Context: an optimization exercise on an open-source flow, tuned for small area. The choices shown serve that exercise and are no tape-out recipe. RTL that was checked went through simulation tests only; none was proved equivalent to the original. The series may have gaps, and a smaller design here may also do less where the tests do not look. For run 2, only the layout was checked, not whether the RTL still works. No activity file was given, so power comes from the tool's default toggle rates.

--- flow/flow/run.sh ---
#!/bin/bash
# The standard layout (standard.sh), with clock tree synthesis using
# clkbuf_4 buffers and no dummy loads. The make output goes to
# standard_flow.log; each ORFS step keeps its own log under orfs/logs/.
set -euo pipefail
export CTS_ARGS="-sink_clustering_enable -repair_clock_nets -dont_use_dummy_load -buf_list sky130_fd_sc_hd__clkbuf_4"
bash standard.sh > standard_flow.log 2>&1
--- flow/standard.sh ---
#!/bin/bash
# synth_recipe.tcl (not shown) runs the flow's synth.tcl, then flattens the netlist and writes it again
# the make line also repeats each setting of config.mk as NAME=value (left out here)
make -C /OpenROAD-flow-scripts/flow DESIGN_CONFIG=/design/flow/config.mk WORK_HOME=/design/flow/orfs CLKGATE_MAP_FILE= SYNTH_SCRIPT=/design/flow/synth_recipe.tcl "${@:-finish}"
--- flow/config.mk ---
export PLATFORM = sky130hd
export DESIGN_NAME = opl2
export DESIGN_NICKNAME = opl2
export VERILOG_FILES = /design/flow/design.v
export SDC_FILE = /design/flow/constraint.sdc
export NUM_CORES = 4
export LEC_CHECK = 0
export ABC_AREA = 1
export CAP_MARGIN = 20
export CORE_MARGIN = 2
export CORE_UTILIZATION = 55
export GPL_TIMING_DRIVEN = 0
export PLACE_DENSITY = 0.7
export SLEW_MARGIN = 20
--- flow/constraint.sdc ---
create_clock -name core_clock -period 20.8 [get_ports {clk}]
set_input_delay 4.1600 -clock core_clock [delete_from_list [all_inputs] [get_ports {clk}]]
set_output_delay 4.1600 -clock core_clock [all_outputs]
set_load 0.01 [all_outputs]
--- flow/design.v ---
`timescale 1ns / 1ps
module opl_edge_detector #(
  parameter EDGE_LEVEL = 1,          
  parameter CLK_DLY = 0,             
  parameter INITIAL_INPUT_LEVEL = 0
) (
  input wire rst,
  input wire clk,
  input wire clk_en,
  input wire in,
  output reg edge_detected
);
  reg in_r0;
  reg in_r1;
  always @(posedge clk)
   if (rst) begin
      in_r0 <= INITIAL_INPUT_LEVEL;
      in_r1 <= INITIAL_INPUT_LEVEL;
   end else if (!CLK_DLY)
      in_r0 <= in;
    else if (clk_en) begin
      in_r0 <= in;
      in_r1 <= in_r0;
    end
  always @ *
    if (EDGE_LEVEL)
      if (!CLK_DLY)
        edge_detected = in && !in_r0;
      else
        edge_detected = in_r0 && !in_r1;
    else
      if (!CLK_DLY)
        edge_detected = !in && in_r0;
      else
        edge_detected = !in_r0 && in_r1;
endmodule
`timescale 1ns / 1ps
module opl_exp_lut (
  input wire [7:0] in,
  output reg [9:0] out
);
  always @ *
    case(in)
      8'h0:  out = 0;
      8'h1:  out = 3;
      8'h2:  out = 6;
      8'h3:  out = 8;
      8'h4:  out = 11;
      8'h5:  out = 14;
      8'h6:  out = 17;
      8'h7:  out = 20;
      8'h8:  out = 22;
      8'h9:  out = 25;
      8'ha:  out = 28;
      8'hb:  out = 31;
      8'hc:  out = 34;
      8'hd:  out = 37;
      8'he:  out = 40;
      8'hf:  out = 42;
      8'h10: out = 45;
      8'h11: out = 48;
      8'h12: out = 51;
      8'h13: out = 54;
      8'h14: out = 57;
      8'h15: out = 60;
      8'h16: out = 63;
      8'h17: out = 66;
      8'h18: out = 69;
      8'h19: out = 72;
      8'h1a: out = 75;
      8'h1b: out = 78;
      8'h1c: out = 81;
      8'h1d: out = 84;
      8'h1e: out = 87;
      8'h1f: out = 90;
      8'h20: out = 93;
      8'h21: out = 96;
      8'h22: out = 99;
      8'h23: out = 102;
      8'h24: out = 105;
      8'h25: out = 108;
      8'h26: out = 111;
      8'h27: out = 114;
      8'h28: out = 117;
      8'h29: out = 120;
      8'h2a: out = 123;
      8'h2b: out = 126;
      8'h2c: out = 130;
      8'h2d: out = 133;
      8'h2e: out = 136;
      8'h2f: out = 139;
      8'h30: out = 142;
      8'h31: out = 145;
      8'h32: out = 148;
      8'h33: out = 152;
      8'h34: out = 155;
      8'h35: out = 158;
      8'h36: out = 161;
      8'h37: out = 164;
      8'h38: out = 168;
      8'h39: out = 171;
      8'h3a: out = 174;
      8'h3b: out = 177;
      8'h3c: out = 181;
      8'h3d: out = 184;
      8'h3e: out = 187;
      8'h3f: out = 190;
      8'h40: out = 194;
      8'h41: out = 197;
      8'h42: out = 200;
      8'h43: out = 204;
      8'h44: out = 207;
      8'h45: out = 210;
      8'h46: out = 214;
      8'h47: out = 217;
      8'h48: out = 220;
      8'h49: out = 224;
      8'h4a: out = 227;
      8'h4b: out = 231;
      8'h4c: out = 234;
      8'h4d: out = 237;
      8'h4e: out = 241;
      8'h4f: out = 244;
      8'h50: out = 248;
      8'h51: out = 251;
      8'h52: out = 255;
      8'h53: out = 258;
      8'h54: out = 262;
      8'h55: out = 265;
      8'h56: out = 268;
      8'h57: out = 272;
      8'h58: out = 276;
      8'h59: out = 279;
      8'h5a: out = 283;
      8'h5b: out = 286;
      8'h5c: out = 290;
      8'h5d: out = 293;
      8'h5e: out = 297;
      8'h5f: out = 300;
      8'h60: out = 304;
      8'h61: out = 308;
      8'h62: out = 311;
      8'h63: out = 315;
      8'h64: out = 318;
      8'h65: out = 322;
      8'h66: out = 326;
      8'h67: out = 329;
      8'h68: out = 333;
      8'h69: out = 337;
      8'h6a: out = 340;
      8'h6b: out = 344;
      8'h6c: out = 348;
      8'h6d: out = 352;
      8'h6e: out = 355;
      8'h6f: out = 359;
      8'h70: out = 363;
      8'h71: out = 367;
      8'h72: out = 370;
      8'h73: out = 374;
      8'h74: out = 378;
      8'h75: out = 382;
      8'h76: out = 385;
      8'h77: out = 389;
      8'h78: out = 393;
      8'h79: out = 397;
      8'h7a: out = 401;
      8'h7b: out = 405;
      8'h7c: out = 409;
      8'h7d: out = 412;
      8'h7e: out = 416;
      8'h7f: out = 420;
      8'h80: out = 424;
      8'h81: out = 428;
      8'h82: out = 432;
      8'h83: out = 436;
      8'h84: out = 440;
      8'h85: out = 444;
      8'h86: out = 448;
      8'h87: out = 452;
      8'h88: out = 456;
      8'h89: out = 460;
      8'h8a: out = 464;
      8'h8b: out = 468;
      8'h8c: out = 472;
      8'h8d: out = 476;
      8'h8e: out = 480;
      8'h8f: out = 484;
      8'h90: out = 488;
      8'h91: out = 492;
      8'h92: out = 496;
      8'h93: out = 501;
      8'h94: out = 505;
      8'h95: out = 509;
      8'h96: out = 513;
      8'h97: out = 517;
      8'h98: out = 521;
      8'h99: out = 526;
      8'h9a: out = 530;
      8'h9b: out = 534;
      8'h9c: out = 538;
      8'h9d: out = 542;
      8'h9e: out = 547;
      8'h9f: out = 551;
      8'ha0: out = 555;
      8'ha1: out = 560;
      8'ha2: out = 564;
      8'ha3: out = 568;
      8'ha4: out = 572;
      8'ha5: out = 577;
      8'ha6: out = 581;
      8'ha7: out = 585;
      8'ha8: out = 590;
      8'ha9: out = 594;
      8'haa: out = 599;
      8'hab: out = 603;
      8'hac: out = 607;
      8'had: out = 612;
      8'hae: out = 616;
      8'haf: out = 621;
      8'hb0: out = 625;
      8'hb1: out = 630;
      8'hb2: out = 634;
      8'hb3: out = 639;
      8'hb4: out = 643;
      8'hb5: out = 648;
      8'hb6: out = 652;
      8'hb7: out = 657;
      8'hb8: out = 661;
      8'hb9: out = 666;
      8'hba: out = 670;
      8'hbb: out = 675;
      8'hbc: out = 680;
      8'hbd: out = 684;
      8'hbe: out = 689;
      8'hbf: out = 693;
      8'hc0: out = 698;
      8'hc1: out = 703;
      8'hc2: out = 708;
      8'hc3: out = 712;
      8'hc4: out = 717;
      8'hc5: out = 722;
      8'hc6: out = 726;
      8'hc7: out = 731;
      8'hc8: out = 736;
      8'hc9: out = 741;
      8'hca: out = 745;
      8'hcb: out = 750;
      8'hcc: out = 755;
      8'hcd: out = 760;
      8'hce: out = 765;
      8'hcf: out = 770;
      8'hd0: out = 774;
      8'hd1: out = 779;
      8'hd2: out = 784;
      8'hd3: out = 789;
      8'hd4: out = 794;
      8'hd5: out = 799;
      8'hd6: out = 804;
      8'hd7: out = 809;
      8'hd8: out = 814;
      8'hd9: out = 819;
      8'hda: out = 824;
      8'hdb: out = 829;
      8'hdc: out = 834;
      8'hdd: out = 839;
      8'hde: out = 844;
      8'hdf: out = 849;
      8'he0: out = 854;
      8'he1: out = 859;
      8'he2: out = 864;
      8'he3: out = 869;
      8'he4: out = 874;
      8'he5: out = 880;
      8'he6: out = 885;
      8'he7: out = 890;
      8'he8: out = 895;
      8'he9: out = 900;
      8'hea: out = 906;
      8'heb: out = 911;
      8'hec: out = 916;
      8'hed: out = 921;
      8'hee: out = 927;
      8'hef: out = 932;
      8'hf0: out = 937;
      8'hf1: out = 942;
      8'hf2: out = 948;
      8'hf3: out = 953;
      8'hf4: out = 959;
      8'hf5: out = 964;
      8'hf6: out = 969;
      8'hf7: out = 975;
      8'hf8: out = 980;
      8'hf9: out = 986;
      8'hfa: out = 991;
      8'hfb: out = 996;
      8'hfc: out = 1002;
      8'hfd: out = 1007;
      8'hfe: out = 1013;
      8'hff: out = 1018;
    endcase
endmodule
`timescale 1ns / 1ps
module opl_log_sine_lut (
  input wire [7:0] theta,
  output reg [11:0] out
);
  always @ *
    case(theta)
      8'h0:  out = 2137;
      8'h1:  out = 1731;
      8'h2:  out = 1543;
      8'h3:  out = 1419;
      8'h4:  out = 1326;
      8'h5:  out = 1252;
      8'h6:  out = 1190;
      8'h7:  out = 1137;
      8'h8:  out = 1091;
      8'h9:  out = 1050;
      8'ha:  out = 1013;
      8'hb:  out = 979;
      8'hc:  out = 949;
      8'hd:  out = 920;
      8'he:  out = 894;
      8'hf:  out = 869;
      8'h10: out = 846;
      8'h11: out = 825;
      8'h12: out = 804;
      8'h13: out = 785;
      8'h14: out = 767;
      8'h15: out = 749;
      8'h16: out = 732;
      8'h17: out = 717;
      8'h18: out = 701;
      8'h19: out = 687;
      8'h1a: out = 672;
      8'h1b: out = 659;
      8'h1c: out = 646;
      8'h1d: out = 633;
      8'h1e: out = 621;
      8'h1f: out = 609;
      8'h20: out = 598;
      8'h21: out = 587;
      8'h22: out = 576;
      8'h23: out = 566;
      8'h24: out = 556;
      8'h25: out = 546;
      8'h26: out = 536;
      8'h27: out = 527;
      8'h28: out = 518;
      8'h29: out = 509;
      8'h2a: out = 501;
      8'h2b: out = 492;
      8'h2c: out = 484;
      8'h2d: out = 476;
      8'h2e: out = 468;
      8'h2f: out = 461;
      8'h30: out = 453;
      8'h31: out = 446;
      8'h32: out = 439;
      8'h33: out = 432;
      8'h34: out = 425;
      8'h35: out = 418;
      8'h36: out = 411;
      8'h37: out = 405;
      8'h38: out = 399;
      8'h39: out = 392;
      8'h3a: out = 386;
      8'h3b: out = 380;
      8'h3c: out = 375;
      8'h3d: out = 369;
      8'h3e: out = 363;
      8'h3f: out = 358;
      8'h40: out = 352;
      8'h41: out = 347;
      8'h42: out = 341;
      8'h43: out = 336;
      8'h44: out = 331;
      8'h45: out = 326;
      8'h46: out = 321;
      8'h47: out = 316;
      8'h48: out = 311;
      8'h49: out = 307;
      8'h4a: out = 302;
      8'h4b: out = 297;
      8'h4c: out = 293;
      8'h4d: out = 289;
      8'h4e: out = 284;
      8'h4f: out = 280;
      8'h50: out = 276;
      8'h51: out = 271;
      8'h52: out = 267;
      8'h53: out = 263;
      8'h54: out = 259;
      8'h55: out = 255;
      8'h56: out = 251;
      8'h57: out = 248;
      8'h58: out = 244;
      8'h59: out = 240;
      8'h5a: out = 236;
      8'h5b: out = 233;
      8'h5c: out = 229;
      8'h5d: out = 226;
      8'h5e: out = 222;
      8'h5f: out = 219;
      8'h60: out = 215;
      8'h61: out = 212;
      8'h62: out = 209;
      8'h63: out = 205;
      8'h64: out = 202;
      8'h65: out = 199;
      8'h66: out = 196;
      8'h67: out = 193;
      8'h68: out = 190;
      8'h69: out = 187;
      8'h6a: out = 184;
      8'h6b: out = 181;
      8'h6c: out = 178;
      8'h6d: out = 175;
      8'h6e: out = 172;
      8'h6f: out = 169;
      8'h70: out = 167;
      8'h71: out = 164;
      8'h72: out = 161;
      8'h73: out = 159;
      8'h74: out = 156;
      8'h75: out = 153;
      8'h76: out = 151;
      8'h77: out = 148;
      8'h78: out = 146;
      8'h79: out = 143;
      8'h7a: out = 141;
      8'h7b: out = 138;
      8'h7c: out = 136;
      8'h7d: out = 134;
      8'h7e: out = 131;
      8'h7f: out = 129;
      8'h80: out = 127;
      8'h81: out = 125;
      8'h82: out = 122;
      8'h83: out = 120;
      8'h84: out = 118;
      8'h85: out = 116;
      8'h86: out = 114;
      8'h87: out = 112;
      8'h88: out = 110;
      8'h89: out = 108;
      8'h8a: out = 106;
      8'h8b: out = 104;
      8'h8c: out = 102;
      8'h8d: out = 100;
      8'h8e: out = 98;
      8'h8f: out = 96;
      8'h90: out = 94;
      8'h91: out = 92;
      8'h92: out = 91;
      8'h93: out = 89;
      8'h94: out = 87;
      8'h95: out = 85;
      8'h96: out = 83;
      8'h97: out = 82;
      8'h98: out = 80;
      8'h99: out = 78;
      8'h9a: out = 77;
      8'h9b: out = 75;
      8'h9c: out = 74;
      8'h9d: out = 72;
      8'h9e: out = 70;
      8'h9f: out = 69;
      8'ha0: out = 67;
      8'ha1: out = 66;
      8'ha2: out = 64;
      8'ha3: out = 63;
      8'ha4: out = 62;
      8'ha5: out = 60;
      8'ha6: out = 59;
      8'ha7: out = 57;
      8'ha8: out = 56;
      8'ha9: out = 55;
      8'haa: out = 53;
      8'hab: out = 52;
      8'hac: out = 51;
      8'had: out = 49;
      8'hae: out = 48;
      8'haf: out = 47;
      8'hb0: out = 46;
      8'hb1: out = 45;
      8'hb2: out = 43;
      8'hb3: out = 42;
      8'hb4: out = 41;
      8'hb5: out = 40;
      8'hb6: out = 39;
      8'hb7: out = 38;
      8'hb8: out = 37;
      8'hb9: out = 36;
      8'hba: out = 35;
      8'hbb: out = 34;
      8'hbc: out = 33;
      8'hbd: out = 32;
      8'hbe: out = 31;
      8'hbf: out = 30;
      8'hc0: out = 29;
      8'hc1: out = 28;
      8'hc2: out = 27;
      8'hc3: out = 26;
      8'hc4: out = 25;
      8'hc5: out = 24;
      8'hc6: out = 23;
      8'hc7: out = 23;
      8'hc8: out = 22;
      8'hc9: out = 21;
      8'hca: out = 20;
      8'hcb: out = 20;
      8'hcc: out = 19;
      8'hcd: out = 18;
      8'hce: out = 17;
      8'hcf: out = 17;
      8'hd0: out = 16;
      8'hd1: out = 15;
      8'hd2: out = 15;
      8'hd3: out = 14;
      8'hd4: out = 13;
      8'hd5: out = 13;
      8'hd6: out = 12;
      8'hd7: out = 12;
      8'hd8: out = 11;
      8'hd9: out = 10;
      8'hda: out = 10;
      8'hdb: out = 9;
      8'hdc: out = 9;
      8'hdd: out = 8;
      8'hde: out = 8;
      8'hdf: out = 7;
      8'he0: out = 7;
      8'he1: out = 7;
      8'he2: out = 6;
      8'he3: out = 6;
      8'he4: out = 5;
      8'he5: out = 5;
      8'he6: out = 5;
      8'he7: out = 4;
      8'he8: out = 4;
      8'he9: out = 4;
      8'hea: out = 3;
      8'heb: out = 3;
      8'hec: out = 3;
      8'hed: out = 2;
      8'hee: out = 2;
      8'hef: out = 2;
      8'hf0: out = 2;
      8'hf1: out = 1;
      8'hf2: out = 1;
      8'hf3: out = 1;
      8'hf4: out = 1;
      8'hf5: out = 1;
      8'hf6: out = 1;
      8'hf7: out = 1;
      8'hf8: out = 0;
      8'hf9: out = 0;
      8'hfa: out = 0;
      8'hfb: out = 0;
      8'hfc: out = 0;
      8'hfd: out = 0;
      8'hfe: out = 0;
      8'hff: out = 0;
    endcase
endmodule
`timescale 1ns / 1ps
module ksl_add_rom # (
  parameter integer KSL_ADD_WIDTH = 8  
) (
  input wire [10-1:0] fnum,
  input wire [3-1:0] block,
  input wire [2-1:0] ksl,
  output reg [KSL_ADD_WIDTH-1:0] ksl_add
);
  reg [6:0] rom_out;
  wire signed [KSL_ADD_WIDTH-1:0] tmp0;
  wire signed [KSL_ADD_WIDTH-1:0] tmp1;
  wire [10-6-1:0] fnum_shifted;
  assign fnum_shifted = fnum >> 6;
  always @ *
    case (fnum_shifted)
      0:  rom_out = 0;
      1:  rom_out = 32;
      2:  rom_out = 40;
      3:  rom_out = 45;
      4:  rom_out = 48;
      5:  rom_out = 51;
      6:  rom_out = 53;
      7:  rom_out = 55;
      8:  rom_out = 56;
      9:  rom_out = 58;
      10: rom_out = 59;
      11: rom_out = 60;
      12: rom_out = 61;
      13: rom_out = 62;
      14: rom_out = 63;
      15: rom_out = 64;
    endcase
  assign tmp0 = block - 8;
  assign tmp1 = rom_out + (tmp0 << 3);
  always @ *
    case (ksl)
    0: ksl_add = 0;
    1: ksl_add = tmp1 <= 0 ? 0 : tmp1 << 1;
    2: ksl_add = tmp1 <= 0 ? 0 : tmp1;
    3: ksl_add = tmp1 <= 0 ? 0 : tmp1 << 2;
    endcase
endmodule
`timescale 1ns / 1ps
module tremolo (
  input wire rst,
  input wire clk,
  input wire sample_clk_en,
  input wire dam,  
  output wire [5-1:0] am_val
);
  localparam TREMOLO_MAX_COUNT = 13*1024;
  localparam TREMOLO_INDEX_WIDTH = 14;
  reg [TREMOLO_INDEX_WIDTH-1:0] tremolo_index;
  wire [TREMOLO_INDEX_WIDTH-8-1:0] am_val_tmp0;
  wire [TREMOLO_INDEX_WIDTH-8-1:0] am_val_tmp1;
  always @(posedge clk)
    if (rst)
      tremolo_index <= 0;
    else if (sample_clk_en)
      if (tremolo_index == TREMOLO_MAX_COUNT - 1)
        tremolo_index <= 0;
      else
        tremolo_index <= tremolo_index + 1;
  assign am_val_tmp0 = tremolo_index >> 8;
  assign am_val_tmp1 = (am_val_tmp0 > 26) ? (2*26 + ~am_val_tmp0) : am_val_tmp0;
  assign am_val = dam ? am_val_tmp1 : am_val_tmp1 >> 2;
endmodule
`timescale 1ns / 1ps
module vibrato (
  input wire [12:0] vibrato_index,
  input wire [10-1:0] fnum,
  input wire dvb,
  output wire [10-1:0] vib_val
);
  wire [10-1:0] delta0;
  wire [10-1:0] delta1;
  wire [10-1:0] delta2;
  assign delta0 = fnum >> 7;
  assign delta1 = ((vibrato_index >> 10) & 3) == 3 ? delta0 >> 1 : delta0;
  assign delta2 = !dvb ? delta1 >> 1 : delta1;
  assign vib_val = ((vibrato_index >> 10) & 4) != 0 ? ~delta2 : delta2;
endmodule
`timescale 1ns / 1ps
module env_rate_counter (
  input wire ksr,  
  input wire nts,  
  input wire [10-1:0] fnum,
  input wire [3-1:0] block,
  input wire [4-1:0] requested_rate,
  output wire [17:0] increment
);
  wire [8-1:0] rate_tmp0;
  wire [8-1:0] rate_tmp1;
  wire [8-1:0] rate_tmp2;
  wire [8-1:0] effective_rate;
  wire [8-1:0] rate_value;
  wire [8-1:0] requested_rate_shifted;
  wire [1:0] rof;
  assign rate_tmp0 = nts ? fnum[8] : fnum[9];
  assign rate_tmp1 = rate_tmp0 | (block << 1);
  assign rate_tmp2 = ksr ? rate_tmp1 : rate_tmp1 >> 2;
  assign requested_rate_shifted = requested_rate << 2;
  assign effective_rate = (rate_tmp2 + requested_rate_shifted > 60) ?  60 : rate_tmp2 + requested_rate_shifted;
  assign rate_value = effective_rate >> 2;
  assign rof = effective_rate[1:0];
  assign increment = (4 | rof) << rate_value;
endmodule
`timescale 1ns / 1ps
module envelope_generator #(
  parameter SILENCE = 511
)(
  input wire [4-1:0] ar,   
  input wire [4-1:0] dr,   
  input wire [4-1:0] sl,   
  input wire [4-1:0] rr,   
  input wire ksr,                       
  input wire egt,                       
  input wire nts,                       
  input wire [10-1:0] fnum,
  input wire [3-1:0] block,
  input wire key_on_old,
  input wire key_off_old,
  input wire key_on_new,
  input wire key_off_new,
  input wire [1:0] state0,
  input wire [9-1:0] env_int0,
  input wire [14:0] counter0,
  output reg [1:0] state2,
  output reg [9-1:0] env_int1,
  output wire [14:0] counter1
);
  localparam [1:0]
    RELEASE  = 2'b00,
    ATTACK  = 2'b01,
    DECAY   = 2'b10,
    SUSTAIN  = 2'b11;
  reg [1:0] next_state;
  reg [1:0] state1;
  reg [4-1:0] requested_rate1;
  reg [4-1:0] requested_rate2;
  wire [17:0] increment1;
  wire [17:0] increment2;
  wire [17:0] overflow_tmp;
  wire [8-1:0] rate_counter_overflow;
  always @ *
    case (state0)
    ATTACK: next_state = env_int0 == 0 ? DECAY : ATTACK;
    DECAY: next_state = (env_int0 >> 4) >= sl ? SUSTAIN : DECAY;
    SUSTAIN: next_state = !egt ? RELEASE : SUSTAIN;
    RELEASE: next_state = RELEASE;
    default: next_state = RELEASE;
    endcase
  always @ *
    if (key_on_old)
      state1 = ATTACK;
    else if (key_off_old)
      state1 = RELEASE;
    else
      state1 = next_state;
  always @ *
    if (key_on_new)
      state2 = ATTACK;
    else if (key_off_new)
      state2 = RELEASE;
    else
      state2 = state1;
  always @ *
    case (state1)
    ATTACK: requested_rate1 = ar;
    DECAY: requested_rate1 = dr;
    SUSTAIN: requested_rate1 = 0;
    RELEASE: requested_rate1 = rr;
    default: requested_rate1 = rr;
    endcase
  always @ *
    case (state2)
    ATTACK: requested_rate2 = ar;
    DECAY: requested_rate2 = dr;
    SUSTAIN: requested_rate2 = 0;
    RELEASE: requested_rate2 = rr;
    default: requested_rate2 = rr;
    endcase
  env_rate_counter rate1 (
    .ksr(ksr),
    .nts(nts),
    .fnum(fnum),
    .block(block),
    .requested_rate(requested_rate1),
    .increment(increment1)
  );
  env_rate_counter rate2 (
    .ksr(ksr),
    .nts(nts),
    .fnum(fnum),
    .block(block),
    .requested_rate(requested_rate2),
    .increment(increment2)
  );
  assign counter1 = requested_rate1 != 0 ? counter0 + increment1 : counter0;
  assign overflow_tmp = counter1 + increment2;
  assign rate_counter_overflow = overflow_tmp >> 15;
  always @ *
    if (state2 == ATTACK && rate_counter_overflow != 0 && env_int0 != 0)
      env_int1 = env_int0 - (((env_int0*rate_counter_overflow) >> 3) + 1);
    else if (state2 == DECAY || state2 == RELEASE)
      if (env_int0 + rate_counter_overflow > SILENCE)
        env_int1 = SILENCE;
      else
        env_int1 = env_int0 + rate_counter_overflow;
    else
      env_int1 = env_int0;
endmodule
`timescale 1ns / 1ps
module calc_rhythm_phase (
  input wire rst,
  input wire clk,
  input wire sample_clk_en,
  input wire [20-1:0] phase_acc,
  input wire [20-1:0] friend_phase_acc,
  input wire [2:0] op_type,
  output reg [20-1:0] rhythm_phase
);
  localparam RAND_POLYNOMIAL = 'h800302;  
  localparam RAND_NUM_WIDTH = 24;
  reg [20-10-1:0] friend_phase;
  wire [20-10-1:0] phase_bit;
  wire [20-10-1:0] upper_current_phase;
  reg [20-10-1:0] noise_bit;
  reg [RAND_NUM_WIDTH-1:0] rand_num;
  assign upper_current_phase = phase_acc >> 10;
  always @ *
    case (op_type)
    2:   friend_phase = friend_phase_acc >> 10;
    5: friend_phase = friend_phase_acc >> 10;
    default:    friend_phase = 0;
    endcase
  assign
    phase_bit = (((upper_current_phase & 'h88) ^ ((upper_current_phase << 5) & 'h80)) |
     ((friend_phase ^ (friend_phase << 2)) & 'h20)) ? 'h02 : 'h00;
  always @ *
    case (op_type)
    2:   noise_bit = rand_num[0] << 1;
    4: noise_bit = rand_num[0] << 8;
    default:    noise_bit = 0;
    endcase
  always @ *
    case (op_type)
    0:   rhythm_phase = phase_acc;
    1: rhythm_phase = phase_acc;
    2:   rhythm_phase = ((phase_bit << 8) | ('h34 << (phase_bit ^ noise_bit))) << 10;
    3:  rhythm_phase = phase_acc;
    4: rhythm_phase = (('h100 + (upper_current_phase & 'h100)) ^ noise_bit) << 10;
    5: rhythm_phase = ((1 + phase_bit) << 8) << 10;
    default:    rhythm_phase = phase_acc;
    endcase
  always @(posedge clk)
    if (rst)
      rand_num <= 1;
    else if (sample_clk_en)
      if (rand_num & 1)
        rand_num <= (rand_num ^ RAND_POLYNOMIAL) >> 1;
      else
        rand_num <= rand_num >> 1;
endmodule
`timescale 1ns / 1ps
module calc_phase_inc (
  input wire [10-1:0] fnum,
  input wire [4-1:0] mult,
  input wire [3-1:0] block,
  input wire vib,
  input wire signed [10-1:0] vib_val,
  output reg signed [20-1:0] phase_inc
);
  reg signed [20-1:0] post_mult;
  reg [3:0] pre_mult_adj;
  always @(*) begin
    case (mult)
    'h0: pre_mult_adj = 1;
    'h1: pre_mult_adj = 1;
    'h2: pre_mult_adj = 2;
    'h3: pre_mult_adj = 3;
    'h4: pre_mult_adj = 4;
    'h5: pre_mult_adj = 5;
    'h6: pre_mult_adj = 6;
    'h7: pre_mult_adj = 7;
    'h8: pre_mult_adj = 8;
    'h9: pre_mult_adj = 9;
    'hA: pre_mult_adj = 10;
    'hB: pre_mult_adj = 10;
    'hC: pre_mult_adj = 12;
    'hD: pre_mult_adj = 12;
    'hE: pre_mult_adj = 15;
    'hF: pre_mult_adj = 15;
    default: pre_mult_adj = 1;
    endcase
  end
  wire [10+3:0] fnum_mult = fnum * pre_mult_adj;
  wire [20-1:0] fnum_mult_shifted = fnum_mult << block;
  always @ *
    case (mult)
    'h0: post_mult = fnum_mult_shifted >> 1;
    default: post_mult = fnum_mult_shifted;
    endcase
  always @ *
    if (vib)
      phase_inc = post_mult + vib_val;
    else
      phase_inc = post_mult;
endmodule
`timescale 1ns / 1ps
module operator (
  input wire clk,
  input wire [10-1:0] fnum,
  input wire [4-1:0] mult,
  input wire [3-1:0] block,
  input wire [2-1:0] ws,
  input wire vib,
  input wire kon,                       
  input wire [4-1:0] ar,   
  input wire [4-1:0] dr,   
  input wire [4-1:0] sl,   
  input wire [4-1:0] rr,   
  input wire [6-1:0] tl,    
  input wire ksr,                       
  input wire [2-1:0] ksl,  
  input wire egt,                       
  input wire am,                        
  input wire nts,                       
  input wire [5-1:0] am_val,
  input wire [10-1:0] vib_val,
  input wire [20-1:0] rhythm_phase_in_friend,
  input wire rhythm_on_old,             
  input wire rhythm_on_new,
  input wire use_feedback,
  input wire [3-1:0] fb,
  input wire signed [13-1:0] feedback1,
  input wire signed [13-1:0] feedback2,
  input wire [13-1:0] modulation,
  input wire [2:0] op_type,
  input wire rand_en,
  input wire rst,
  input wire kon_r0,
  input wire kon_r1,
  input wire koff_r0,
  input wire koff_r1,
  input wire [45:0] st_in,
  output wire [45:0] st_out,
  output reg signed [13-1:0] out
);
  localparam LOG_SIN_OUT_WIDTH = 12;
  localparam EXP_OUT_WIDTH = 10;
  localparam LOG_SIN_PLUS_GAIN_WIDTH = 13;
  localparam SILENCE = 511;
  wire [1:0] state0 = st_in[1:0];
  wire [9-1:0] env_int0 = st_in[10:2];
  wire [14:0] counter0 = st_in[25:11];
  wire [20-1:0] phase_acc0 = st_in[45:26];
  wire normal = op_type == 0;
  wire koff_r0_new = normal ? kon : koff_r0;
  wire koff_r1_new = normal ? koff_r0 : koff_r1;
  wire key_on_old = (kon_r0 && !kon_r1) || rhythm_on_old;
  wire key_off_old = !koff_r0 && koff_r1;
  wire key_on_new = (kon && !kon_r0) || rhythm_on_new;
  wire key_off_new = !koff_r0_new && koff_r1_new;
  wire [1:0] state2;
  wire [9-1:0] env_int1;
  wire [14:0] counter1;
  envelope_generator envelope_generator (
    .ar(ar),
    .dr(dr),
    .sl(sl),
    .rr(rr),
    .ksr(ksr),
    .egt(egt),
    .nts(nts),
    .fnum(fnum),
    .block(block),
    .key_on_old(key_on_old),
    .key_off_old(key_off_old),
    .key_on_new(key_on_new),
    .key_off_new(key_off_new),
    .state0(state0),
    .env_int0(env_int0),
    .counter0(counter0),
    .state2(state2),
    .env_int1(env_int1),
    .counter1(counter1)
  );
  wire signed [20-1:0] phase_inc;
  wire [20-1:0] rhythm_phase;
  wire signed [13-1:0] feedback_result;
  reg signed [13+1+2**3-1:0] feedback_result_p0;
  calc_phase_inc calc_phase_inc (
    .fnum(fnum),
    .mult(mult),
    .block(block),
    .vib(vib),
    .vib_val(vib_val),
    .phase_inc(phase_inc)
  );
  calc_rhythm_phase calc_rhythm_phase (
    .rst(rst),
    .clk(clk),
    .sample_clk_en(rand_en),
    .phase_acc(phase_acc0),
    .friend_phase_acc(rhythm_phase_in_friend),
    .op_type(op_type),
    .rhythm_phase(rhythm_phase)
  );
  always @ *
    if (fb == 0)
      feedback_result_p0 = 0;
    else
      feedback_result_p0 = ((feedback1 +
       feedback2) <<< fb);
  assign feedback_result = feedback_result_p0 >>> 9;
  wire [13-1:0] modulation_in = use_feedback ? feedback_result : modulation;
  wire [20-1:0] phase_sum = phase_acc0 + phase_inc;
  wire [20-1:0] phase_acc1 = key_on_new ? 0 : phase_sum;
  wire rhythm_op = op_type == 2 || op_type == 4 ||
   op_type == 5;
  wire [9:0] phase_hi = rhythm_op ? rhythm_phase[19:10] + phase_inc[19:10] :
   phase_sum[19:10];
  wire [9:0] final_phase = key_on_new ? 10'd0 : phase_hi + modulation_in[9:0];
  assign st_out = {phase_acc1, counter1, env_int1, state2};
  wire [9-1:0] level_add;  
  wire [7:0] ksl_add;
  ksl_add_rom ksl_add_rom (
    .fnum(fnum),
    .block(block),
    .ksl(ksl),
    .ksl_add(ksl_add)
  );
  assign level_add = am ? (tl << 2) + ksl_add + am_val : (tl << 2) + ksl_add;
  reg [9:0] final_phase_p;
  reg [9-1:0] env_int_p;
  reg [9-1:0] level_add_p;
  reg [2-1:0] ws_p;
  reg shift_p;
  always @(posedge clk) begin
    final_phase_p <= final_phase;
    env_int_p <= env_int1;
    level_add_p <= level_add;
    ws_p <= ws;
    shift_p <= !(op_type == 0 || op_type == 1);
  end
  reg signed [9+1:0] env_tmp;  
  reg [9-1:0] env;
  wire [LOG_SIN_OUT_WIDTH-1:0] log_sin_out;
  wire [LOG_SIN_PLUS_GAIN_WIDTH-1:0] log_sin_plus_gain;
  wire [EXP_OUT_WIDTH-1:0] exp_out;
  wire [13-1:0] tmp_out0;
  reg signed [13-1:0] tmp_out1;
  reg signed [13-1:0] tmp_out2;
  wire signed [13-1:0] tmp_ws2;
  always @ * begin
    env_tmp = env_int_p + level_add_p;
    if (env_tmp < 0)
      env = 0;
    else if (env_tmp > SILENCE)
      env = SILENCE;
    else
      env = env_tmp;
  end
  opl_log_sine_lut log_sine_lut_inst (
    .theta(final_phase_p[8] ? ~final_phase_p[7:0] : final_phase_p[7:0]),
    .out(log_sin_out)
  );
  assign log_sin_plus_gain = (log_sin_out) + (env << 3);
  opl_exp_lut exp_lut_inst (
    .in(~log_sin_plus_gain[7:0]),
    .out(exp_out)
  );
  assign tmp_out0 = (2**10 + exp_out) << 1;
  assign tmp_ws2 = tmp_out1 < 0 ? ~tmp_out1 : tmp_out1;
  always @ *
    if (final_phase_p[9])
      tmp_out1 = ~(tmp_out0 >> log_sin_plus_gain[LOG_SIN_PLUS_GAIN_WIDTH-1:8]);
    else
      tmp_out1 = tmp_out0 >> log_sin_plus_gain[LOG_SIN_PLUS_GAIN_WIDTH-1:8];
  always @ *
    case (ws_p)
    0: tmp_out2 = tmp_out1;
    1: tmp_out2 = tmp_out1 < 0 ? 0 : tmp_out1;
    2: tmp_out2 = tmp_ws2;
    3: tmp_out2 = final_phase_p[8] ? 0 : tmp_ws2;
    endcase
  always @ *
    if (shift_p)
      out = tmp_out2 << 1;
    else
      out = tmp_out2;
endmodule
`timescale 1ns / 1ps
module timer #(
  parameter MAX_VALUE  
) (
  input wire rst,
  input wire clk,
  input wire [8-1:0] init,
  input wire start,
  output reg overflow
);
  reg [8-1:0] counter;
  reg [
  (MAX_VALUE <= 2) ? 1 : (
  (MAX_VALUE <= 4) ? 2 : (
  (MAX_VALUE <= 8) ? 3 : (
  (MAX_VALUE <= 16) ? 4 : (
  (MAX_VALUE <= 32) ? 5 : (
  (MAX_VALUE <= 64) ? 6 : (
  (MAX_VALUE <= 128) ? 7 : (
  (MAX_VALUE <= 256) ? 8 : (
  (MAX_VALUE <= 512) ? 9 : (
  (MAX_VALUE <= 1024) ? 10 : (
  (MAX_VALUE <= 2048) ? 11 : (
  (MAX_VALUE <= 4196) ? 12 : (
  (MAX_VALUE <= 8192) ? 13 : (
  (MAX_VALUE <= 16384) ? 14 : (
  (MAX_VALUE <= 32768) ? 15 : (
  (MAX_VALUE <= 32768) ? 16 : (
  (MAX_VALUE <= 131072) ? 17 : (
  (MAX_VALUE <= 262144) ? 18 : (
  (MAX_VALUE <= 524288) ? 19 : (
  (MAX_VALUE <= 1048576) ? 20 : (
  (MAX_VALUE <= 2097152) ? 21 : (
  (MAX_VALUE <= 4194304) ? 22 : (
  (MAX_VALUE <= 8388608) ? 23 : (
  (MAX_VALUE <= 4194304) ? 24 : (
  (MAX_VALUE <= 16777216) ? 25 : (
  (MAX_VALUE <= 33554432) ? 26 : (
  -1))))))))))))))))))))))))))-1:0] sub_counter;
  wire start_pulse;
  opl_edge_detector #(
    .EDGE_LEVEL(1),
    .CLK_DLY(1)
  ) start_timer_edge_detect (
    .rst(rst),
    .clk(clk),
    .clk_en(1'b1),
    .in(start),
    .edge_detected(start_pulse)
  );
  always @(posedge clk) begin
    overflow <= 0;
    if (rst) begin
      counter <= 0;
      sub_counter <= 0;
    end else if (start_pulse) begin
      counter <= init;
      sub_counter <= MAX_VALUE - 1;
    end else if (start) begin
      sub_counter <= sub_counter - 1;
      if (!sub_counter) begin
        sub_counter <= MAX_VALUE - 1;
        counter <= counter + 1;
        if (&counter) begin
          overflow <= 1;
          counter <= init;
        end
      end
    end
  end
endmodule
`timescale 1ns / 1ps
module opl2 (
  input rst,  
  input clk,  
  input  [7:0] din,
  output [7:0] dout,
  input cs_n,
  input wr_n,
  input a0,
  output reg irq_n,
  output reg signed [15:0] sample
);
localparam integer CNTR_MAX = 873;
localparam integer TIMER1_MAX = 3456;
localparam integer TIMER2_MAX = 15360;
localparam NOP = 18;
localparam NCH = 9;
localparam QDEPTH = 10;
localparam [45:0] STATE_RESET = 46'd511 << 2;  
function [7:0] op_off(input integer k);
  op_off = (k < 6) ? k : (k < 12) ? k + 2 : k + 4;
endfunction
wire read  = !cs_n && !a0;
wire write = !cs_n && !wr_n;
wire addr_write = (!a0 && write);
wire reg_write = (a0 && write);
reg timer1_overflow;
reg timer2_overflow;
assign dout = read ? {timer1_overflow | timer2_overflow, timer1_overflow, timer2_overflow, 5'd0} : 8'h00;
reg [7:0] index;
always @(posedge clk, posedge rst) begin
  if (rst) index <= 0;
  else if (addr_write) index <= {din};
end
reg [11:0] cntr;
reg sample_clk_en;
always @(posedge clk, posedge rst)
  if (rst) begin
    cntr <= 12'd0;
    sample_clk_en <= 1'b0;
  end else begin
    cntr <= cntr == CNTR_MAX-1 ? 12'd0 : cntr + 1'b1;
    sample_clk_en <= cntr == 12'd0;
  end
reg calc;
reg car;
reg [3:0] q;
always @(posedge clk, posedge rst)
  if (rst) begin
    calc <= 0;
    car <= 0;
    q <= 0;
  end else if (sample_clk_en) begin
    calc <= 1;
    car <= 0;
    q <= 0;
  end else if (calc) begin
    if (q == NCH - 1) begin
      q <= 0;
      car <= 1;
      if (car)
        calc <= 0;
    end else
      q <= q + 1'b1;
  end
wire calc_mod = calc && !car;
wire calc_car = calc && car;
reg [7:0] qa [0:QDEPTH-1];
reg [7:0] qd [0:QDEPTH-1];
reg [3:0] q_wp, q_rp, q_lp, q_n;
reg [7:0] q_last;
wire any_fresh;
wire q_pop = !calc && !any_fresh && q_n != 0;
wire q_use = reg_write && (sample_clk_en || calc || any_fresh || q_n != 0);
wire q_merge = q_use && q_n != 0 && q_last == index && !(q_pop && q_n == 1);
wire q_push = q_use && !q_merge;
function [3:0] q_inc(input [3:0] p);
  q_inc = p == QDEPTH - 1 ? 4'd0 : p + 1'b1;
endfunction
always @(posedge clk)
  if (rst) begin
    q_wp <= 0;
    q_rp <= 0;
    q_lp <= 0;
    q_n <= 0;
  end else begin
    if (q_push) begin
      q_wp <= q_inc(q_wp);
      q_lp <= q_wp;
      q_last <= index;
    end
    if (q_pop)
      q_rp <= q_inc(q_rp);
    q_n <= q_n + q_push - q_pop;
  end
genvar i;
generate
  for (i = 0; i < QDEPTH; i = i + 1) begin: queue
    always @(posedge clk) begin
      if (q_push && q_wp == i) begin
        qa[i] <= index;
        qd[i] <= din;
      end else if (q_merge && q_lp == i)
        qd[i] <= din;
    end
  end
endgenerate
wire lw = q_pop || (reg_write && !q_use);
wire [7:0] la = q_pop ? qa[q_rp] : index;
wire [7:0] ld = q_pop ? qd[q_rp] : din;
reg [33:0] reg_mod [0:NCH-1];
reg [33:0] reg_car [0:NCH-1];
reg [19:0] reg_ch [0:NCH-1];
reg r08;
reg [7:0] rBD;
wire [7:0] ldr = rst ? 8'd0 : ld;
always @(posedge clk) begin
  if (rst || (lw && la == 8'h08)) r08 <= ldr[6];
  if (rst || (lw && la == 8'hBD)) rBD <= ldr;
end
reg [3:0] head_ch;
always @(posedge clk, posedge rst)
  if (rst)
    head_ch <= NCH - 2;
  else
    head_ch <= head_ch == NCH - 1 ? 4'd0 : head_ch + 1'b1;
wire [3:0] head_ch_next = head_ch == NCH - 1 ? 4'd0 : head_ch + 1'b1;
wire [4:0] la_off = la[4:0];
wire la_op_grp = la[7:5] == 3'd1 || la[7:5] == 3'd2 || la[7:5] == 3'd3 ||
 la[7:5] == 3'd4 || la[7:5] == 3'd7;
wire la_op = la_op_grp && la_off[4:3] != 2'd3 && la_off[2:1] != 2'd3;
wire la_op_car = la_off[2:0] >= 3'd3;
wire la_ch = (la[7:4] == 4'hA || la[7:4] == 4'hB || la[7:4] == 4'hC) && la[3:0] < NCH;
wire [3:0] la_q = la_op ? la_off[4:3] * 3 + (la_off[2:0] >= 3'd3 ? la_off[2:0] - 3'd3 : la_off[2:0]) : la[3:0];
wire [3:0] la_pos = la_q >= head_ch_next ? la_q - head_ch_next : la_q + NCH - head_ch_next;
wire [4:0] wr_op_byte = {la[7:5] == 3'd1, la[7:5] == 3'd2, la[7:5] == 3'd3,
 la[7:5] == 3'd4, la[7:5] == 3'd7};
wire [2:0] wr_ch_byte = {la[7:4] == 4'hA, la[7:4] == 4'hB, la[7:4] == 4'hC};
wire wr_mod = lw && la_op && !la_op_car;
wire wr_car = lw && la_op && la_op_car;
wire wr_ch = lw && la_ch;
function [33:0] put_op(input [33:0] old, input [4:0] sel, input [7:0] d);
  put_op = {sel[4] ? d : old[33:26], sel[3] ? d : old[25:18],
   sel[2] ? d : old[17:10], sel[1] ? d : old[9:2], sel[0] ? d[1:0] : old[1:0]};
endfunction
function [19:0] put_ch(input [19:0] old, input [2:0] sel, input [7:0] d);
  put_ch = {sel[2] ? d : old[19:12], sel[1] ? d[5:0] : old[11:6],
   sel[0] ? d[5:0] : old[5:0]};
endfunction
wire nts = r08;
wire dam = rBD[7];
wire dvb = rBD[6];
wire ryt = rBD[5];
wire bd  = rBD[4];
wire sd  = rBD[3];
wire tom = rBD[2];
wire tc  = rBD[1];
wire hh  = rBD[0];
reg [45:0] mod_state [0:NCH-1];
reg [45:0] car_state [0:NCH-1];
reg [5:0] key_det [0:NCH-1];
reg signed [12:0] mod_out [0:NCH-1];
reg signed [12:0] car_out [0:NCH-1];
reg signed [12:0] feedback2 [0:NCH-1];
wire [45:0] st_out;
wire signed [12:0] op_out;
reg wb_mod, wb_car;
always @(posedge clk) begin
  wb_mod <= calc_mod;
  wb_car <= calc_car;
end
reg [NCH-1:0] fresh;
assign any_fresh = |fresh;
always @(posedge clk)
  if (rst)
    fresh <= {NCH{1'b1}};
  else
    fresh <= {1'b0, fresh[NCH-1:1]};
wire [45:0] mod_state0 = fresh[0] ? STATE_RESET : mod_state[0];
wire [45:0] car_state0 = fresh[0] ? STATE_RESET : car_state[0];
wire [5:0] key_det0 = fresh[0] ? 6'd0 : key_det[0];
wire signed [12:0] mod_out0 = fresh[0] ? 13'sd0 : mod_out[0];
wire signed [12:0] car_out0 = fresh[0] ? 13'sd0 : car_out[0];
wire signed [12:0] feedback20 = fresh[0] ? 13'sd0 : feedback2[0];
wire [33:0] reg_mod0 = fresh[0] ? 34'd0 : reg_mod[0];
wire [33:0] reg_car0 = fresh[0] ? 34'd0 : reg_car[0];
wire [19:0] reg_ch0 = fresh[0] ? 20'd0 : reg_ch[0];
genvar p;
generate
  for (p = 0; p < NCH; p = p + 1) begin: reg_ring
    wire [33:0] mod_in = p == NCH - 1 ? reg_mod0 : reg_mod[(p + 1) % NCH];
    wire [33:0] car_in = p == NCH - 1 ? reg_car0 : reg_car[(p + 1) % NCH];
    wire [19:0] ch_in = p == NCH - 1 ? reg_ch0 : reg_ch[(p + 1) % NCH];
    wire here = la_pos == p;
    always @(posedge clk) begin
      reg_mod[p] <= put_op(mod_in, {5{wr_mod && here}} & wr_op_byte, ld);
      reg_car[p] <= put_op(car_in, {5{wr_car && here}} & wr_op_byte, ld);
      reg_ch[p] <= put_ch(ch_in, {3{wr_ch && here}} & wr_ch_byte, ld);
    end
  end
endgenerate
integer k;
always @(posedge clk) begin
  for (k = 0; k < NCH - 1; k = k + 1) begin
    mod_state[k] <= mod_state[k+1];
    car_state[k] <= car_state[k+1];
    mod_out[k] <= mod_out[k+1];
    car_out[k] <= car_out[k+1];
    key_det[k] <= key_det[k+1];
    feedback2[k] <= feedback2[k+1];
  end
  mod_state[NCH-1] <= calc_mod ? st_out : mod_state0;
  car_state[NCH-1] <= calc_car ? st_out : car_state0;
  mod_out[NCH-1] <= mod_out0;
  car_out[NCH-1] <= car_out0;
  key_det[NCH-1] <= calc_mod ? key_det_new : key_det0;
  feedback2[NCH-1] <= feedback20;
  if (wb_mod) begin
    mod_out[7] <= op_out;
    feedback2[7] <= mod_out[8];
  end
  if (wb_car)
    car_out[7] <= op_out;
end
reg [4:0] mod_op;
always @ (*)
  case (q)
  0: mod_op = 0;  1: mod_op = 1;  2: mod_op = 2;
  3: mod_op = 6;  4: mod_op = 7;  5: mod_op = 8;
  6: mod_op = 12; 7: mod_op = 13; default: mod_op = 14;
  endcase
wire [4:0] op = car ? mod_op + 5'd3 : mod_op;
wire ryt_hh_tom = ryt && (q == 7 || q == 8);
reg [2:0] op_type;
always @ (*)
  if (!ryt)
    op_type = 0;
  else
    case (q)
    6: op_type = 1;
    7: op_type = car ? 4 : 2;
    8: op_type = car ? 5 : 3;
    default: op_type = 0;
    endcase
wire [33:0] c_op = car ? reg_car0 : reg_mod0;
wire [7:0] c20 = c_op[33:26];
wire [7:0] c40 = c_op[25:18];
wire [7:0] c60 = c_op[17:10];
wire [7:0] c80 = c_op[9:2];
wire [1:0] cE0 = c_op[1:0];
wire [7:0] cA0 = reg_ch0[19:12];
wire [5:0] cB0 = reg_ch0[11:6];
wire [5:0] cC0 = reg_ch0[5:0];
wire [9:0] fnum = {cB0[1:0], cA0};
wire use_feedback = !car && !ryt_hh_tom;
wire [2:0] fb_cur = use_feedback ? cC0[3:1] : 3'd0;
wire [12:0] modulation = (!car || cC0[0] || ryt_hh_tom) ? 13'd0 : mod_out0;
wire [19:0] friend_phase_acc = car ? mod_state[NCH-1][45:26] : car_state[1][45:26];
reg [12:0] vibrato_base;
always @(posedge clk)
  if (rst)
    vibrato_base <= 0;
  else if (calc_car && q == NCH - 1)
    vibrato_base <= vibrato_base + NOP;
wire [12:0] vibrato_index = vibrato_base + op + 1'b1;
wire [9:0] vib_val;
vibrato vibrato (
  .vibrato_index(vibrato_index),
  .fnum(fnum),
  .dvb(dvb),
  .vib_val(vib_val)
);
wire [5-1:0] am_val;
tremolo tremolo (
  .rst(rst),
  .clk(clk),
  .sample_clk_en(sample_clk_en),
  .dam(dam),
  .am_val(am_val)
);
reg [4:0] rhy_r0, rhy_r1;
reg [4:0] rhy_sel;
always @ (*)
  case (op_type)
  1:  rhy_sel = 5'b00001;
  4: rhy_sel = 5'b00010;
  3:    rhy_sel = 5'b00100;
  5: rhy_sel = 5'b01000;
  2:     rhy_sel = 5'b10000;
  default:        rhy_sel = 5'b00000;
  endcase
wire [4:0] rhy_in = {hh, tc, tom, sd, bd};
wire rhythm_on_old = |(rhy_sel & rhy_r0 & ~rhy_r1);
wire rhythm_on_new = |(rhy_sel & rhy_in & ~rhy_r0);
always @(posedge clk)
  if (rst) begin
    rhy_r0 <= 0;
    rhy_r1 <= 0;
  end else if (calc) begin
    rhy_r0 <= (rhy_sel & rhy_in) | (~rhy_sel & rhy_r0);
    rhy_r1 <= (rhy_sel & rhy_r0) | (~rhy_sel & rhy_r1);
  end
wire normal = op_type == 0;
wire kx = key_det0[5], ky = key_det0[4], kz = key_det0[3];
wire fx = key_det0[2], fy = key_det0[1], fz = key_det0[0];
wire kon_r0 = car ? ky : kx;
wire kon_r1 = car ? kz : ky;
wire koff_r0 = car && normal ? fy : fx;
wire koff_r1 = car && normal ? fz : fy;
wire [5:0] key_det_new = {cB0[5], kx, ky, normal ? {cB0[5], fx, fy} : {fx, fy, fz}};
operator operator_inst(
  .clk(clk),
  .fnum(fnum),
  .mult(c20[3:0]),
  .block(cB0[4:2]),
  .ws(cE0),
  .vib(c20[6]),
  .kon(cB0[5]),
  .ar(c60[7:4]),
  .dr(c60[3:0]),
  .sl(c80[7:4]),
  .rr(c80[3:0]),
  .tl(c40[5:0]),
  .ksr(c20[4]),
  .ksl(c40[7:6]),
  .egt(c20[5]),
  .am(c20[7]),
  .nts(nts),
  .am_val(am_val),
  .vib_val(vib_val),
  .rhythm_phase_in_friend(friend_phase_acc),
  .rhythm_on_old(rhythm_on_old),
  .rhythm_on_new(rhythm_on_new),
  .use_feedback(use_feedback),
  .fb(fb_cur),
  .feedback1(mod_out0),
  .feedback2(feedback20),
  .modulation(modulation),
  .op_type(op_type),
  .rand_en(sample_clk_en),
  .rst(rst),
  .kon_r0(kon_r0),
  .kon_r1(kon_r1),
  .koff_r0(koff_r0),
  .koff_r1(koff_r1),
  .st_in(car ? car_state0 : mod_state0),
  .st_out(st_out),
  .out(op_out)
);
reg cnt0_prev;
always @(posedge clk)
  if (calc_mod && q == 0)
    cnt0_prev <= cC0[0];
wire cnt_cur = q == 0 ? cnt0_prev : cC0[0];
wire signed [12:0] m_out = mod_out0;
wire signed [12:0] c_out = car_out0;
reg signed [12:0] ch_a;
reg signed [12:0] ch_b;
always @ (*) begin
  ch_a = 0;
  ch_b = c_out;
  if (q == 6 && ryt) begin
    if (!cnt_cur) ch_b = m_out;
  end else if (cnt_cur || (ryt && q >= 7))
    ch_a = m_out;
end
wire signed [13:0] channel_out = ch_a + ch_b;
reg signed [19-1:0] channel_acc_pre_clamp;
always @(posedge clk, posedge rst)
  if (rst)
    channel_acc_pre_clamp <= 0;
  else if (sample_clk_en)
    channel_acc_pre_clamp <= 0;
  else if (calc_mod)
    channel_acc_pre_clamp <= channel_acc_pre_clamp + channel_out;
always @(posedge clk, posedge rst)
  if (rst)
    sample <= 0;
  else if (sample_clk_en)
    if (channel_acc_pre_clamp > 2**15 - 1)
      sample <= 2**15 - 1;
    else if (channel_acc_pre_clamp < -2**15)
      sample <= -2**15;
    else
      sample <= channel_acc_pre_clamp;
reg [7:0] timer1_preset;
always @(posedge clk, posedge rst) begin
  if (rst)                  timer1_preset <= 0;
  else if (reg_write && index == 2) timer1_preset <= din;
end
reg timer1_mask;
reg timer1_active;
always @(posedge clk, posedge rst) begin
  if (rst) {timer1_mask, timer1_active} <= 0;
  else if (reg_write && index == 4 && ~din[7]) {timer1_mask, timer1_active} <= {din[6], din[0]};
end
wire timer1_pulse;
timer #(
  .MAX_VALUE(TIMER1_MAX)
) timer1(
  .rst(rst),
  .clk(clk),
  .init(timer1_preset),
  .start(timer1_active),
  .overflow(timer1_pulse)
);
always @(posedge clk, posedge rst) begin
  if (rst) timer1_overflow <= 0;
  else begin
    if (reg_write && index == 4 && din[7]) timer1_overflow <= 0;
    if (timer1_pulse)                 		 timer1_overflow <= 1;
  end
end
reg [7:0] timer2_preset;
always @(posedge clk, posedge rst) begin
  if (rst) timer2_preset <= 0;
  else if (reg_write && index == 3) timer2_preset <= din;
end
reg timer2_mask;
reg timer2_active;
always @(posedge clk, posedge rst) begin
  if (rst) {timer2_mask, timer2_active} <= 0;
  else if (reg_write && index == 4 && ~din[7]) {timer2_mask, timer2_active} <= {din[5], din[1]};
end
wire timer2_pulse;
timer #(.MAX_VALUE(TIMER2_MAX)) timer2 (
  .rst(rst),
  .clk(clk),
  .init(timer2_preset),
  .start(timer2_active),
  .overflow(timer2_pulse)
);
always @(posedge clk, posedge rst) begin
  if (rst) timer2_overflow <= 0;
  else begin
    if (reg_write && index == 4 && din[7]) timer2_overflow <= 0;
    if (timer2_pulse)                      timer2_overflow <= 1;
  end
end
always @(posedge clk, posedge rst) begin
  if (rst) irq_n <= 1;
  else begin
    if (reg_write && index == 4 && din[7]) irq_n <= 1;
    if (~timer1_mask && timer1_pulse)      irq_n <= 0;
    if (~timer2_mask && timer2_pulse)      irq_n <= 0;
  end
end
endmodule
run_1/m1.png
Scale bar: 100 um.
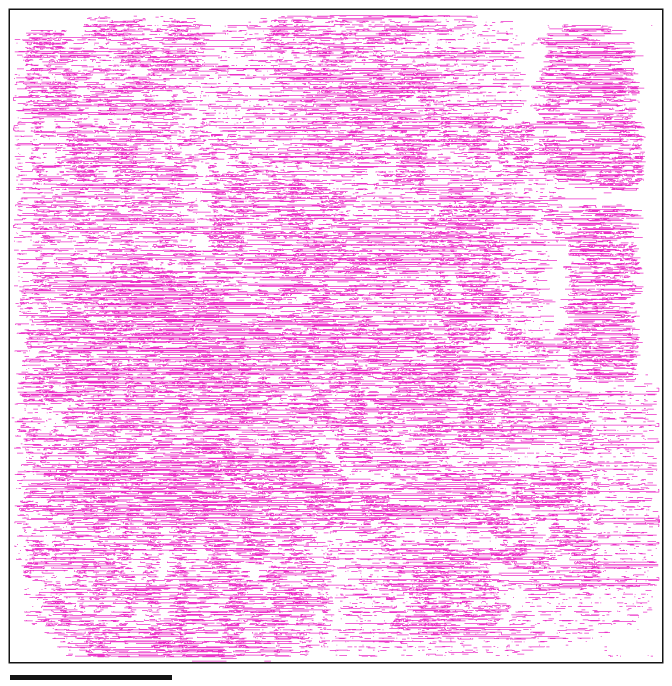
The longest straight run is 116 um. 10432 nets have wire on it. The layer carries 113 mm of wire.

run_1/layers.png
Only two layers are drawn.
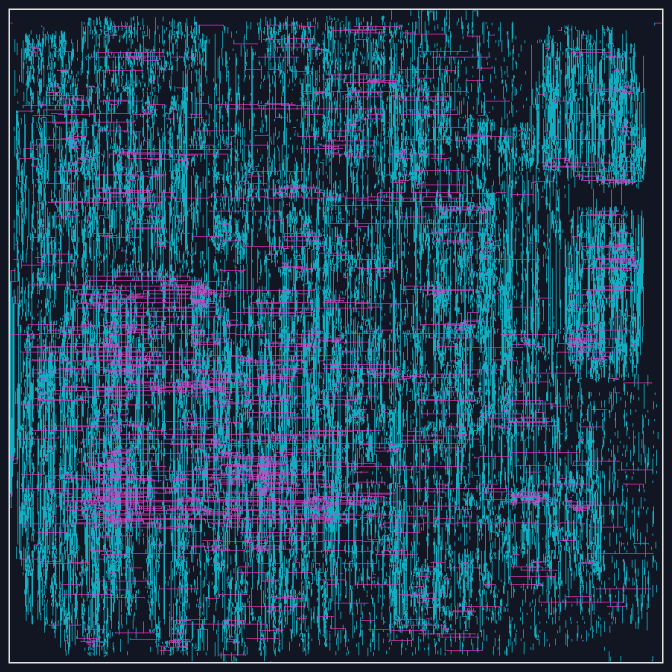
M2: shown in cyan, wire length 118 mm. M3: shown in magenta, wire length 22.1 mm.

run_1/ff_map.png
Other sequential cells in the stronger grey, the rest of the logic in the fainter grey.
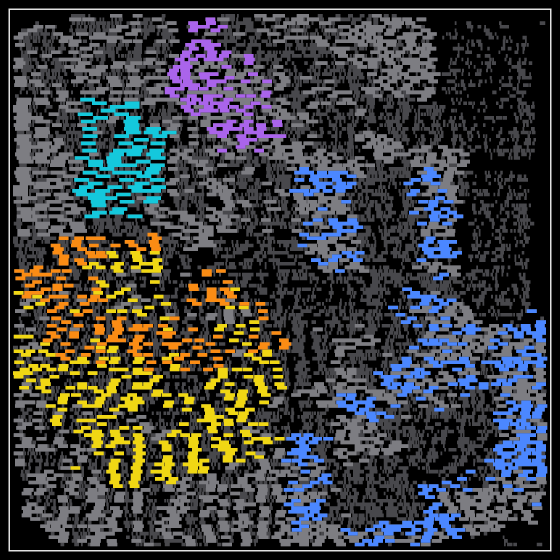
qa: shown in cyan, placed flops 80. car_state: shown in blue, placed flops 414. reg_car: shown in yellow, placed flops 306. reg_ch: shown in orange, placed flops 162, where middle left. car_out: shown in purple, placed flops 117.
Another 1360 sequential cells are not coloured.

run_1/top_view.png
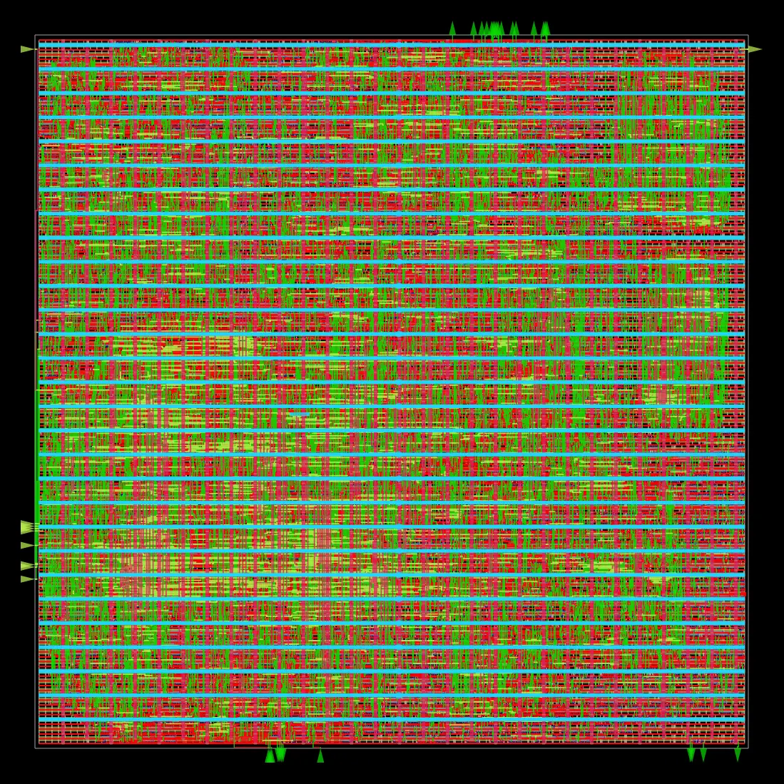
final core utilization: 60.2%
DIE WIDTH: 403 um
Non-Filler Instances: 12500

==> qor.csv, run 1 <==
stage;metric;value;unit
outcome;outcome;finished clean;
logic_synthesis;Synth cell types;76;
logic_synthesis;largest area contributor in the netlist;dfxtp_1;
placed_design;Place WS;3.51;ns
worst_setup_path;Crit Path Category;register to register;
die;# IOs;38;
logic_synthesis;dominant synthesized flop cell;dfxtp_1;
worst_setup_path;max incr delay on CP;0.88;ns
cts;CTS Buf Count;604;
die;row count;146;
detailed_routing;TritonRoute pass-1 iters;8;
timing;Worst Skew;0.152;ns
global_routing;initial antenna violation count;18;
power;Net Switching;1.88;mW
logic_synthesis;Post-Syn Area;87500;um2
detailed_routing;ANT nets after route;0;
detailed_routing;DRC viols;0;
logic_synthesis;FF+latch count, synth;2439;
global_routing;Overflow after GRT;0;
global_routing;Total GRT Usage;32.4;%
cts;post-CTS sizing;0;
timing;Final min period;17.01;ns
logic_synthesis;ys async rst share;3.65;%
worst_setup_path;Slowest cell on crit path;buf_1;
die;CORE AREA;158000;um2
logic_synthesis;most common cell in the netlist;nand2_1;
worst_setup_path;startpoint types;register;
placed_design;DP HPWL;198000;um
cts;Clock Root Buffer;clkbuf_4;
power;Sw Ratio;23.3;%
timing;Final WS setup;3.79;ns
logic_synthesis;top post-synthesis cells by count;nand2_1, dfxtp_1, o21ai_0, inv_1, nor2_1;
cts;Clock Latency Late Sink;1.38;ns
worst_setup_path;WP data arrival;18.26;ns
power;peak supply drop;0.0654;mV
timing;Slew HR;22.1;%
cts;Clock Sinks;2439;
==> run 1: state kept, by name, summed over array words and instances, names as in the netlist, 16 cells and up, named ones only <==
| name | count |
|---|---|
| car_state | 414 |
| mod_state | 414 |
| reg_car | 306 |
| reg_mod | 306 |
| reg_ch | 162 |
| car_out | 117 |
| feedback2 | 117 |
| mod_out | 117 |
| qa | 80 |
| qd | 80 |
| key_det | 54 |
| operator_inst.calc_rhythm_phase.rand_num | 23 |
| channel_acc_pre_clamp | 19 |
| sample | 16 |
==> run 1: layer usage <==
| metal | vias up | global-route usage, % | part of all wire (%) | wire length, um |
|---|---|---|---|---|
| li1 | 33200 | - | - | - |
| met1 | 32300 | 42.8 | 42 | 113000 |
| met2 | 3103 | 50.0 | 44 | 118000 |
| met3 | 719 | 6.67 | 8.3 | 22100 |
| met4 | 2 | 17.4 | 5.4 | 14400 |
| met5 | - | 0 | 0.0034 | 9 |
==> run 1: cell families after synthesis <==
group           count (synthesis)  share of synthesized area (%)
flops                        2439                           58.4
other cells                     1                        0.00429
fa+ha+maj                     342                           5.43
simple gates                 3518                           16.3
xor+xnor                      158                           1.59
compound gates               2047                           12.7
mux                            13                          0.149
buf+inv                      1224                           5.38
==> run 1: cell usage in the layout, fill, tap and decap left out, types with 29 or more instances in the layout <==
master	instances
a21oi_1	297
a221oi_1	34
a31oi_1	47
buf_1	29
clkbuf_1	327
clkbuf_4	605
clkdlybuf4s50_1	32
dfrtp_1	85
dfxtp_1	2172
edfxtp_1	178
fa_1	63
ha_1	279
inv_1	791
nand2_1	2203
nand3_1	415
nand4_1	30
nor2_1	685
nor3_1	66
o211ai_1	49
o21ai_0	1352
o21ai_1	69
o22ai_1	34
or2_2	32
xnor2_1	57
xor2_1	98
==> run 1: per-stage QoR <==
step	hold slack (ns)	instances	cell area [um2]	utilization, %
floorplan	0.310	9746	87500	-
global placement	0.310	11900	90400	57.1
detailed placement	0.312	11900	90700	57.3
CTS	0.221	12500	95200	60.2
global route	0.218	12500	95200	60.2
finish	0.223	12500	95300	60.2
==> run 1: final cells by class <==
cell class	instances	area, um2
fill	14100	62900
sequential	2439	51100
multi-input combinational	6083	31800
clock buffer	604	4530
inverter	827	3110
tap	2072	2590
buffer	397	1600
timing repair buffer	46	505
antenna	15	37.5
==> run 1: path summary, 6_finish.rpt <==
check | start | to | slack [ns] | depth (start not counted)
min in group asynchronous | rst | timer2_overflow | 4.51 | 4
setup reg to reg | fresh[0] | mod_state[8][10] | 3.79 | 83
max in group asynchronous | rst | channel_acc_pre_clamp[0] | 15.60 | 5
setup / recovery | fresh[0] | mod_state[8][10] | 3.79 | 83
hold / removal | mod_out[3][2] | mod_out[2][2] | 0.22 | 0
hold reg to reg | mod_out[3][2] | mod_out[2][2] | 0.22 | 0
==> run 1: power groups by stage <==
stage	Sequential [mW]	Clock (mW)	Combinational [mW]
floorplan	4.88	0	0.206
global placement	4.90	0	0.312
detailed placement	4.90	0	0.323
CTS	4.80	3.00	0.324
global route	4.80	3.22	0.363
finish	4.80	2.92	0.329
run_1/m4.png
Scale bar: 100 um.
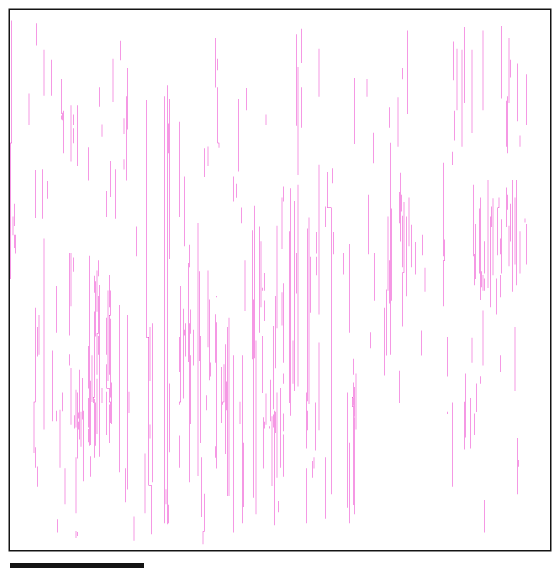

==> inputs of run 2 (changes only) <==
--- a/flow/design.v
+++ b/flow/design.v
@@ -1148,4 +1148,4 @@
 localparam NCH = 9;
-localparam QDEPTH = 10;
-localparam [45:0] STATE_RESET = 46'd511 << 2;  
+localparam QDEPTH = 9;
+localparam [44:0] STATE_RESET = 45'd511 << 2;  
 function [7:0] op_off(input integer k);
@@ -1177,3 +1177,3 @@
 reg car;
-reg [3:0] q;
+wire [3:0] q;
 always @(posedge clk, posedge rst)
@@ -1182,3 +1182,2 @@
     car <= 0;
-    q <= 0;
   end else if (sample_clk_en) begin
@@ -1186,11 +1185,6 @@
     car <= 0;
-    q <= 0;
-  end else if (calc) begin
-    if (q == NCH - 1) begin
-      q <= 0;
-      car <= 1;
-      if (car)
-        calc <= 0;
-    end else
-      q <= q + 1'b1;
+  end else if (calc && q == NCH - 1) begin
+    car <= 1;
+    if (car)
+      calc <= 0;
   end
@@ -1203,4 +1197,5 @@
 wire any_fresh;
-wire q_pop = !calc && !any_fresh && q_n != 0;
-wire q_use = reg_write && (sample_clk_en || calc || any_fresh || q_n != 0);
+wire hold = calc && !(car && q == NCH - 1);
+wire q_pop = !hold && !any_fresh && q_n != 0;
+wire q_use = reg_write && (sample_clk_en || hold || any_fresh || q_n != 0);
 wire q_merge = q_use && q_n != 0 && q_last == index && !(q_pop && q_n == 1);
@@ -1258,2 +1253,3 @@
 wire [3:0] head_ch_next = head_ch == NCH - 1 ? 4'd0 : head_ch + 1'b1;
+assign q = head_ch;
 wire [4:0] la_off = la[4:0];
@@ -1289,4 +1285,4 @@
 wire hh  = rBD[0];
-reg [45:0] mod_state [0:NCH-1];
-reg [45:0] car_state [0:NCH-1];
+reg [44:0] mod_state [0:NCH-1];
+reg [44:0] car_state [0:NCH-1];
 reg [5:0] key_det [0:NCH-1];
@@ -1309,4 +1305,5 @@
     fresh <= {1'b0, fresh[NCH-1:1]};
-wire [45:0] mod_state0 = fresh[0] ? STATE_RESET : mod_state[0];
-wire [45:0] car_state0 = fresh[0] ? STATE_RESET : car_state[0];
+wire [44:0] mod_state0 = fresh[0] ? STATE_RESET : mod_state[0];
+wire [44:0] car_state0 = fresh[0] ? STATE_RESET : car_state[0];
+wire [44:0] st_out_kept = {st_out[45:12], st_out[10:0]};
 wire [5:0] key_det0 = fresh[0] ? 6'd0 : key_det[0];
@@ -1342,4 +1339,4 @@
   end
-  mod_state[NCH-1] <= calc_mod ? st_out : mod_state0;
-  car_state[NCH-1] <= calc_car ? st_out : car_state0;
+  mod_state[NCH-1] <= calc_mod ? st_out_kept : mod_state0;
+  car_state[NCH-1] <= calc_car ? st_out_kept : car_state0;
   mod_out[NCH-1] <= mod_out0;
@@ -1388,3 +1385,3 @@
 wire [12:0] modulation = (!car || cC0[0] || ryt_hh_tom) ? 13'd0 : mod_out0;
-wire [19:0] friend_phase_acc = car ? mod_state[NCH-1][45:26] : car_state[1][45:26];
+wire [19:0] friend_phase_acc = car ? mod_state[NCH-1][44:25] : car_state[1][44:25];
 reg [12:0] vibrato_base;
@@ -1476,3 +1473,3 @@
   .koff_r1(koff_r1),
-  .st_in(car ? car_state0 : mod_state0),
+  .st_in(car ? {car_state0[44:11], 1'b0, car_state0[10:0]} : {mod_state0[44:11], 1'b0, mod_state0[10:0]}),
   .st_out(st_out),
==> flow/flow/run.sh (replaced) <==
#!/bin/bash
# The standard layout (standard.sh), with clock tree synthesis using
# clkbuf_8 buffers, large sink clusters and no dummy loads. The make output
# goes to standard_flow.log; each ORFS step keeps its own log under orfs/logs/.
set -euo pipefail
export CTS_ARGS="-sink_clustering_enable -repair_clock_nets -dont_use_dummy_load -buf_list sky130_fd_sc_hd__clkbuf_8 -sink_clustering_size 20 -sink_clustering_max_diameter 40"
bash standard.sh > standard_flow.log 2>&1
--- a/flow/config.mk
+++ b/flow/config.mk
@@ -8,7 +8,7 @@
 export ABC_AREA = 1
-export CAP_MARGIN = 20
+export CAP_MARGIN = 10
 export CORE_MARGIN = 2
-export CORE_UTILIZATION = 55
+export CORE_UTILIZATION = 68
 export GPL_TIMING_DRIVEN = 0
-export PLACE_DENSITY = 0.7
-export SLEW_MARGIN = 20
+export PLACE_DENSITY = 0.78
+export SLEW_MARGIN = 10
run_2/m4.png
Scale bar: 100 um.
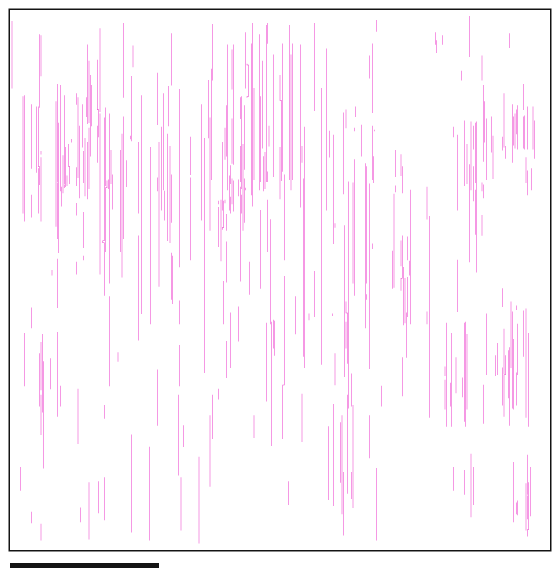
The layer carries 13700 um of wire. The layer holds 5.5% of the routed length.

run_2/ff_map.png
Other sequential cells in the stronger grey, the rest of the logic in the fainter grey.
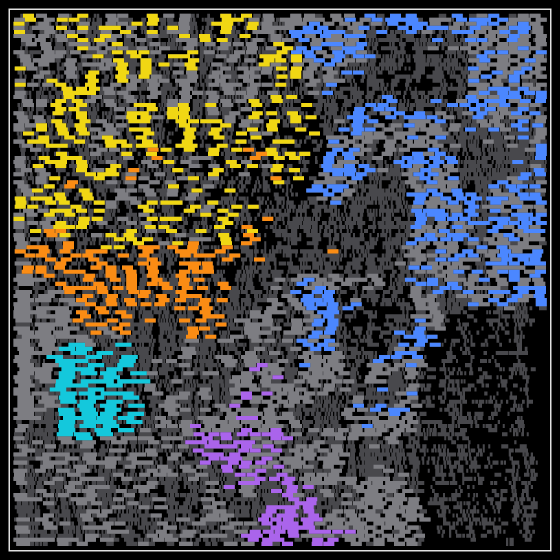
car_state: shown in blue, placed flops 405. reg_car: shown in yellow, placed flops 306. qa: shown in cyan, placed flops 72. reg_ch: shown in orange, placed flops 162, where middle left. car_out: shown in purple, placed flops 117, where bottom centre.

run_2/top_view.png
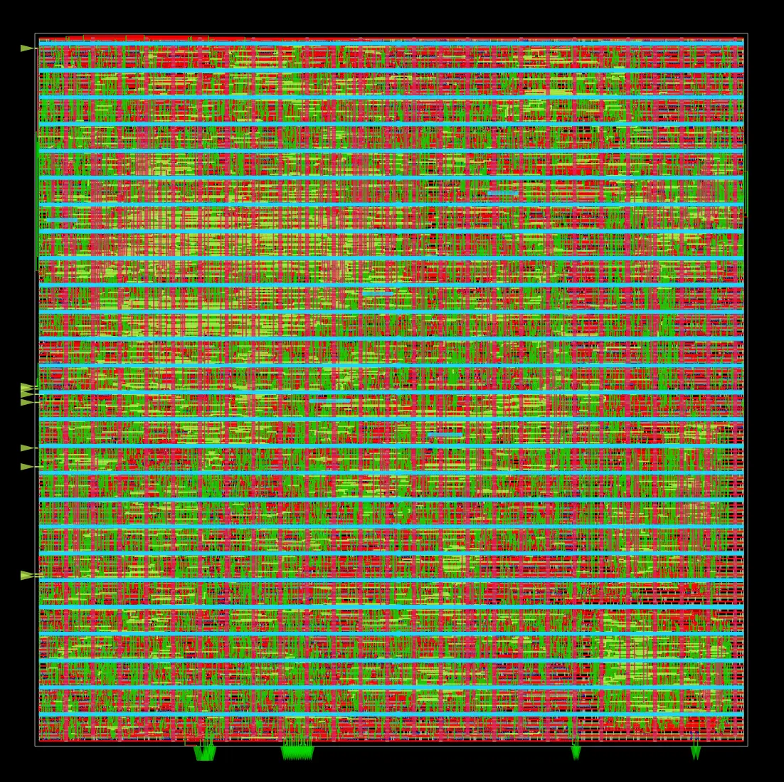
Final Instance Area: 92400 um2
row count: 131
final wirelength: 251000 um
Die ar.: 131000 um2

run_2/m1.png
Scale bar: 100 um.
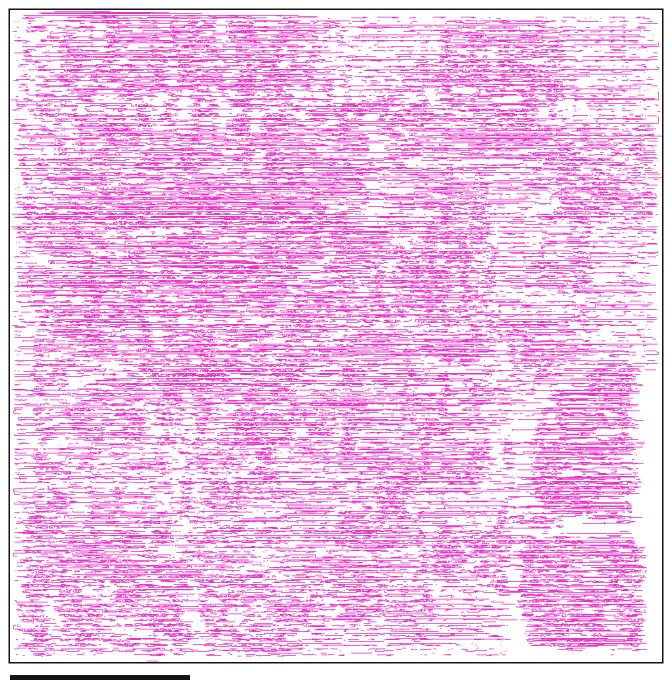
The longest straight run is 80.5 um. The layer carries 102 mm of wire.

==> run 2 against run 1 <==
Clock power decreased by 22%. Critical path type unchanged. Sequential cell count down 38. Wire length is 6.1% lower. Still clean. Die area down 19%. Synthesized area shrank 0.64%. Synthesized cell count shrank 0.74%. Register-to-register slack got worse by 1.3 ns. Clock-buffer cell count fell by 395. Core utilization rose by 12 points.
==> qor.csv, run 2 <==
stage;metric;value;unit;change
timing;Slew HR;8.97;%;-13 points
cts;CTS Buf Count;209;;-65%
placed_design;DP HPWL;186000;um;-6.0%
finish;most common cell after layout, fill and taps aside;dfxtp_1;;
placed_design;Post-DP Area;89500;um2;-1.3%
worst_setup_path;WP data arrival;19.17;ns;+0.91 ns
cts;post-CTS sizing;0;;unchanged
finish;Multi-input gate area;32000;um2;+0.67%
outcome;outcome;finished clean;;
logic_synthesis;Post-Syn Area;86900;um2;-0.64%
logic_synthesis;dominant synthesized flop cell;dfxtp_1;;
logic_synthesis;ys async rst share;3.54;%;-0.11 points
logic_synthesis;largest area contributor in the netlist;dfxtp_1;;
logic_synthesis;FF+latch count, synth;2401;;-1.6%
hold_path;WHS Path Cells;0;;unchanged
logic_synthesis;Compound-Gate Fraction of Synth Area;12.8;%;+0.085 points
worst_setup_path;Critical R2R Capture;mod_state[8][10];;
timing;Worst Skew;0.120;ns;-0.0321 ns
power;peak supply drop;0.0747;mV;+14%
timing;Hold Slack;0.233;ns;+0.00979 ns
logic_synthesis;top post-synthesis cells by count;dfxtp_1, nand2_1, o21ai_0, inv_1, nor2_1;;
hold_path;HP Start;mod_state[1][2];;
finish;final core utilization;72.6;%;+12 points
timing;Final min period;18.30;ns;+1.28 ns
cts;Clock Sinks;2401;;-1.6%
detailed_routing;TritonRoute pass-1 iters;9;;+1
die;DIE WIDTH;361;um;-10%
finish;Regs by FF count;car_state x405, mod_state x405;;
die;Starting Density;68.3;%;
worst_setup_path;startpoint types;register;;
die;CORE AREA;127000;um2;-20%
power;Clock Power Share;31.0;%;
finish;most frequent cells in the layout;dfxtp_1, nand2_1, o21ai_0;;
hold_path;Hold Path End;mod_state[0][2];;
cts;Clock Root Buffer;clkbuf_8;;
worst_setup_path;max incr delay on CP;1.00;ns;+0.12 ns
logic_synthesis;Synth cell types;80;;+5.3%
finish;layout filler cell count;9363;;-33%
cts;Clock Latency Late Sink;0.97;ns;-0.41 ns
detailed_routing;DRC viols;0;;unchanged
die;# IOs;38;;unchanged
power;Sw Ratio;22.9;%;-0.41 points
timing;RSZ-0062 raised after global routing;no;;
worst_setup_path;critical path's most frequent cell;nand2_1;;
logic_synthesis;mux contribution to synthesized area;0.0921;%;-0.057 points
detailed_routing;ANT nets after route;0;;unchanged
global_routing;initial antenna violation count;15;;-3
worst_setup_path;reg-to-reg slack, setup;2.50;ns;-1.28 ns
power;leakage power;38.3;nW;
worst_setup_path;Slowest cell on crit path;clkbuf_1;;
global_routing;Total GRT Usage;37.7;%;+5.4 points
worst_setup_path;reg2reg path depth;83;;unchanged
finish;FF/Latch Area;50100;um2;-1.8%
global_routing;Overflow after GRT;0;;unchanged
-- run 2: power by group through the flow --
stage / clock network, mW / registers (mW) / logic, mW
floorplan: 0 / 4.81 / 0.239
global placement: 0 / 4.81 / 0.333
detailed placement: 0 / 4.82 / 0.349
CTS: 2.29 / 4.71 / 0.351
global route: 2.45 / 4.72 / 0.391
finish: 2.28 / 4.71 / 0.359
-- run 2: critical path: cells and delay by family, from the launching register on --
kind	cells	cell delay (ns)
AOI/OAI and AO/OA	16	3.21
xor gates and xnor gates	3	0.60
adders and majority gates	9	3.16
buffers and inverters	15	5.90
DFF	1	0.38
and+or+nand+nor	40	4.97
-- run 2: through the flow --
stage / setup slack [ns] / total power, mW / instances
2_1_floorplan: 8.37 / 5.05 / 9674
3_3_place_gp: 3.56 / 5.15 / 11400
3_5_place_dp: 3.00 / 5.17 / 11400
4_1_cts: 2.94 / 7.35 / 11600
5_1_grt: 1.48 / 7.56 / 11600
6_report: 2.50 / 7.35 / 11600
-- run 2: cell type report --
class	instances	share of cell area (%)
diodes	6	0.0163
plain buffers	389	1.77
clock buffers	209	3.11
inverters	853	3.47
multi-input cells	6031	34.7
flip-flops and latches	2401	54.2
well taps	1662	2.25
repair buffers	41	0.474
-- run 2: cells by family (layout without fill, tap and decap cells) --
logic type,count (synthesis),in the layout
AND/OR/NAND/NOR,3487,3487
flip-flops,2401,2401
AO/OA/AOI/OAI,2033,2033
buffers and inverters,1242,1492
adder cells (fa/ha/maj),347,347
XOR/XNOR,151,151
multiplexers,8,8
other,1,11
-- run 2: worst max-delay path by stage --
stage | start | end | slack [ns]
floorplan | fresh[0] | car_state[8][10] | 8.37
global placement | fresh[0] | car_state[8][10] | 3.56
detailed placement | fresh[0] | mod_state[8][10] | 3.00
CTS | fresh[0] | mod_state[8][10] | 2.94
global route | fresh[0] | mod_state[8][10] | 1.48
finish | fresh[0] | mod_state[8][10] | 2.50
-- run 2: routing by layer --
metal | GRT usage (%) | vias up | share of wire, %
met5 | 0 | - | 0.030
met2 | 58.6 | 3674 | 44
met1 | 50.7 | 31700 | 41
met4 | 18.7 | 10 | 5.5
met3 | 7.37 | 780 | 9.8
li1 | - | 31900 | -
run_2/layers.png
Only two layers are drawn.
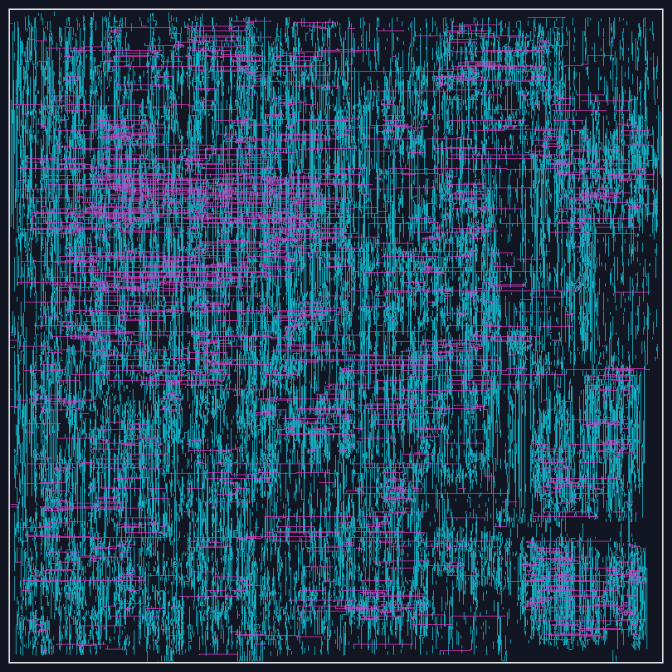

==> inputs of run 3 (changes only) <==
--- a/flow/design.v
+++ b/flow/design.v
@@ -1148,3 +1148,3 @@
 localparam NCH = 9;
-localparam QDEPTH = 9;
+localparam QDEPTH = 10;
 localparam [44:0] STATE_RESET = 45'd511 << 2;  
@@ -1197,5 +1197,4 @@
 wire any_fresh;
-wire hold = calc && !(car && q == NCH - 1);
-wire q_pop = !hold && !any_fresh && q_n != 0;
-wire q_use = reg_write && (sample_clk_en || hold || any_fresh || q_n != 0);
+wire q_pop = !calc && !any_fresh && q_n != 0;
+wire q_use = reg_write && (sample_clk_en || calc || any_fresh || q_n != 0);
 wire q_merge = q_use && q_n != 0 && q_last == index && !(q_pop && q_n == 1);
--- a/flow/config.mk
+++ b/flow/config.mk
@@ -10,5 +10,5 @@
 export CORE_MARGIN = 2
-export CORE_UTILIZATION = 68
+export CORE_UTILIZATION = 60
 export GPL_TIMING_DRIVEN = 0
-export PLACE_DENSITY = 0.78
+export PLACE_DENSITY = 0.72
 export SLEW_MARGIN = 10
run_3/layers.png
Only two layers are drawn.
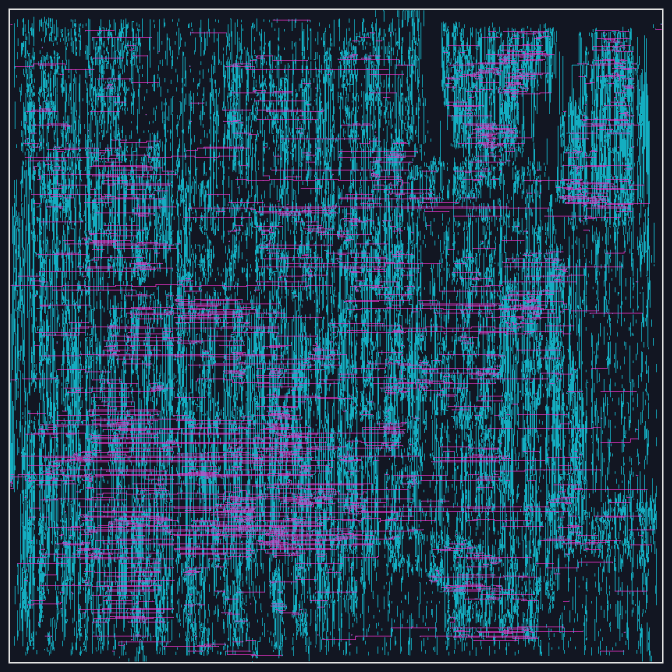
M2: shown in cyan, wire length 111 mm. M3: shown in magenta, wire length 23.3 mm.

run_3/m1.png
Scale bar: 100 um.
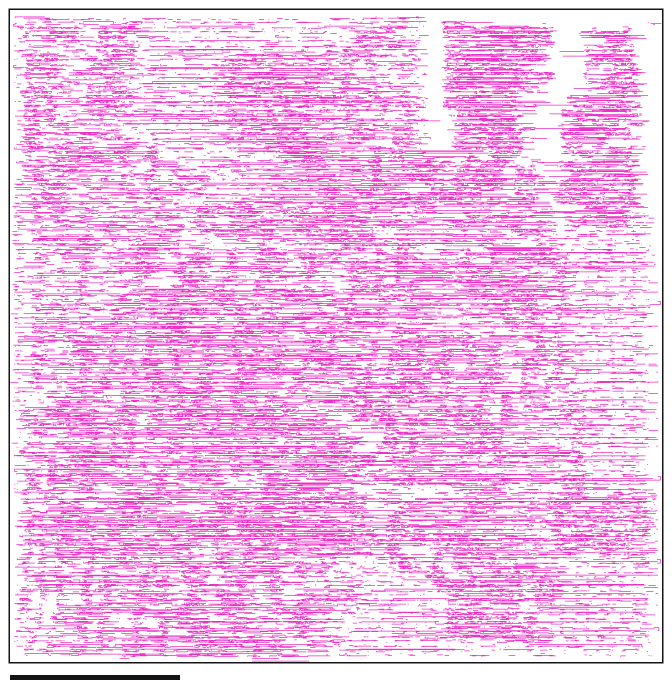
The longest straight run is 146 um. The layer carries 109 mm of wire. The layer holds 43% of the routed length. The wires run mostly horizontal. 9953 nets have wire on it.

run_3/top_view.png
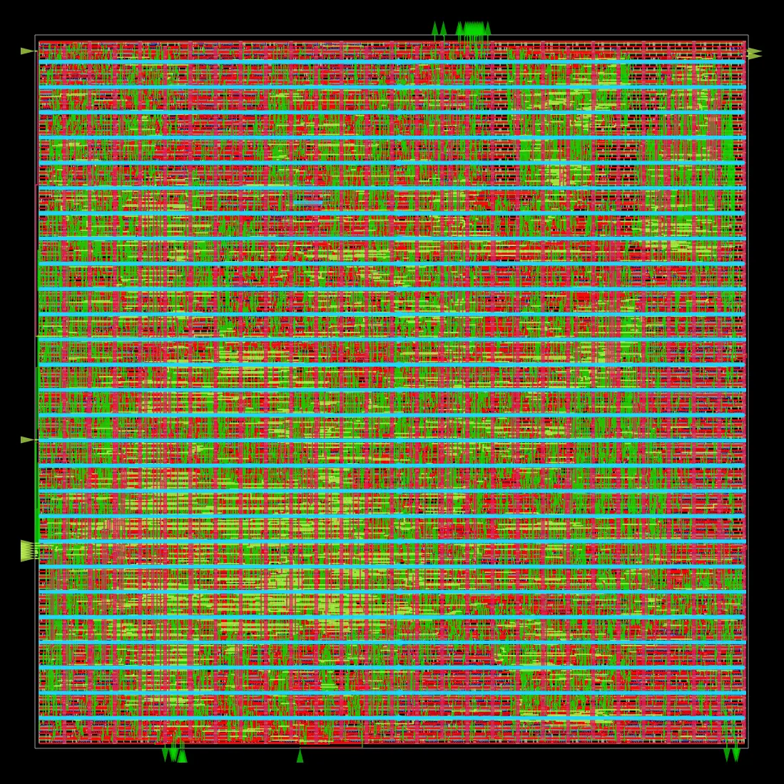
Final Instance Area: 92800 um2
# IOs: 38
Die ar.: 148000 um2
Chip Height: 384 um

run_3/ff_map.png
Other sequential cells in the stronger grey, the rest of the logic in the fainter grey.
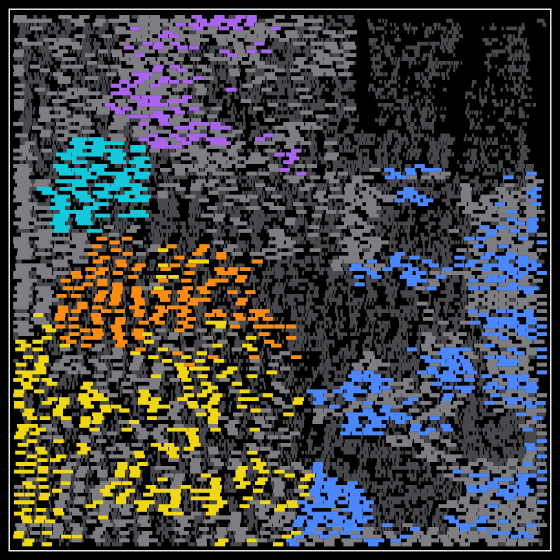
reg_ch: shown in orange, placed flops 162, where middle left. car_out: shown in purple, placed flops 117. qa: shown in cyan, placed flops 80. car_state: shown in blue, placed flops 405. reg_car: shown in yellow, placed flops 306.

==> run 3 against run 2 <==
Non-clock buffer count grew 5. Via count shrank 1.4%. Global-route usage shrank 3.9 points. Fmax grew 0.22%. Power grew 1.3%. Die area grew 13%. Clock power grew 3%. Sequential power grew 0.8%. Worst setup slack gained 0.040 ns. Sequential cell count grew 16. Register-to-register slack gained 0.04 ns.
==> qor.csv, run 3 <==
stage;metric;value;unit;change
timing;worst slew pin tran;1.28;ns;
logic_synthesis;Post-Syn Area;86800;um2;about the same
placed_design;DP HPWL;192000;um;+3.2%
cts;Clock Root Buffer;clkbuf_8;;
timing;RSZ-0062 raised after global routing;no;;
detailed_routing;initial DRC count;7327;;
cts;Clock Latency Late Sink;1.01;ns;+0.04 ns
logic_synthesis;top post-synthesis cells by count;nand2_1, dfxtp_1, o21ai_0, inv_1, nor2_1;;
logic_synthesis;dominant synthesized flop cell;dfxtp_1;;
placed_design;Post-DP Area;89700;um2;+0.25%
outcome;outcome;finished clean;;
detailed_routing;ANT nets after route;0;;unchanged
detailed_routing;DRC viols;0;;unchanged
worst_setup_path;critical path's most frequent cell;nand2_1;;
die;Starting Density;60.4;%;-7.9 points
worst_setup_path;startpoint types;register;;
detailed_routing;TritonRoute pass-1 iters;19;;+10
logic_synthesis;FF+latch count, synth;2417;;+0.67%
die;row count;139;;+6.1%
worst_setup_path;reg2reg path depth;87;;+4.8%
worst_setup_path;max incr delay on CP;0.96;ns;-0.04 ns
timing;Hold Slack;0.252;ns;+0.0194 ns
die;DIE WIDTH;384;um;+6.3%
detailed_routing;final wirelength;256000;um;+1.9%
global_routing;initial antenna violation count;15;;unchanged
logic_synthesis;ys async rst share;3.52;%;-0.023 points
die;CORE AREA;144000;um2;+13%
cts;Clock Sinks;2417;;+0.67%
cts;# hold bufs at CTS;0;;
worst_setup_path;WP data arrival;19.08;ns;-0.09 ns
logic_synthesis;Synth cell types;74;;-7.5%
logic_synthesis;largest area contributor in the netlist;dfxtp_1;;
worst_setup_path;reg-to-reg slack, setup;2.54;ns;+0.04 ns
hold_path;HP Start;mod_state[6][28];;
hold_path;Hold Path End;mod_state[5][28];;
detailed_routing;vias;67200;;
timing;Worst Skew;0.185;ns;+0.0647 ns
global_routing;first-pass GRT wire length;376000;um;
finish;most common cell after layout, fill and taps aside;nand2_1;;
finish;area growth from synthesis to layout;6.92;%;
cts;CTS Buf Count;224;;+7.2%
global_routing;Total GRT Usage;33.9;%;-3.9 points
detailed_routing;Via density;5.67;;
worst_setup_path;Critical R2R Capture;mod_state[8][10];;
power;total power;7.44;mW;+1.3%
finish;Regs by FF count;car_state x405, mod_state x405;;
==> run 3: changes by cell type after synthesis, moves of 19 or more <==
cell,change
nor2_1,-23
nand2_2,-33
buf_2,-19
o21ai_0,+249
clkbuf_1,+29
nand4_1,+19
o21ai_1,-265
nand2_1,+78
==> run 3: cell type report <==
| class | count | area (um2) |
|---|---|---|
| diodes | 9 | 22.5 |
| plain buffers | 394 | 1570 |
| clock buffers | 224 | 3080 |
| fillers | 12100 | 50800 |
| inverters | 846 | 3180 |
| multi-input cells | 6006 | 31600 |
| flip-flops and latches | 2417 | 50600 |
| well taps | 1903 | 2380 |
| repair buffers | 41 | 423 |
==> run 3: worst max path at each step <==
stage,start,end,slack (ns),cells after the start
6_report,fresh[0],mod_state[8][10],2.54,87
5_1_grt,fresh[0],mod_state[8][10],1.60,87
4_1_cts,fresh[0],mod_state[8][10],2.86,85
3_5_place_dp,fresh[0],mod_state[8][10],2.92,85
3_3_place_gp,fresh[0],car_state[8][10],3.31,83
2_1_floorplan,fresh[0],mod_state[8][10],8.65,87
==> run 3: report_power, final <==
group          internal [mW]  leakage (nW)  switching [mW]  total (mW)
Combinational         0.0912          16.3           0.249       0.341
Sequential              4.72          20.1          0.0336        4.75
Clock                  0.949          1.61            1.40        2.35
Total                   5.76          38.0            1.68        7.44
==> run 3: metal layers <==
metal  GRT usage [%]  wire length (um)  up-vias
met5               0                13        -
met3            6.01             23300      631
li1                -                 -    32000
met4            14.7             11800        2
met1            46.9            109000    31400
met2            52.2            111000     3212
==> run 3: cell families after synthesis <==
group / synth area share (%)
AOI/OAI and AO/OA: 12.6
xor gates and xnor gates: 1.52
and+or+nand+nor: 16.6
other: 0.00432
DFF: 58.3
muxes: 0.184
buffers and inverters: 5.46
adders and majority gates: 5.43
==> run 3: through the flow <==
| stage | utilization [%] | worst slack [ns] | instances |
|---|---|---|---|
| after detailed placement | 62.5 | 2.92 | 11600 |
| after global routing | 64.6 | 1.60 | 11800 |
| after CTS | 64.6 | 2.86 | 11800 |
| after floorplan | - | 8.65 | 9663 |
| after global placement | 62.3 | 3.31 | 11600 |
| final | 64.6 | 2.54 | 11800 |
==> run 3: worst max-delay path: cells and delay by family (launching register included) <==
kind / cells / cell delay, ns
adders and majority gates: 8 / 3.01
xor gates and xnor gates: 3 / 0.54
and+or+nand+nor: 42 / 4.54
AOI/OAI and AO/OA: 15 / 3.26
buffers and inverters: 19 / 6.41
DFF: 1 / 0.39
run_3/m4.png
Scale bar: 100 um.
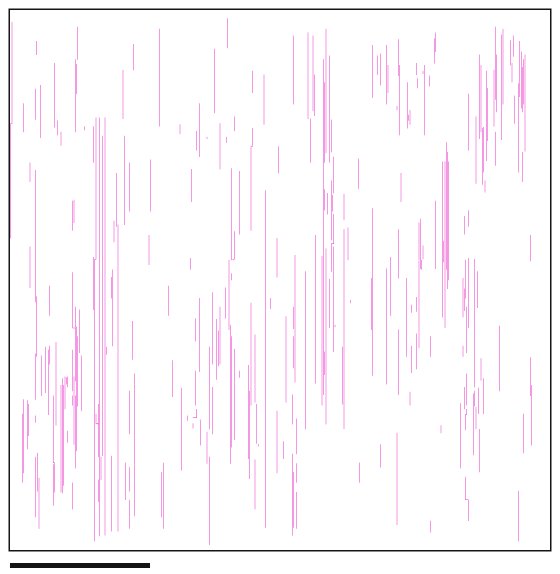

==> inputs of run 4 (changes only) <==
--- a/flow/design.v
+++ b/flow/design.v
@@ -1148,7 +1148,4 @@
 localparam NCH = 9;
-localparam QDEPTH = 10;
+localparam QDEPTH = 9;
 localparam [44:0] STATE_RESET = 45'd511 << 2;  
-function [7:0] op_off(input integer k);
-  op_off = (k < 6) ? k : (k < 12) ? k + 2 : k + 4;
-endfunction
 wire read  = !cs_n && !a0;
@@ -1165,11 +1162,13 @@
 end
-reg [11:0] cntr;
+reg [6:0] tick_cnt;
 reg sample_clk_en;
+reg [3:0] head_ch;
 always @(posedge clk, posedge rst)
   if (rst) begin
-    cntr <= 12'd0;
+    tick_cnt <= 7'd0;
     sample_clk_en <= 1'b0;
   end else begin
-    cntr <= cntr == CNTR_MAX-1 ? 12'd0 : cntr + 1'b1;
-    sample_clk_en <= cntr == 12'd0;
+    if (head_ch == NCH - 3)
+      tick_cnt <= tick_cnt == CNTR_MAX / NCH - 1 ? 7'd0 : tick_cnt + 1'b1;
+    sample_clk_en <= tick_cnt == 7'd0 && head_ch == NCH - 2;
   end
@@ -1197,4 +1196,5 @@
 wire any_fresh;
-wire q_pop = !calc && !any_fresh && q_n != 0;
-wire q_use = reg_write && (sample_clk_en || calc || any_fresh || q_n != 0);
+wire hold = calc && !(car && q == NCH - 1);
+wire q_pop = !hold && !any_fresh && q_n != 0;
+wire q_use = reg_write && (sample_clk_en || hold || any_fresh || q_n != 0);
 wire q_merge = q_use && q_n != 0 && q_last == index && !(q_pop && q_n == 1);
@@ -1245,3 +1245,2 @@
 end
-reg [3:0] head_ch;
 always @(posedge clk, posedge rst)
--- a/flow/config.mk
+++ b/flow/config.mk
@@ -10,5 +10,5 @@
 export CORE_MARGIN = 2
-export CORE_UTILIZATION = 60
-export GPL_TIMING_DRIVEN = 0
-export PLACE_DENSITY = 0.72
+export CORE_UTILIZATION = 68
+export GPL_TIMING_DRIVEN = 1
+export PLACE_DENSITY = 0.78
 export SLEW_MARGIN = 10
run_4/m4.png
Scale bar: 100 um.
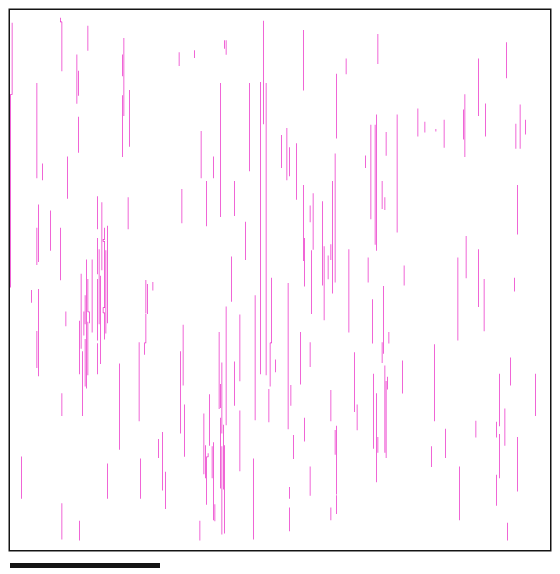
The layer holds 3.2% of the routed length. The layer carries 6620 um of wire. The longest straight run is 195 um. 126 nets have wire on it. The wires run mostly vertical.

run_4/layers.png
Only two layers are drawn.
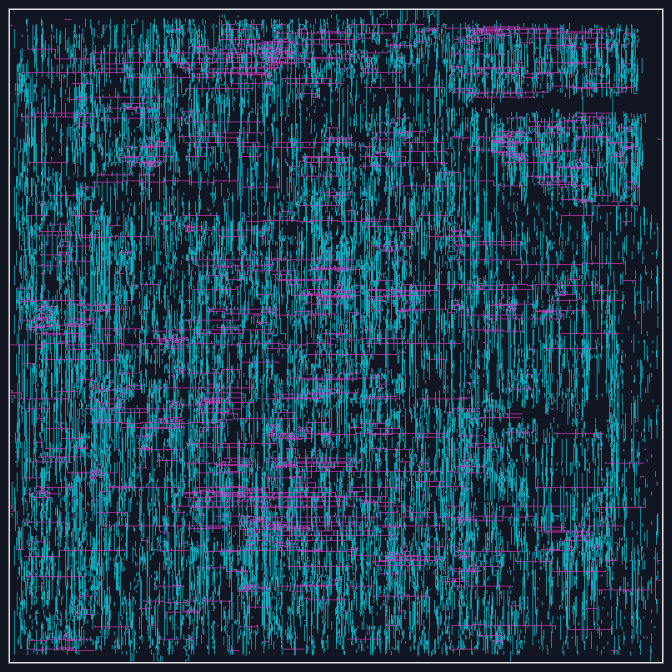
M3: shown in magenta, wire length 14200 um. M2: shown in cyan, wire length 91.0 mm.

==> run 4 against run 3 <==
Still clean. Sequential power is 1% lower. Combinational power is 14% lower. First-iteration DRC count down 15%. Die area shrank 12%. Critical endpoint unchanged.
==> qor.csv, run 4 <==
stage;metric;value;unit;change
die;Starting Density;68.5;%;+8.1 points
finish;most common cell after layout, fill and taps aside;nand2_1;;
worst_setup_path;WP data arrival;13.50;ns;-5.58 ns
detailed_routing;Top Layer Used;met4;;
die;Die ar.;130000;um2;-12%
placed_design;DP HPWL;141000;um;-27%
timing;RSZ-0062 raised after global routing;no;;
cts;Clock Sinks;2396;;-0.87%
power;Net Switching;1.60;mW;-5.1%
power;Sequential Power Share;64.8;%;+0.9 points
finish;Regs by FF count;car_state x405, mod_state x405;;
cts;Clock Root Buffer;clkbuf_8;;
finish;most frequent cells in the layout;nand2_1, dfxtp_1, o21ai_0;;
logic_synthesis;dominant synthesized flop cell;dfxtp_1;;
worst_setup_path;crit-path leading delay family;compound AO/OA/AOI/OAI gates;;
worst_setup_path;sum of buffers and inverters on the critical path;5;;-14
power;P_int;5.65;mW;-2.0%
logic_synthesis;Synth cell types;76;;+2.7%
finish;layout filler cell count;9470;;-21%
cts;# hold bufs at CTS;0;;unchanged
power;total power;7.24;mW;-2.7%
detailed_routing;TritonRoute pass-1 iters;8;;-11
logic_synthesis;largest area contributor in the netlist;dfxtp_1;;
worst_setup_path;critical path's most frequent cell;nand2_1;;
global_routing;first-pass GRT wire length;323000;um;-14%
timing;Worst Skew;0.162;ns;-0.0231 ns
die;Chip Height;360;um;-6.4%
detailed_routing;DRC viols;0;;unchanged
finish;final core utilization;72.0;%;+7.4 points
detailed_routing;routed length on met2;91000;um;-18%
power;Comb pwr share;4.1;%;-0.5 points
detailed_routing;met3 routed WL;14200;um;-39%
timing;worst slew pin tran;1.23;ns;-0.0469 ns
global_routing;initial antenna violation count;3;;-12
die;DIE WIDTH;360;um;-6.4%
power;Sw Ratio;22.0;%;-0.56 points
detailed_routing;ANT nets after route;0;;unchanged
detailed_routing;Metal-1 WL;92300;um;-16%
global_routing;Total GRT Usage;31.1;%;-2.8 points
logic_synthesis;top post-synthesis cells by count;nand2_1, dfxtp_1, o21ai_0, inv_1, nor2_1;;
die;# IOs;38;;unchanged
die;row count;130;;-6.5%
timing;Hold Slack;0.217;ns;-0.0352 ns
outcome;outcome;finished clean;;
cts;CTS Buf Count;211;;-5.8%
power;Clock Power Share;31.2;%;-0.4 points
detailed_routing;vias;63400;;-5.7%
logic_synthesis;ys async rst share;3.34;%;-0.18 points
logic_synthesis;FF+latch count, synth;2396;;-0.87%
cts;Clock Latency Late Sink;0.97;ns;-0.04 ns
worst_setup_path;max incr delay on CP;0.75;ns;-0.21 ns
run_4/m1.png
Scale bar: 100 um.
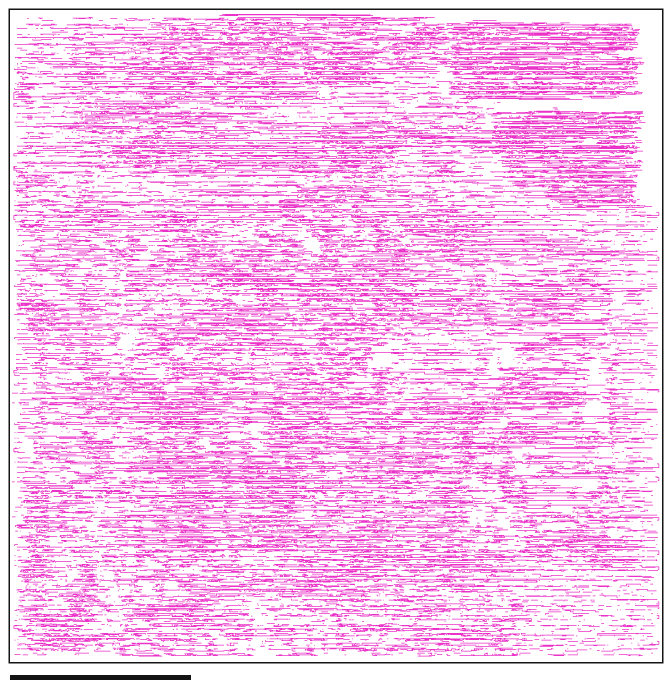
The layer carries 92.3 mm of wire. The wires run mostly horizontal.

run_4/top_view.png
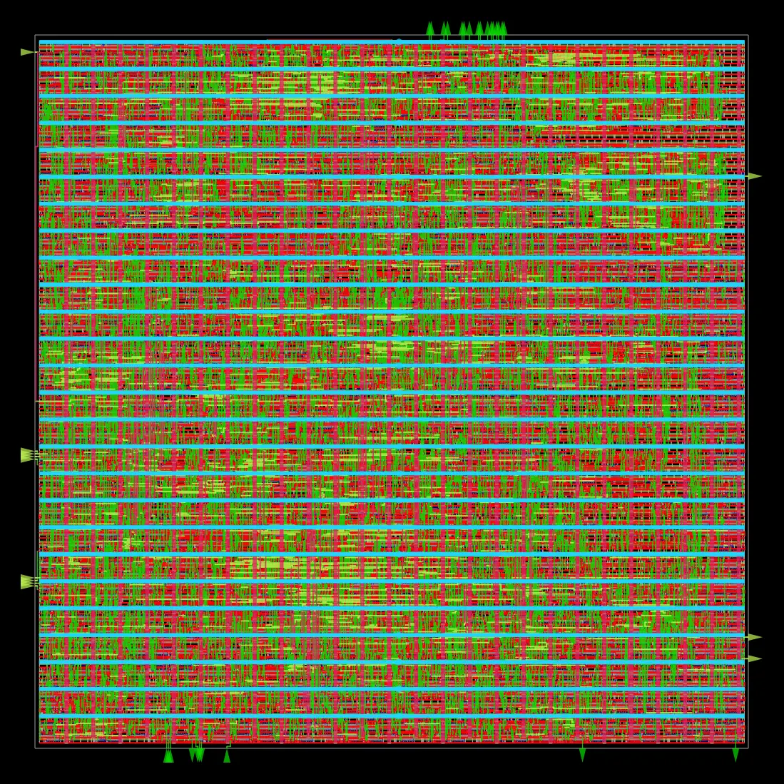
Non-Filler Instances: 11200
final wirelength: 204000 um

-- run 4: cell types whose count changed in the layout (fill, tap and decap cells not counted), sizes merged, moves of 8 or more --
cell	delta
a31oi	-16
clkbuf	-336
mux2i	-9
a22o	+8
edfxtp	-16
nand2	-24
ha	+8
a21oi	+46
nor3	+16
inv	-17
nand3	-17
a32o	-8
nor2	+30
-- run 4: path summary, 6_finish.rpt --
path	start	to	slack (ns)	depth (start not counted)
worst min register to register	car_state[5][0]	car_state[4][0]	0.22	0
worst max-delay path	fresh[0]	mod_state[8][10]	8.03	69
worst min-delay path	car_state[5][0]	car_state[4][0]	0.22	0
worst max register to register	fresh[0]	mod_state[8][10]	8.03	69
max in group asynchronous	rst	sample[5]	15.39	5
min in group asynchronous	rst	timer2_preset[5]	3.64	3
-- run 4: logic make-up after synthesis --
logic type / share of synthesized area [%]
AOI/OAI and AO/OA: 12.6
xor gates and xnor gates: 1.67
adders and majority gates: 5.59
buffers and inverters: 5.47
DFF: 58.0
muxes: 0.0814
other: 0.00435
and+or+nand+nor: 16.6
-- run 4: per-stage QoR --
stage	instance area (um2)	cells	setup WS (ns)
after floorplan	86100	9645	8.78
after global placement	87600	11000	8.41
after detailed placement	87600	11000	8.27
after CTS	90500	11200	8.18
after global routing	90500	11200	6.88
final	90500	11200	8.03
-- run 4: routing by layer --
| metal | track usage (%) | up-vias |
|---|---|---|
| met4 | 10.7 | 0 |
| met5 | 0 | - |
| met3 | 4.68 | 435 |
| li1 | - | 31100 |
| met2 | 49.1 | 2231 |
| met1 | 43.9 | 29600 |
-- run 4: cell type report --
type,count,area (um2),share of cell area (%)
sequential,2396,50000,55.2
clock buffer,211,2900,3.21
multi-input combinational,6027,31600,34.9
antenna,3,7.51,0.00829
timing repair buffer,105,863,0.954
inverter,827,3120,3.45
tap,1650,2060,2.28
-- run 4: power groups by stage --
stage               sequential [mW]  combinational, mW  clock, mW
floorplan                      4.79              0.201          0
global placement               4.79              0.280          0
detailed placement             4.79              0.288          0
CTS                            4.69              0.290       2.29
global route                   4.69              0.329       2.47
finish                         4.69              0.293       2.26
run_4/ff_map.png
Other sequential cells in the stronger grey, the rest of the logic in the fainter grey.
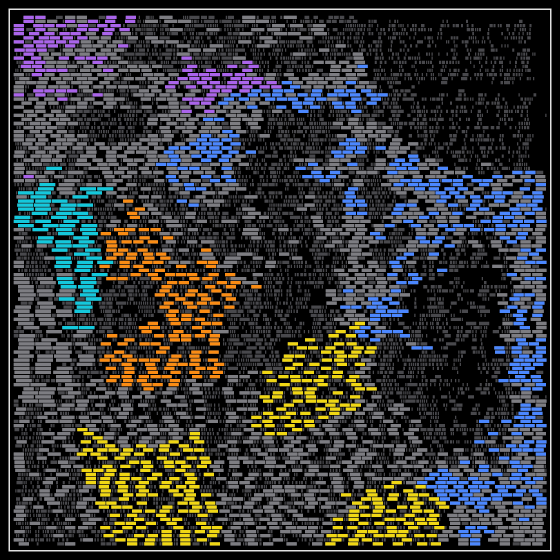

==> inputs of run 5 (changes only) <==
==> flow/flow/run.sh (replaced) <==
#!/bin/bash
# The standard layout (standard.sh), with clock tree synthesis using
# clkbuf_8 buffers, large sink clusters and no dummy loads. The make output
# goes to standard_flow.log; each ORFS step keeps its own log under orfs/logs/.
set -euo pipefail
export CTS_ARGS="-sink_clustering_enable -repair_clock_nets -dont_use_dummy_load -buf_list sky130_fd_sc_hd__clkbuf_8 -sink_clustering_size 16 -sink_clustering_max_diameter 35"
bash standard.sh > standard_flow.log 2>&1
--- a/flow/config.mk
+++ b/flow/config.mk
@@ -10,5 +10,5 @@
 export CORE_MARGIN = 2
-export CORE_UTILIZATION = 68
+export CORE_UTILIZATION = 60
 export GPL_TIMING_DRIVEN = 1
-export PLACE_DENSITY = 0.78
+export PLACE_DENSITY = 0.72
 export SLEW_MARGIN = 10
run_5/ff_map.png
Other sequential cells in the stronger grey, the rest of the logic in the fainter grey.
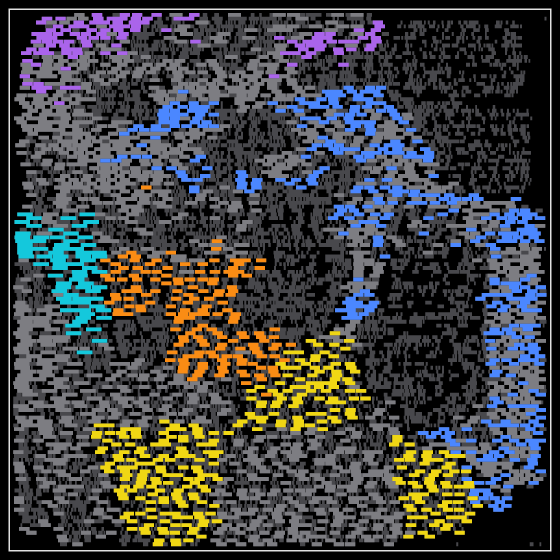
car_out: shown in purple, placed flops 117. car_state: shown in blue, placed flops 405, where widely spread. reg_ch: shown in orange, placed flops 162. qa: shown in cyan, placed flops 72, where middle left. reg_car: shown in yellow, placed flops 306.

run_5/top_view.png
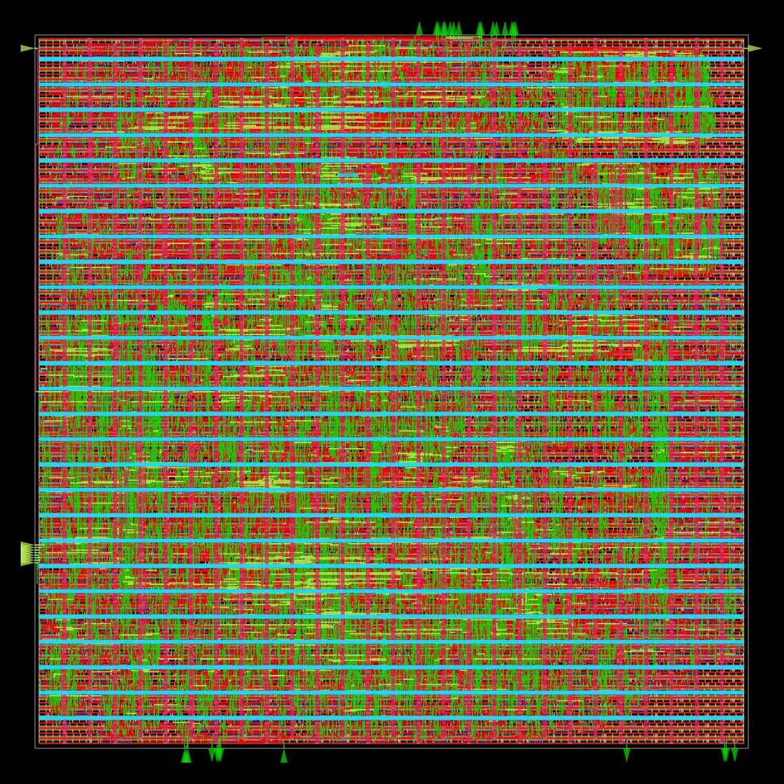
Final Instance Area: 92300 um2
row count: 139
final core utilization: 64.6%
DIE WIDTH: 383 um
Chip Height: 383 um

run_5/m1.png
Scale bar: 100 um.
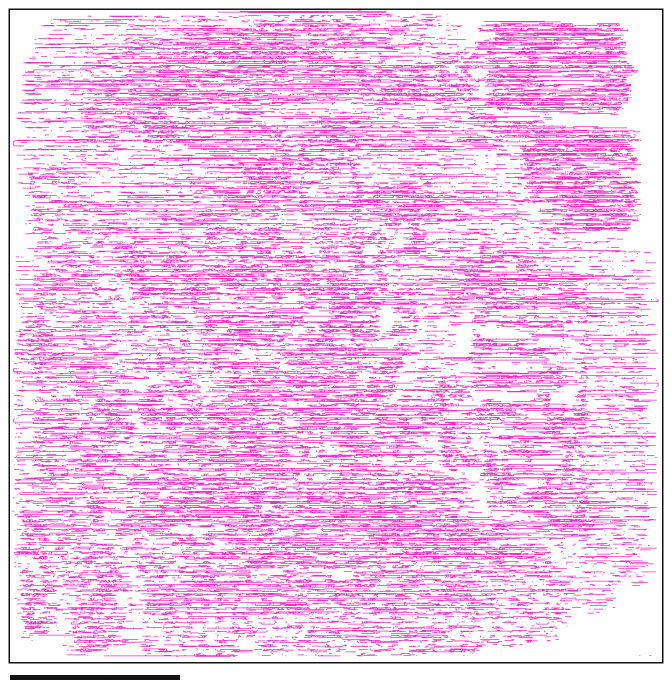
The layer holds 47% of the routed length. The longest straight run is 86.0 um. The layer carries 95.3 mm of wire.

run_5/m4.png
Scale bar: 100 um.
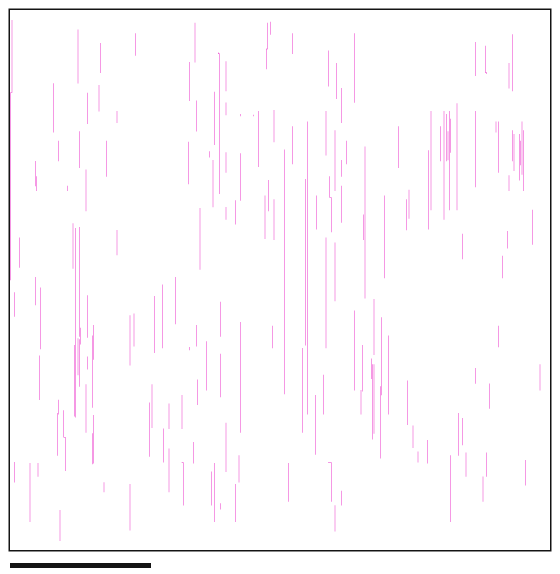
121 nets have wire on it. The longest straight run is 207 um. The wires run mostly vertical. The layer carries 5840 um of wire.

==> run 5 against run 4 <==
Sequential share of layout area fell by 1.1 points. Global-route usage fell by 3.6 points. Via count fell by 0.28%. Clock power rose by 25%. Final cell count rose by 3.2%. Largest cell class unchanged. Clock skew fell by 0.040 ns.
==> qor.csv, run 5 <==
stage;metric;value;unit;change
logic_synthesis;most common cell in the netlist;nand2_1;;
finish;FF/Latch Area;50000;um2;about the same
finish;Multi-input gate area;31600;um2;about the same
finish;share of cells above drive strength 1;5.63;%;
cts;# hold bufs at CTS;0;;unchanged
worst_setup_path;WP data arrival;13.84;ns;+0.34 ns
detailed_routing;Via density;5.46;;
die;# IOs;38;;unchanged
detailed_routing;DRC viols;0;;unchanged
detailed_routing;vias;63200;;-0.28%
die;Die ar.;147000;um2;+13%
cts;# Post-CTS Setup Buffers;0;;
global_routing;Total GRT Usage;27.5;%;-3.6 points
die;Starting Density;60.2;%;-8.3 points
cts;Clock Sinks;2396;;unchanged
finish;layout filler cell count;12000;;+27%
worst_setup_path;Crit Path Category;register to register;;
global_routing;Overflow after GRT;0;;
detailed_routing;final wirelength;203000;um;-0.29%
die;CORE AREA;143000;um2;
placed_design;Place WS;7.86;ns;-0.412 ns
worst_setup_path;critical path's most frequent cell;nand2_1;;
logic_synthesis;cells after synthesis;9641;;
logic_synthesis;largest area contributor in the netlist;dfxtp_1;;
worst_setup_path;max incr delay on CP;0.66;ns;-0.09 ns
logic_synthesis;ys async rst share;3.34;%;unchanged
detailed_routing;ANT nets after route;0;;unchanged
timing;worst slew pin tran;1.17;ns;-0.0638 ns
finish;most common cell after layout, fill and taps aside;nand2_1;;
cts;Clock Latency Late Sink;0.99;ns;+0.02 ns
timing;Hold Slack;0.258;ns;+0.0410 ns
power;total power;7.81;mW;+7.9%
cts;Clock Root Buffer;clkbuf_8;;
timing;Worst Skew;0.122;ns;-0.0396 ns
finish;most frequent cells in the layout;nand2_1, dfxtp_1, o21ai_0;;
global_routing;initial antenna violation count;7;;+4
global_routing;first-pass GRT wire length;322000;um;-0.19%
cts;CTS Buf Count;318;;+51%
logic_synthesis;dominant synthesized flop cell;dfxtp_1;;
timing;Final WS setup;7.76;ns;-0.278 ns
finish;Regs by FF count;car_state x405, mod_state x405;;
timing;Setup violations, final;0;;
power;pwr dens;84.6;nW/um2;
placed_design;DP HPWL;140000;um;-1.1%
logic_synthesis;Synth cell types;76;;unchanged
logic_synthesis;FF+latch count, synth;2396;;unchanged
logic_synthesis;sequential area share after synthesis;58.0;%;
detailed_routing;TritonRoute pass-1 iters;8;;unchanged
timing;RSZ-0062 raised after global routing;no;;
outcome;outcome;finished clean;;
logic_synthesis;top post-synthesis cells by count;nand2_1, dfxtp_1, o21ai_0, inv_1, nor2_1;;
placed_design;number of buffers added on ports;32;;
## run 5: logic make-up after synthesis
kind of cell               synth area share (%)
and+or+nand+nor                            16.6
DFF                                        58.0
AOI/OAI and AO/OA                          12.6
buffers and inverters                      5.47
adders and majority gates                  5.59
xor gates and xnor gates                   1.67
muxes                                    0.0814
other                                   0.00435
## run 5: per-stage QoR
stage | instances | cell area (um2)
after global routing | 11600 | 92300
final | 11600 | 92300
after floorplan | 9645 | 86100
after global placement | 11300 | 87900
after detailed placement | 11300 | 87900
after CTS | 11600 | 92300
## run 5: path summary, 6_finish.rpt
path | startpoint | to | slack (ns) | cells after the start
max | car | car_state[8][10] | 7.76 | 72
min | mod_state[8][31] | mod_state[7][31] | 0.26 | 0
max reg2reg | car | car_state[8][10] | 7.76 | 72
min reg2reg | mod_state[8][31] | mod_state[7][31] | 0.26 | 0
max in group asynchronous | rst | car | 15.56 | 4
min in group asynchronous | rst | timer1_active | 3.61 | 3
## run 5: worst max-delay path, delay by kind of cell (launching register included)
family                   cells  cell delay [ns]
buffers and inverters        7             1.59
AND/OR/NAND/NOR             36             3.55
AO/OA/AOI/OAI               15             2.92
adder cells (fa/ha/maj)     10             3.43
flip-flops                   1             0.65
XOR/XNOR                     4             0.65
## run 5: layout make-up
| type | instances | share of cell area (%) |
|---|---|---|
| multi-input combinational | 6027 | 34.2 |
| inverter | 827 | 3.38 |
| sequential | 2396 | 54.2 |
| antenna | 4 | 0.0108 |
| clock buffer | 318 | 4.74 |
| tap | 1903 | 2.58 |
| timing repair buffer | 104 | 0.927 |
## run 5: routing by layer
metal | track usage, % | vias to the layer above | part of all wire [%]
met2 | 43.0 | 1869 | 44
li1 | - | 31300 | -
met3 | 4.22 | 425 | 6.0
met5 | 0 | - | 0.0044
met1 | 39.0 | 29600 | 47
met4 | 9.14 | 2 | 2.9
## run 5: report_power, final
group | leakage, nW | internal [mW] | total (mW) | switching [mW]
Sequential | 19.9 | 4.67 | 4.69 | 0.0187
Combinational | 15.8 | 0.0820 | 0.299 | 0.217
Clock | 2.29 | 1.35 | 2.83 | 1.48

-- what the ideal ports hide --
The results above use ideal ports. As a check the final layouts listed here were re-extracted and re-timed, cells and wires unchanged.
Step 1: set_driving_cell puts a clkbuf_16 on clk and a buf_2 on each other input, an assumption about the parent block.
Step 2, shift: input delay + t, output delay - t, t = (earliest + latest rising clock arrival at the registers) / 2. This alone moves slack from input paths to output paths.
Slacks: ideal ports / drivers / drivers and shift; pairs: ideal ports / drivers.
| run | t (ns) | setup WS [ns] | worst setup path after step 2 | worst register clock-pin slew, ns | pins driven straight from the clock port |
|---|---|---|---|---|---|
| run 1 | 1.390 | 3.786 / 3.786 / 3.786 | register to register | 0.07 / 0.07 | 1 |
| run 2 | 1.001 | 2.502 / 2.502 / 2.502 | register to register | 0.12 / 0.12 | 1 |
| run 3 | 0.996 | 2.542 / 2.542 / 2.542 | register to register | 0.11 / 0.11 | 1 |
| run 4 | 0.964 | 8.034 / 8.034 / 8.034 | register to register | 0.12 / 0.12 | 1 |
| run 5 | 1.012 | 7.756 / 7.756 / 7.756 | register to register | 0.09 / 0.09 | 1 |
After both steps every run listed still meets setup and hold.
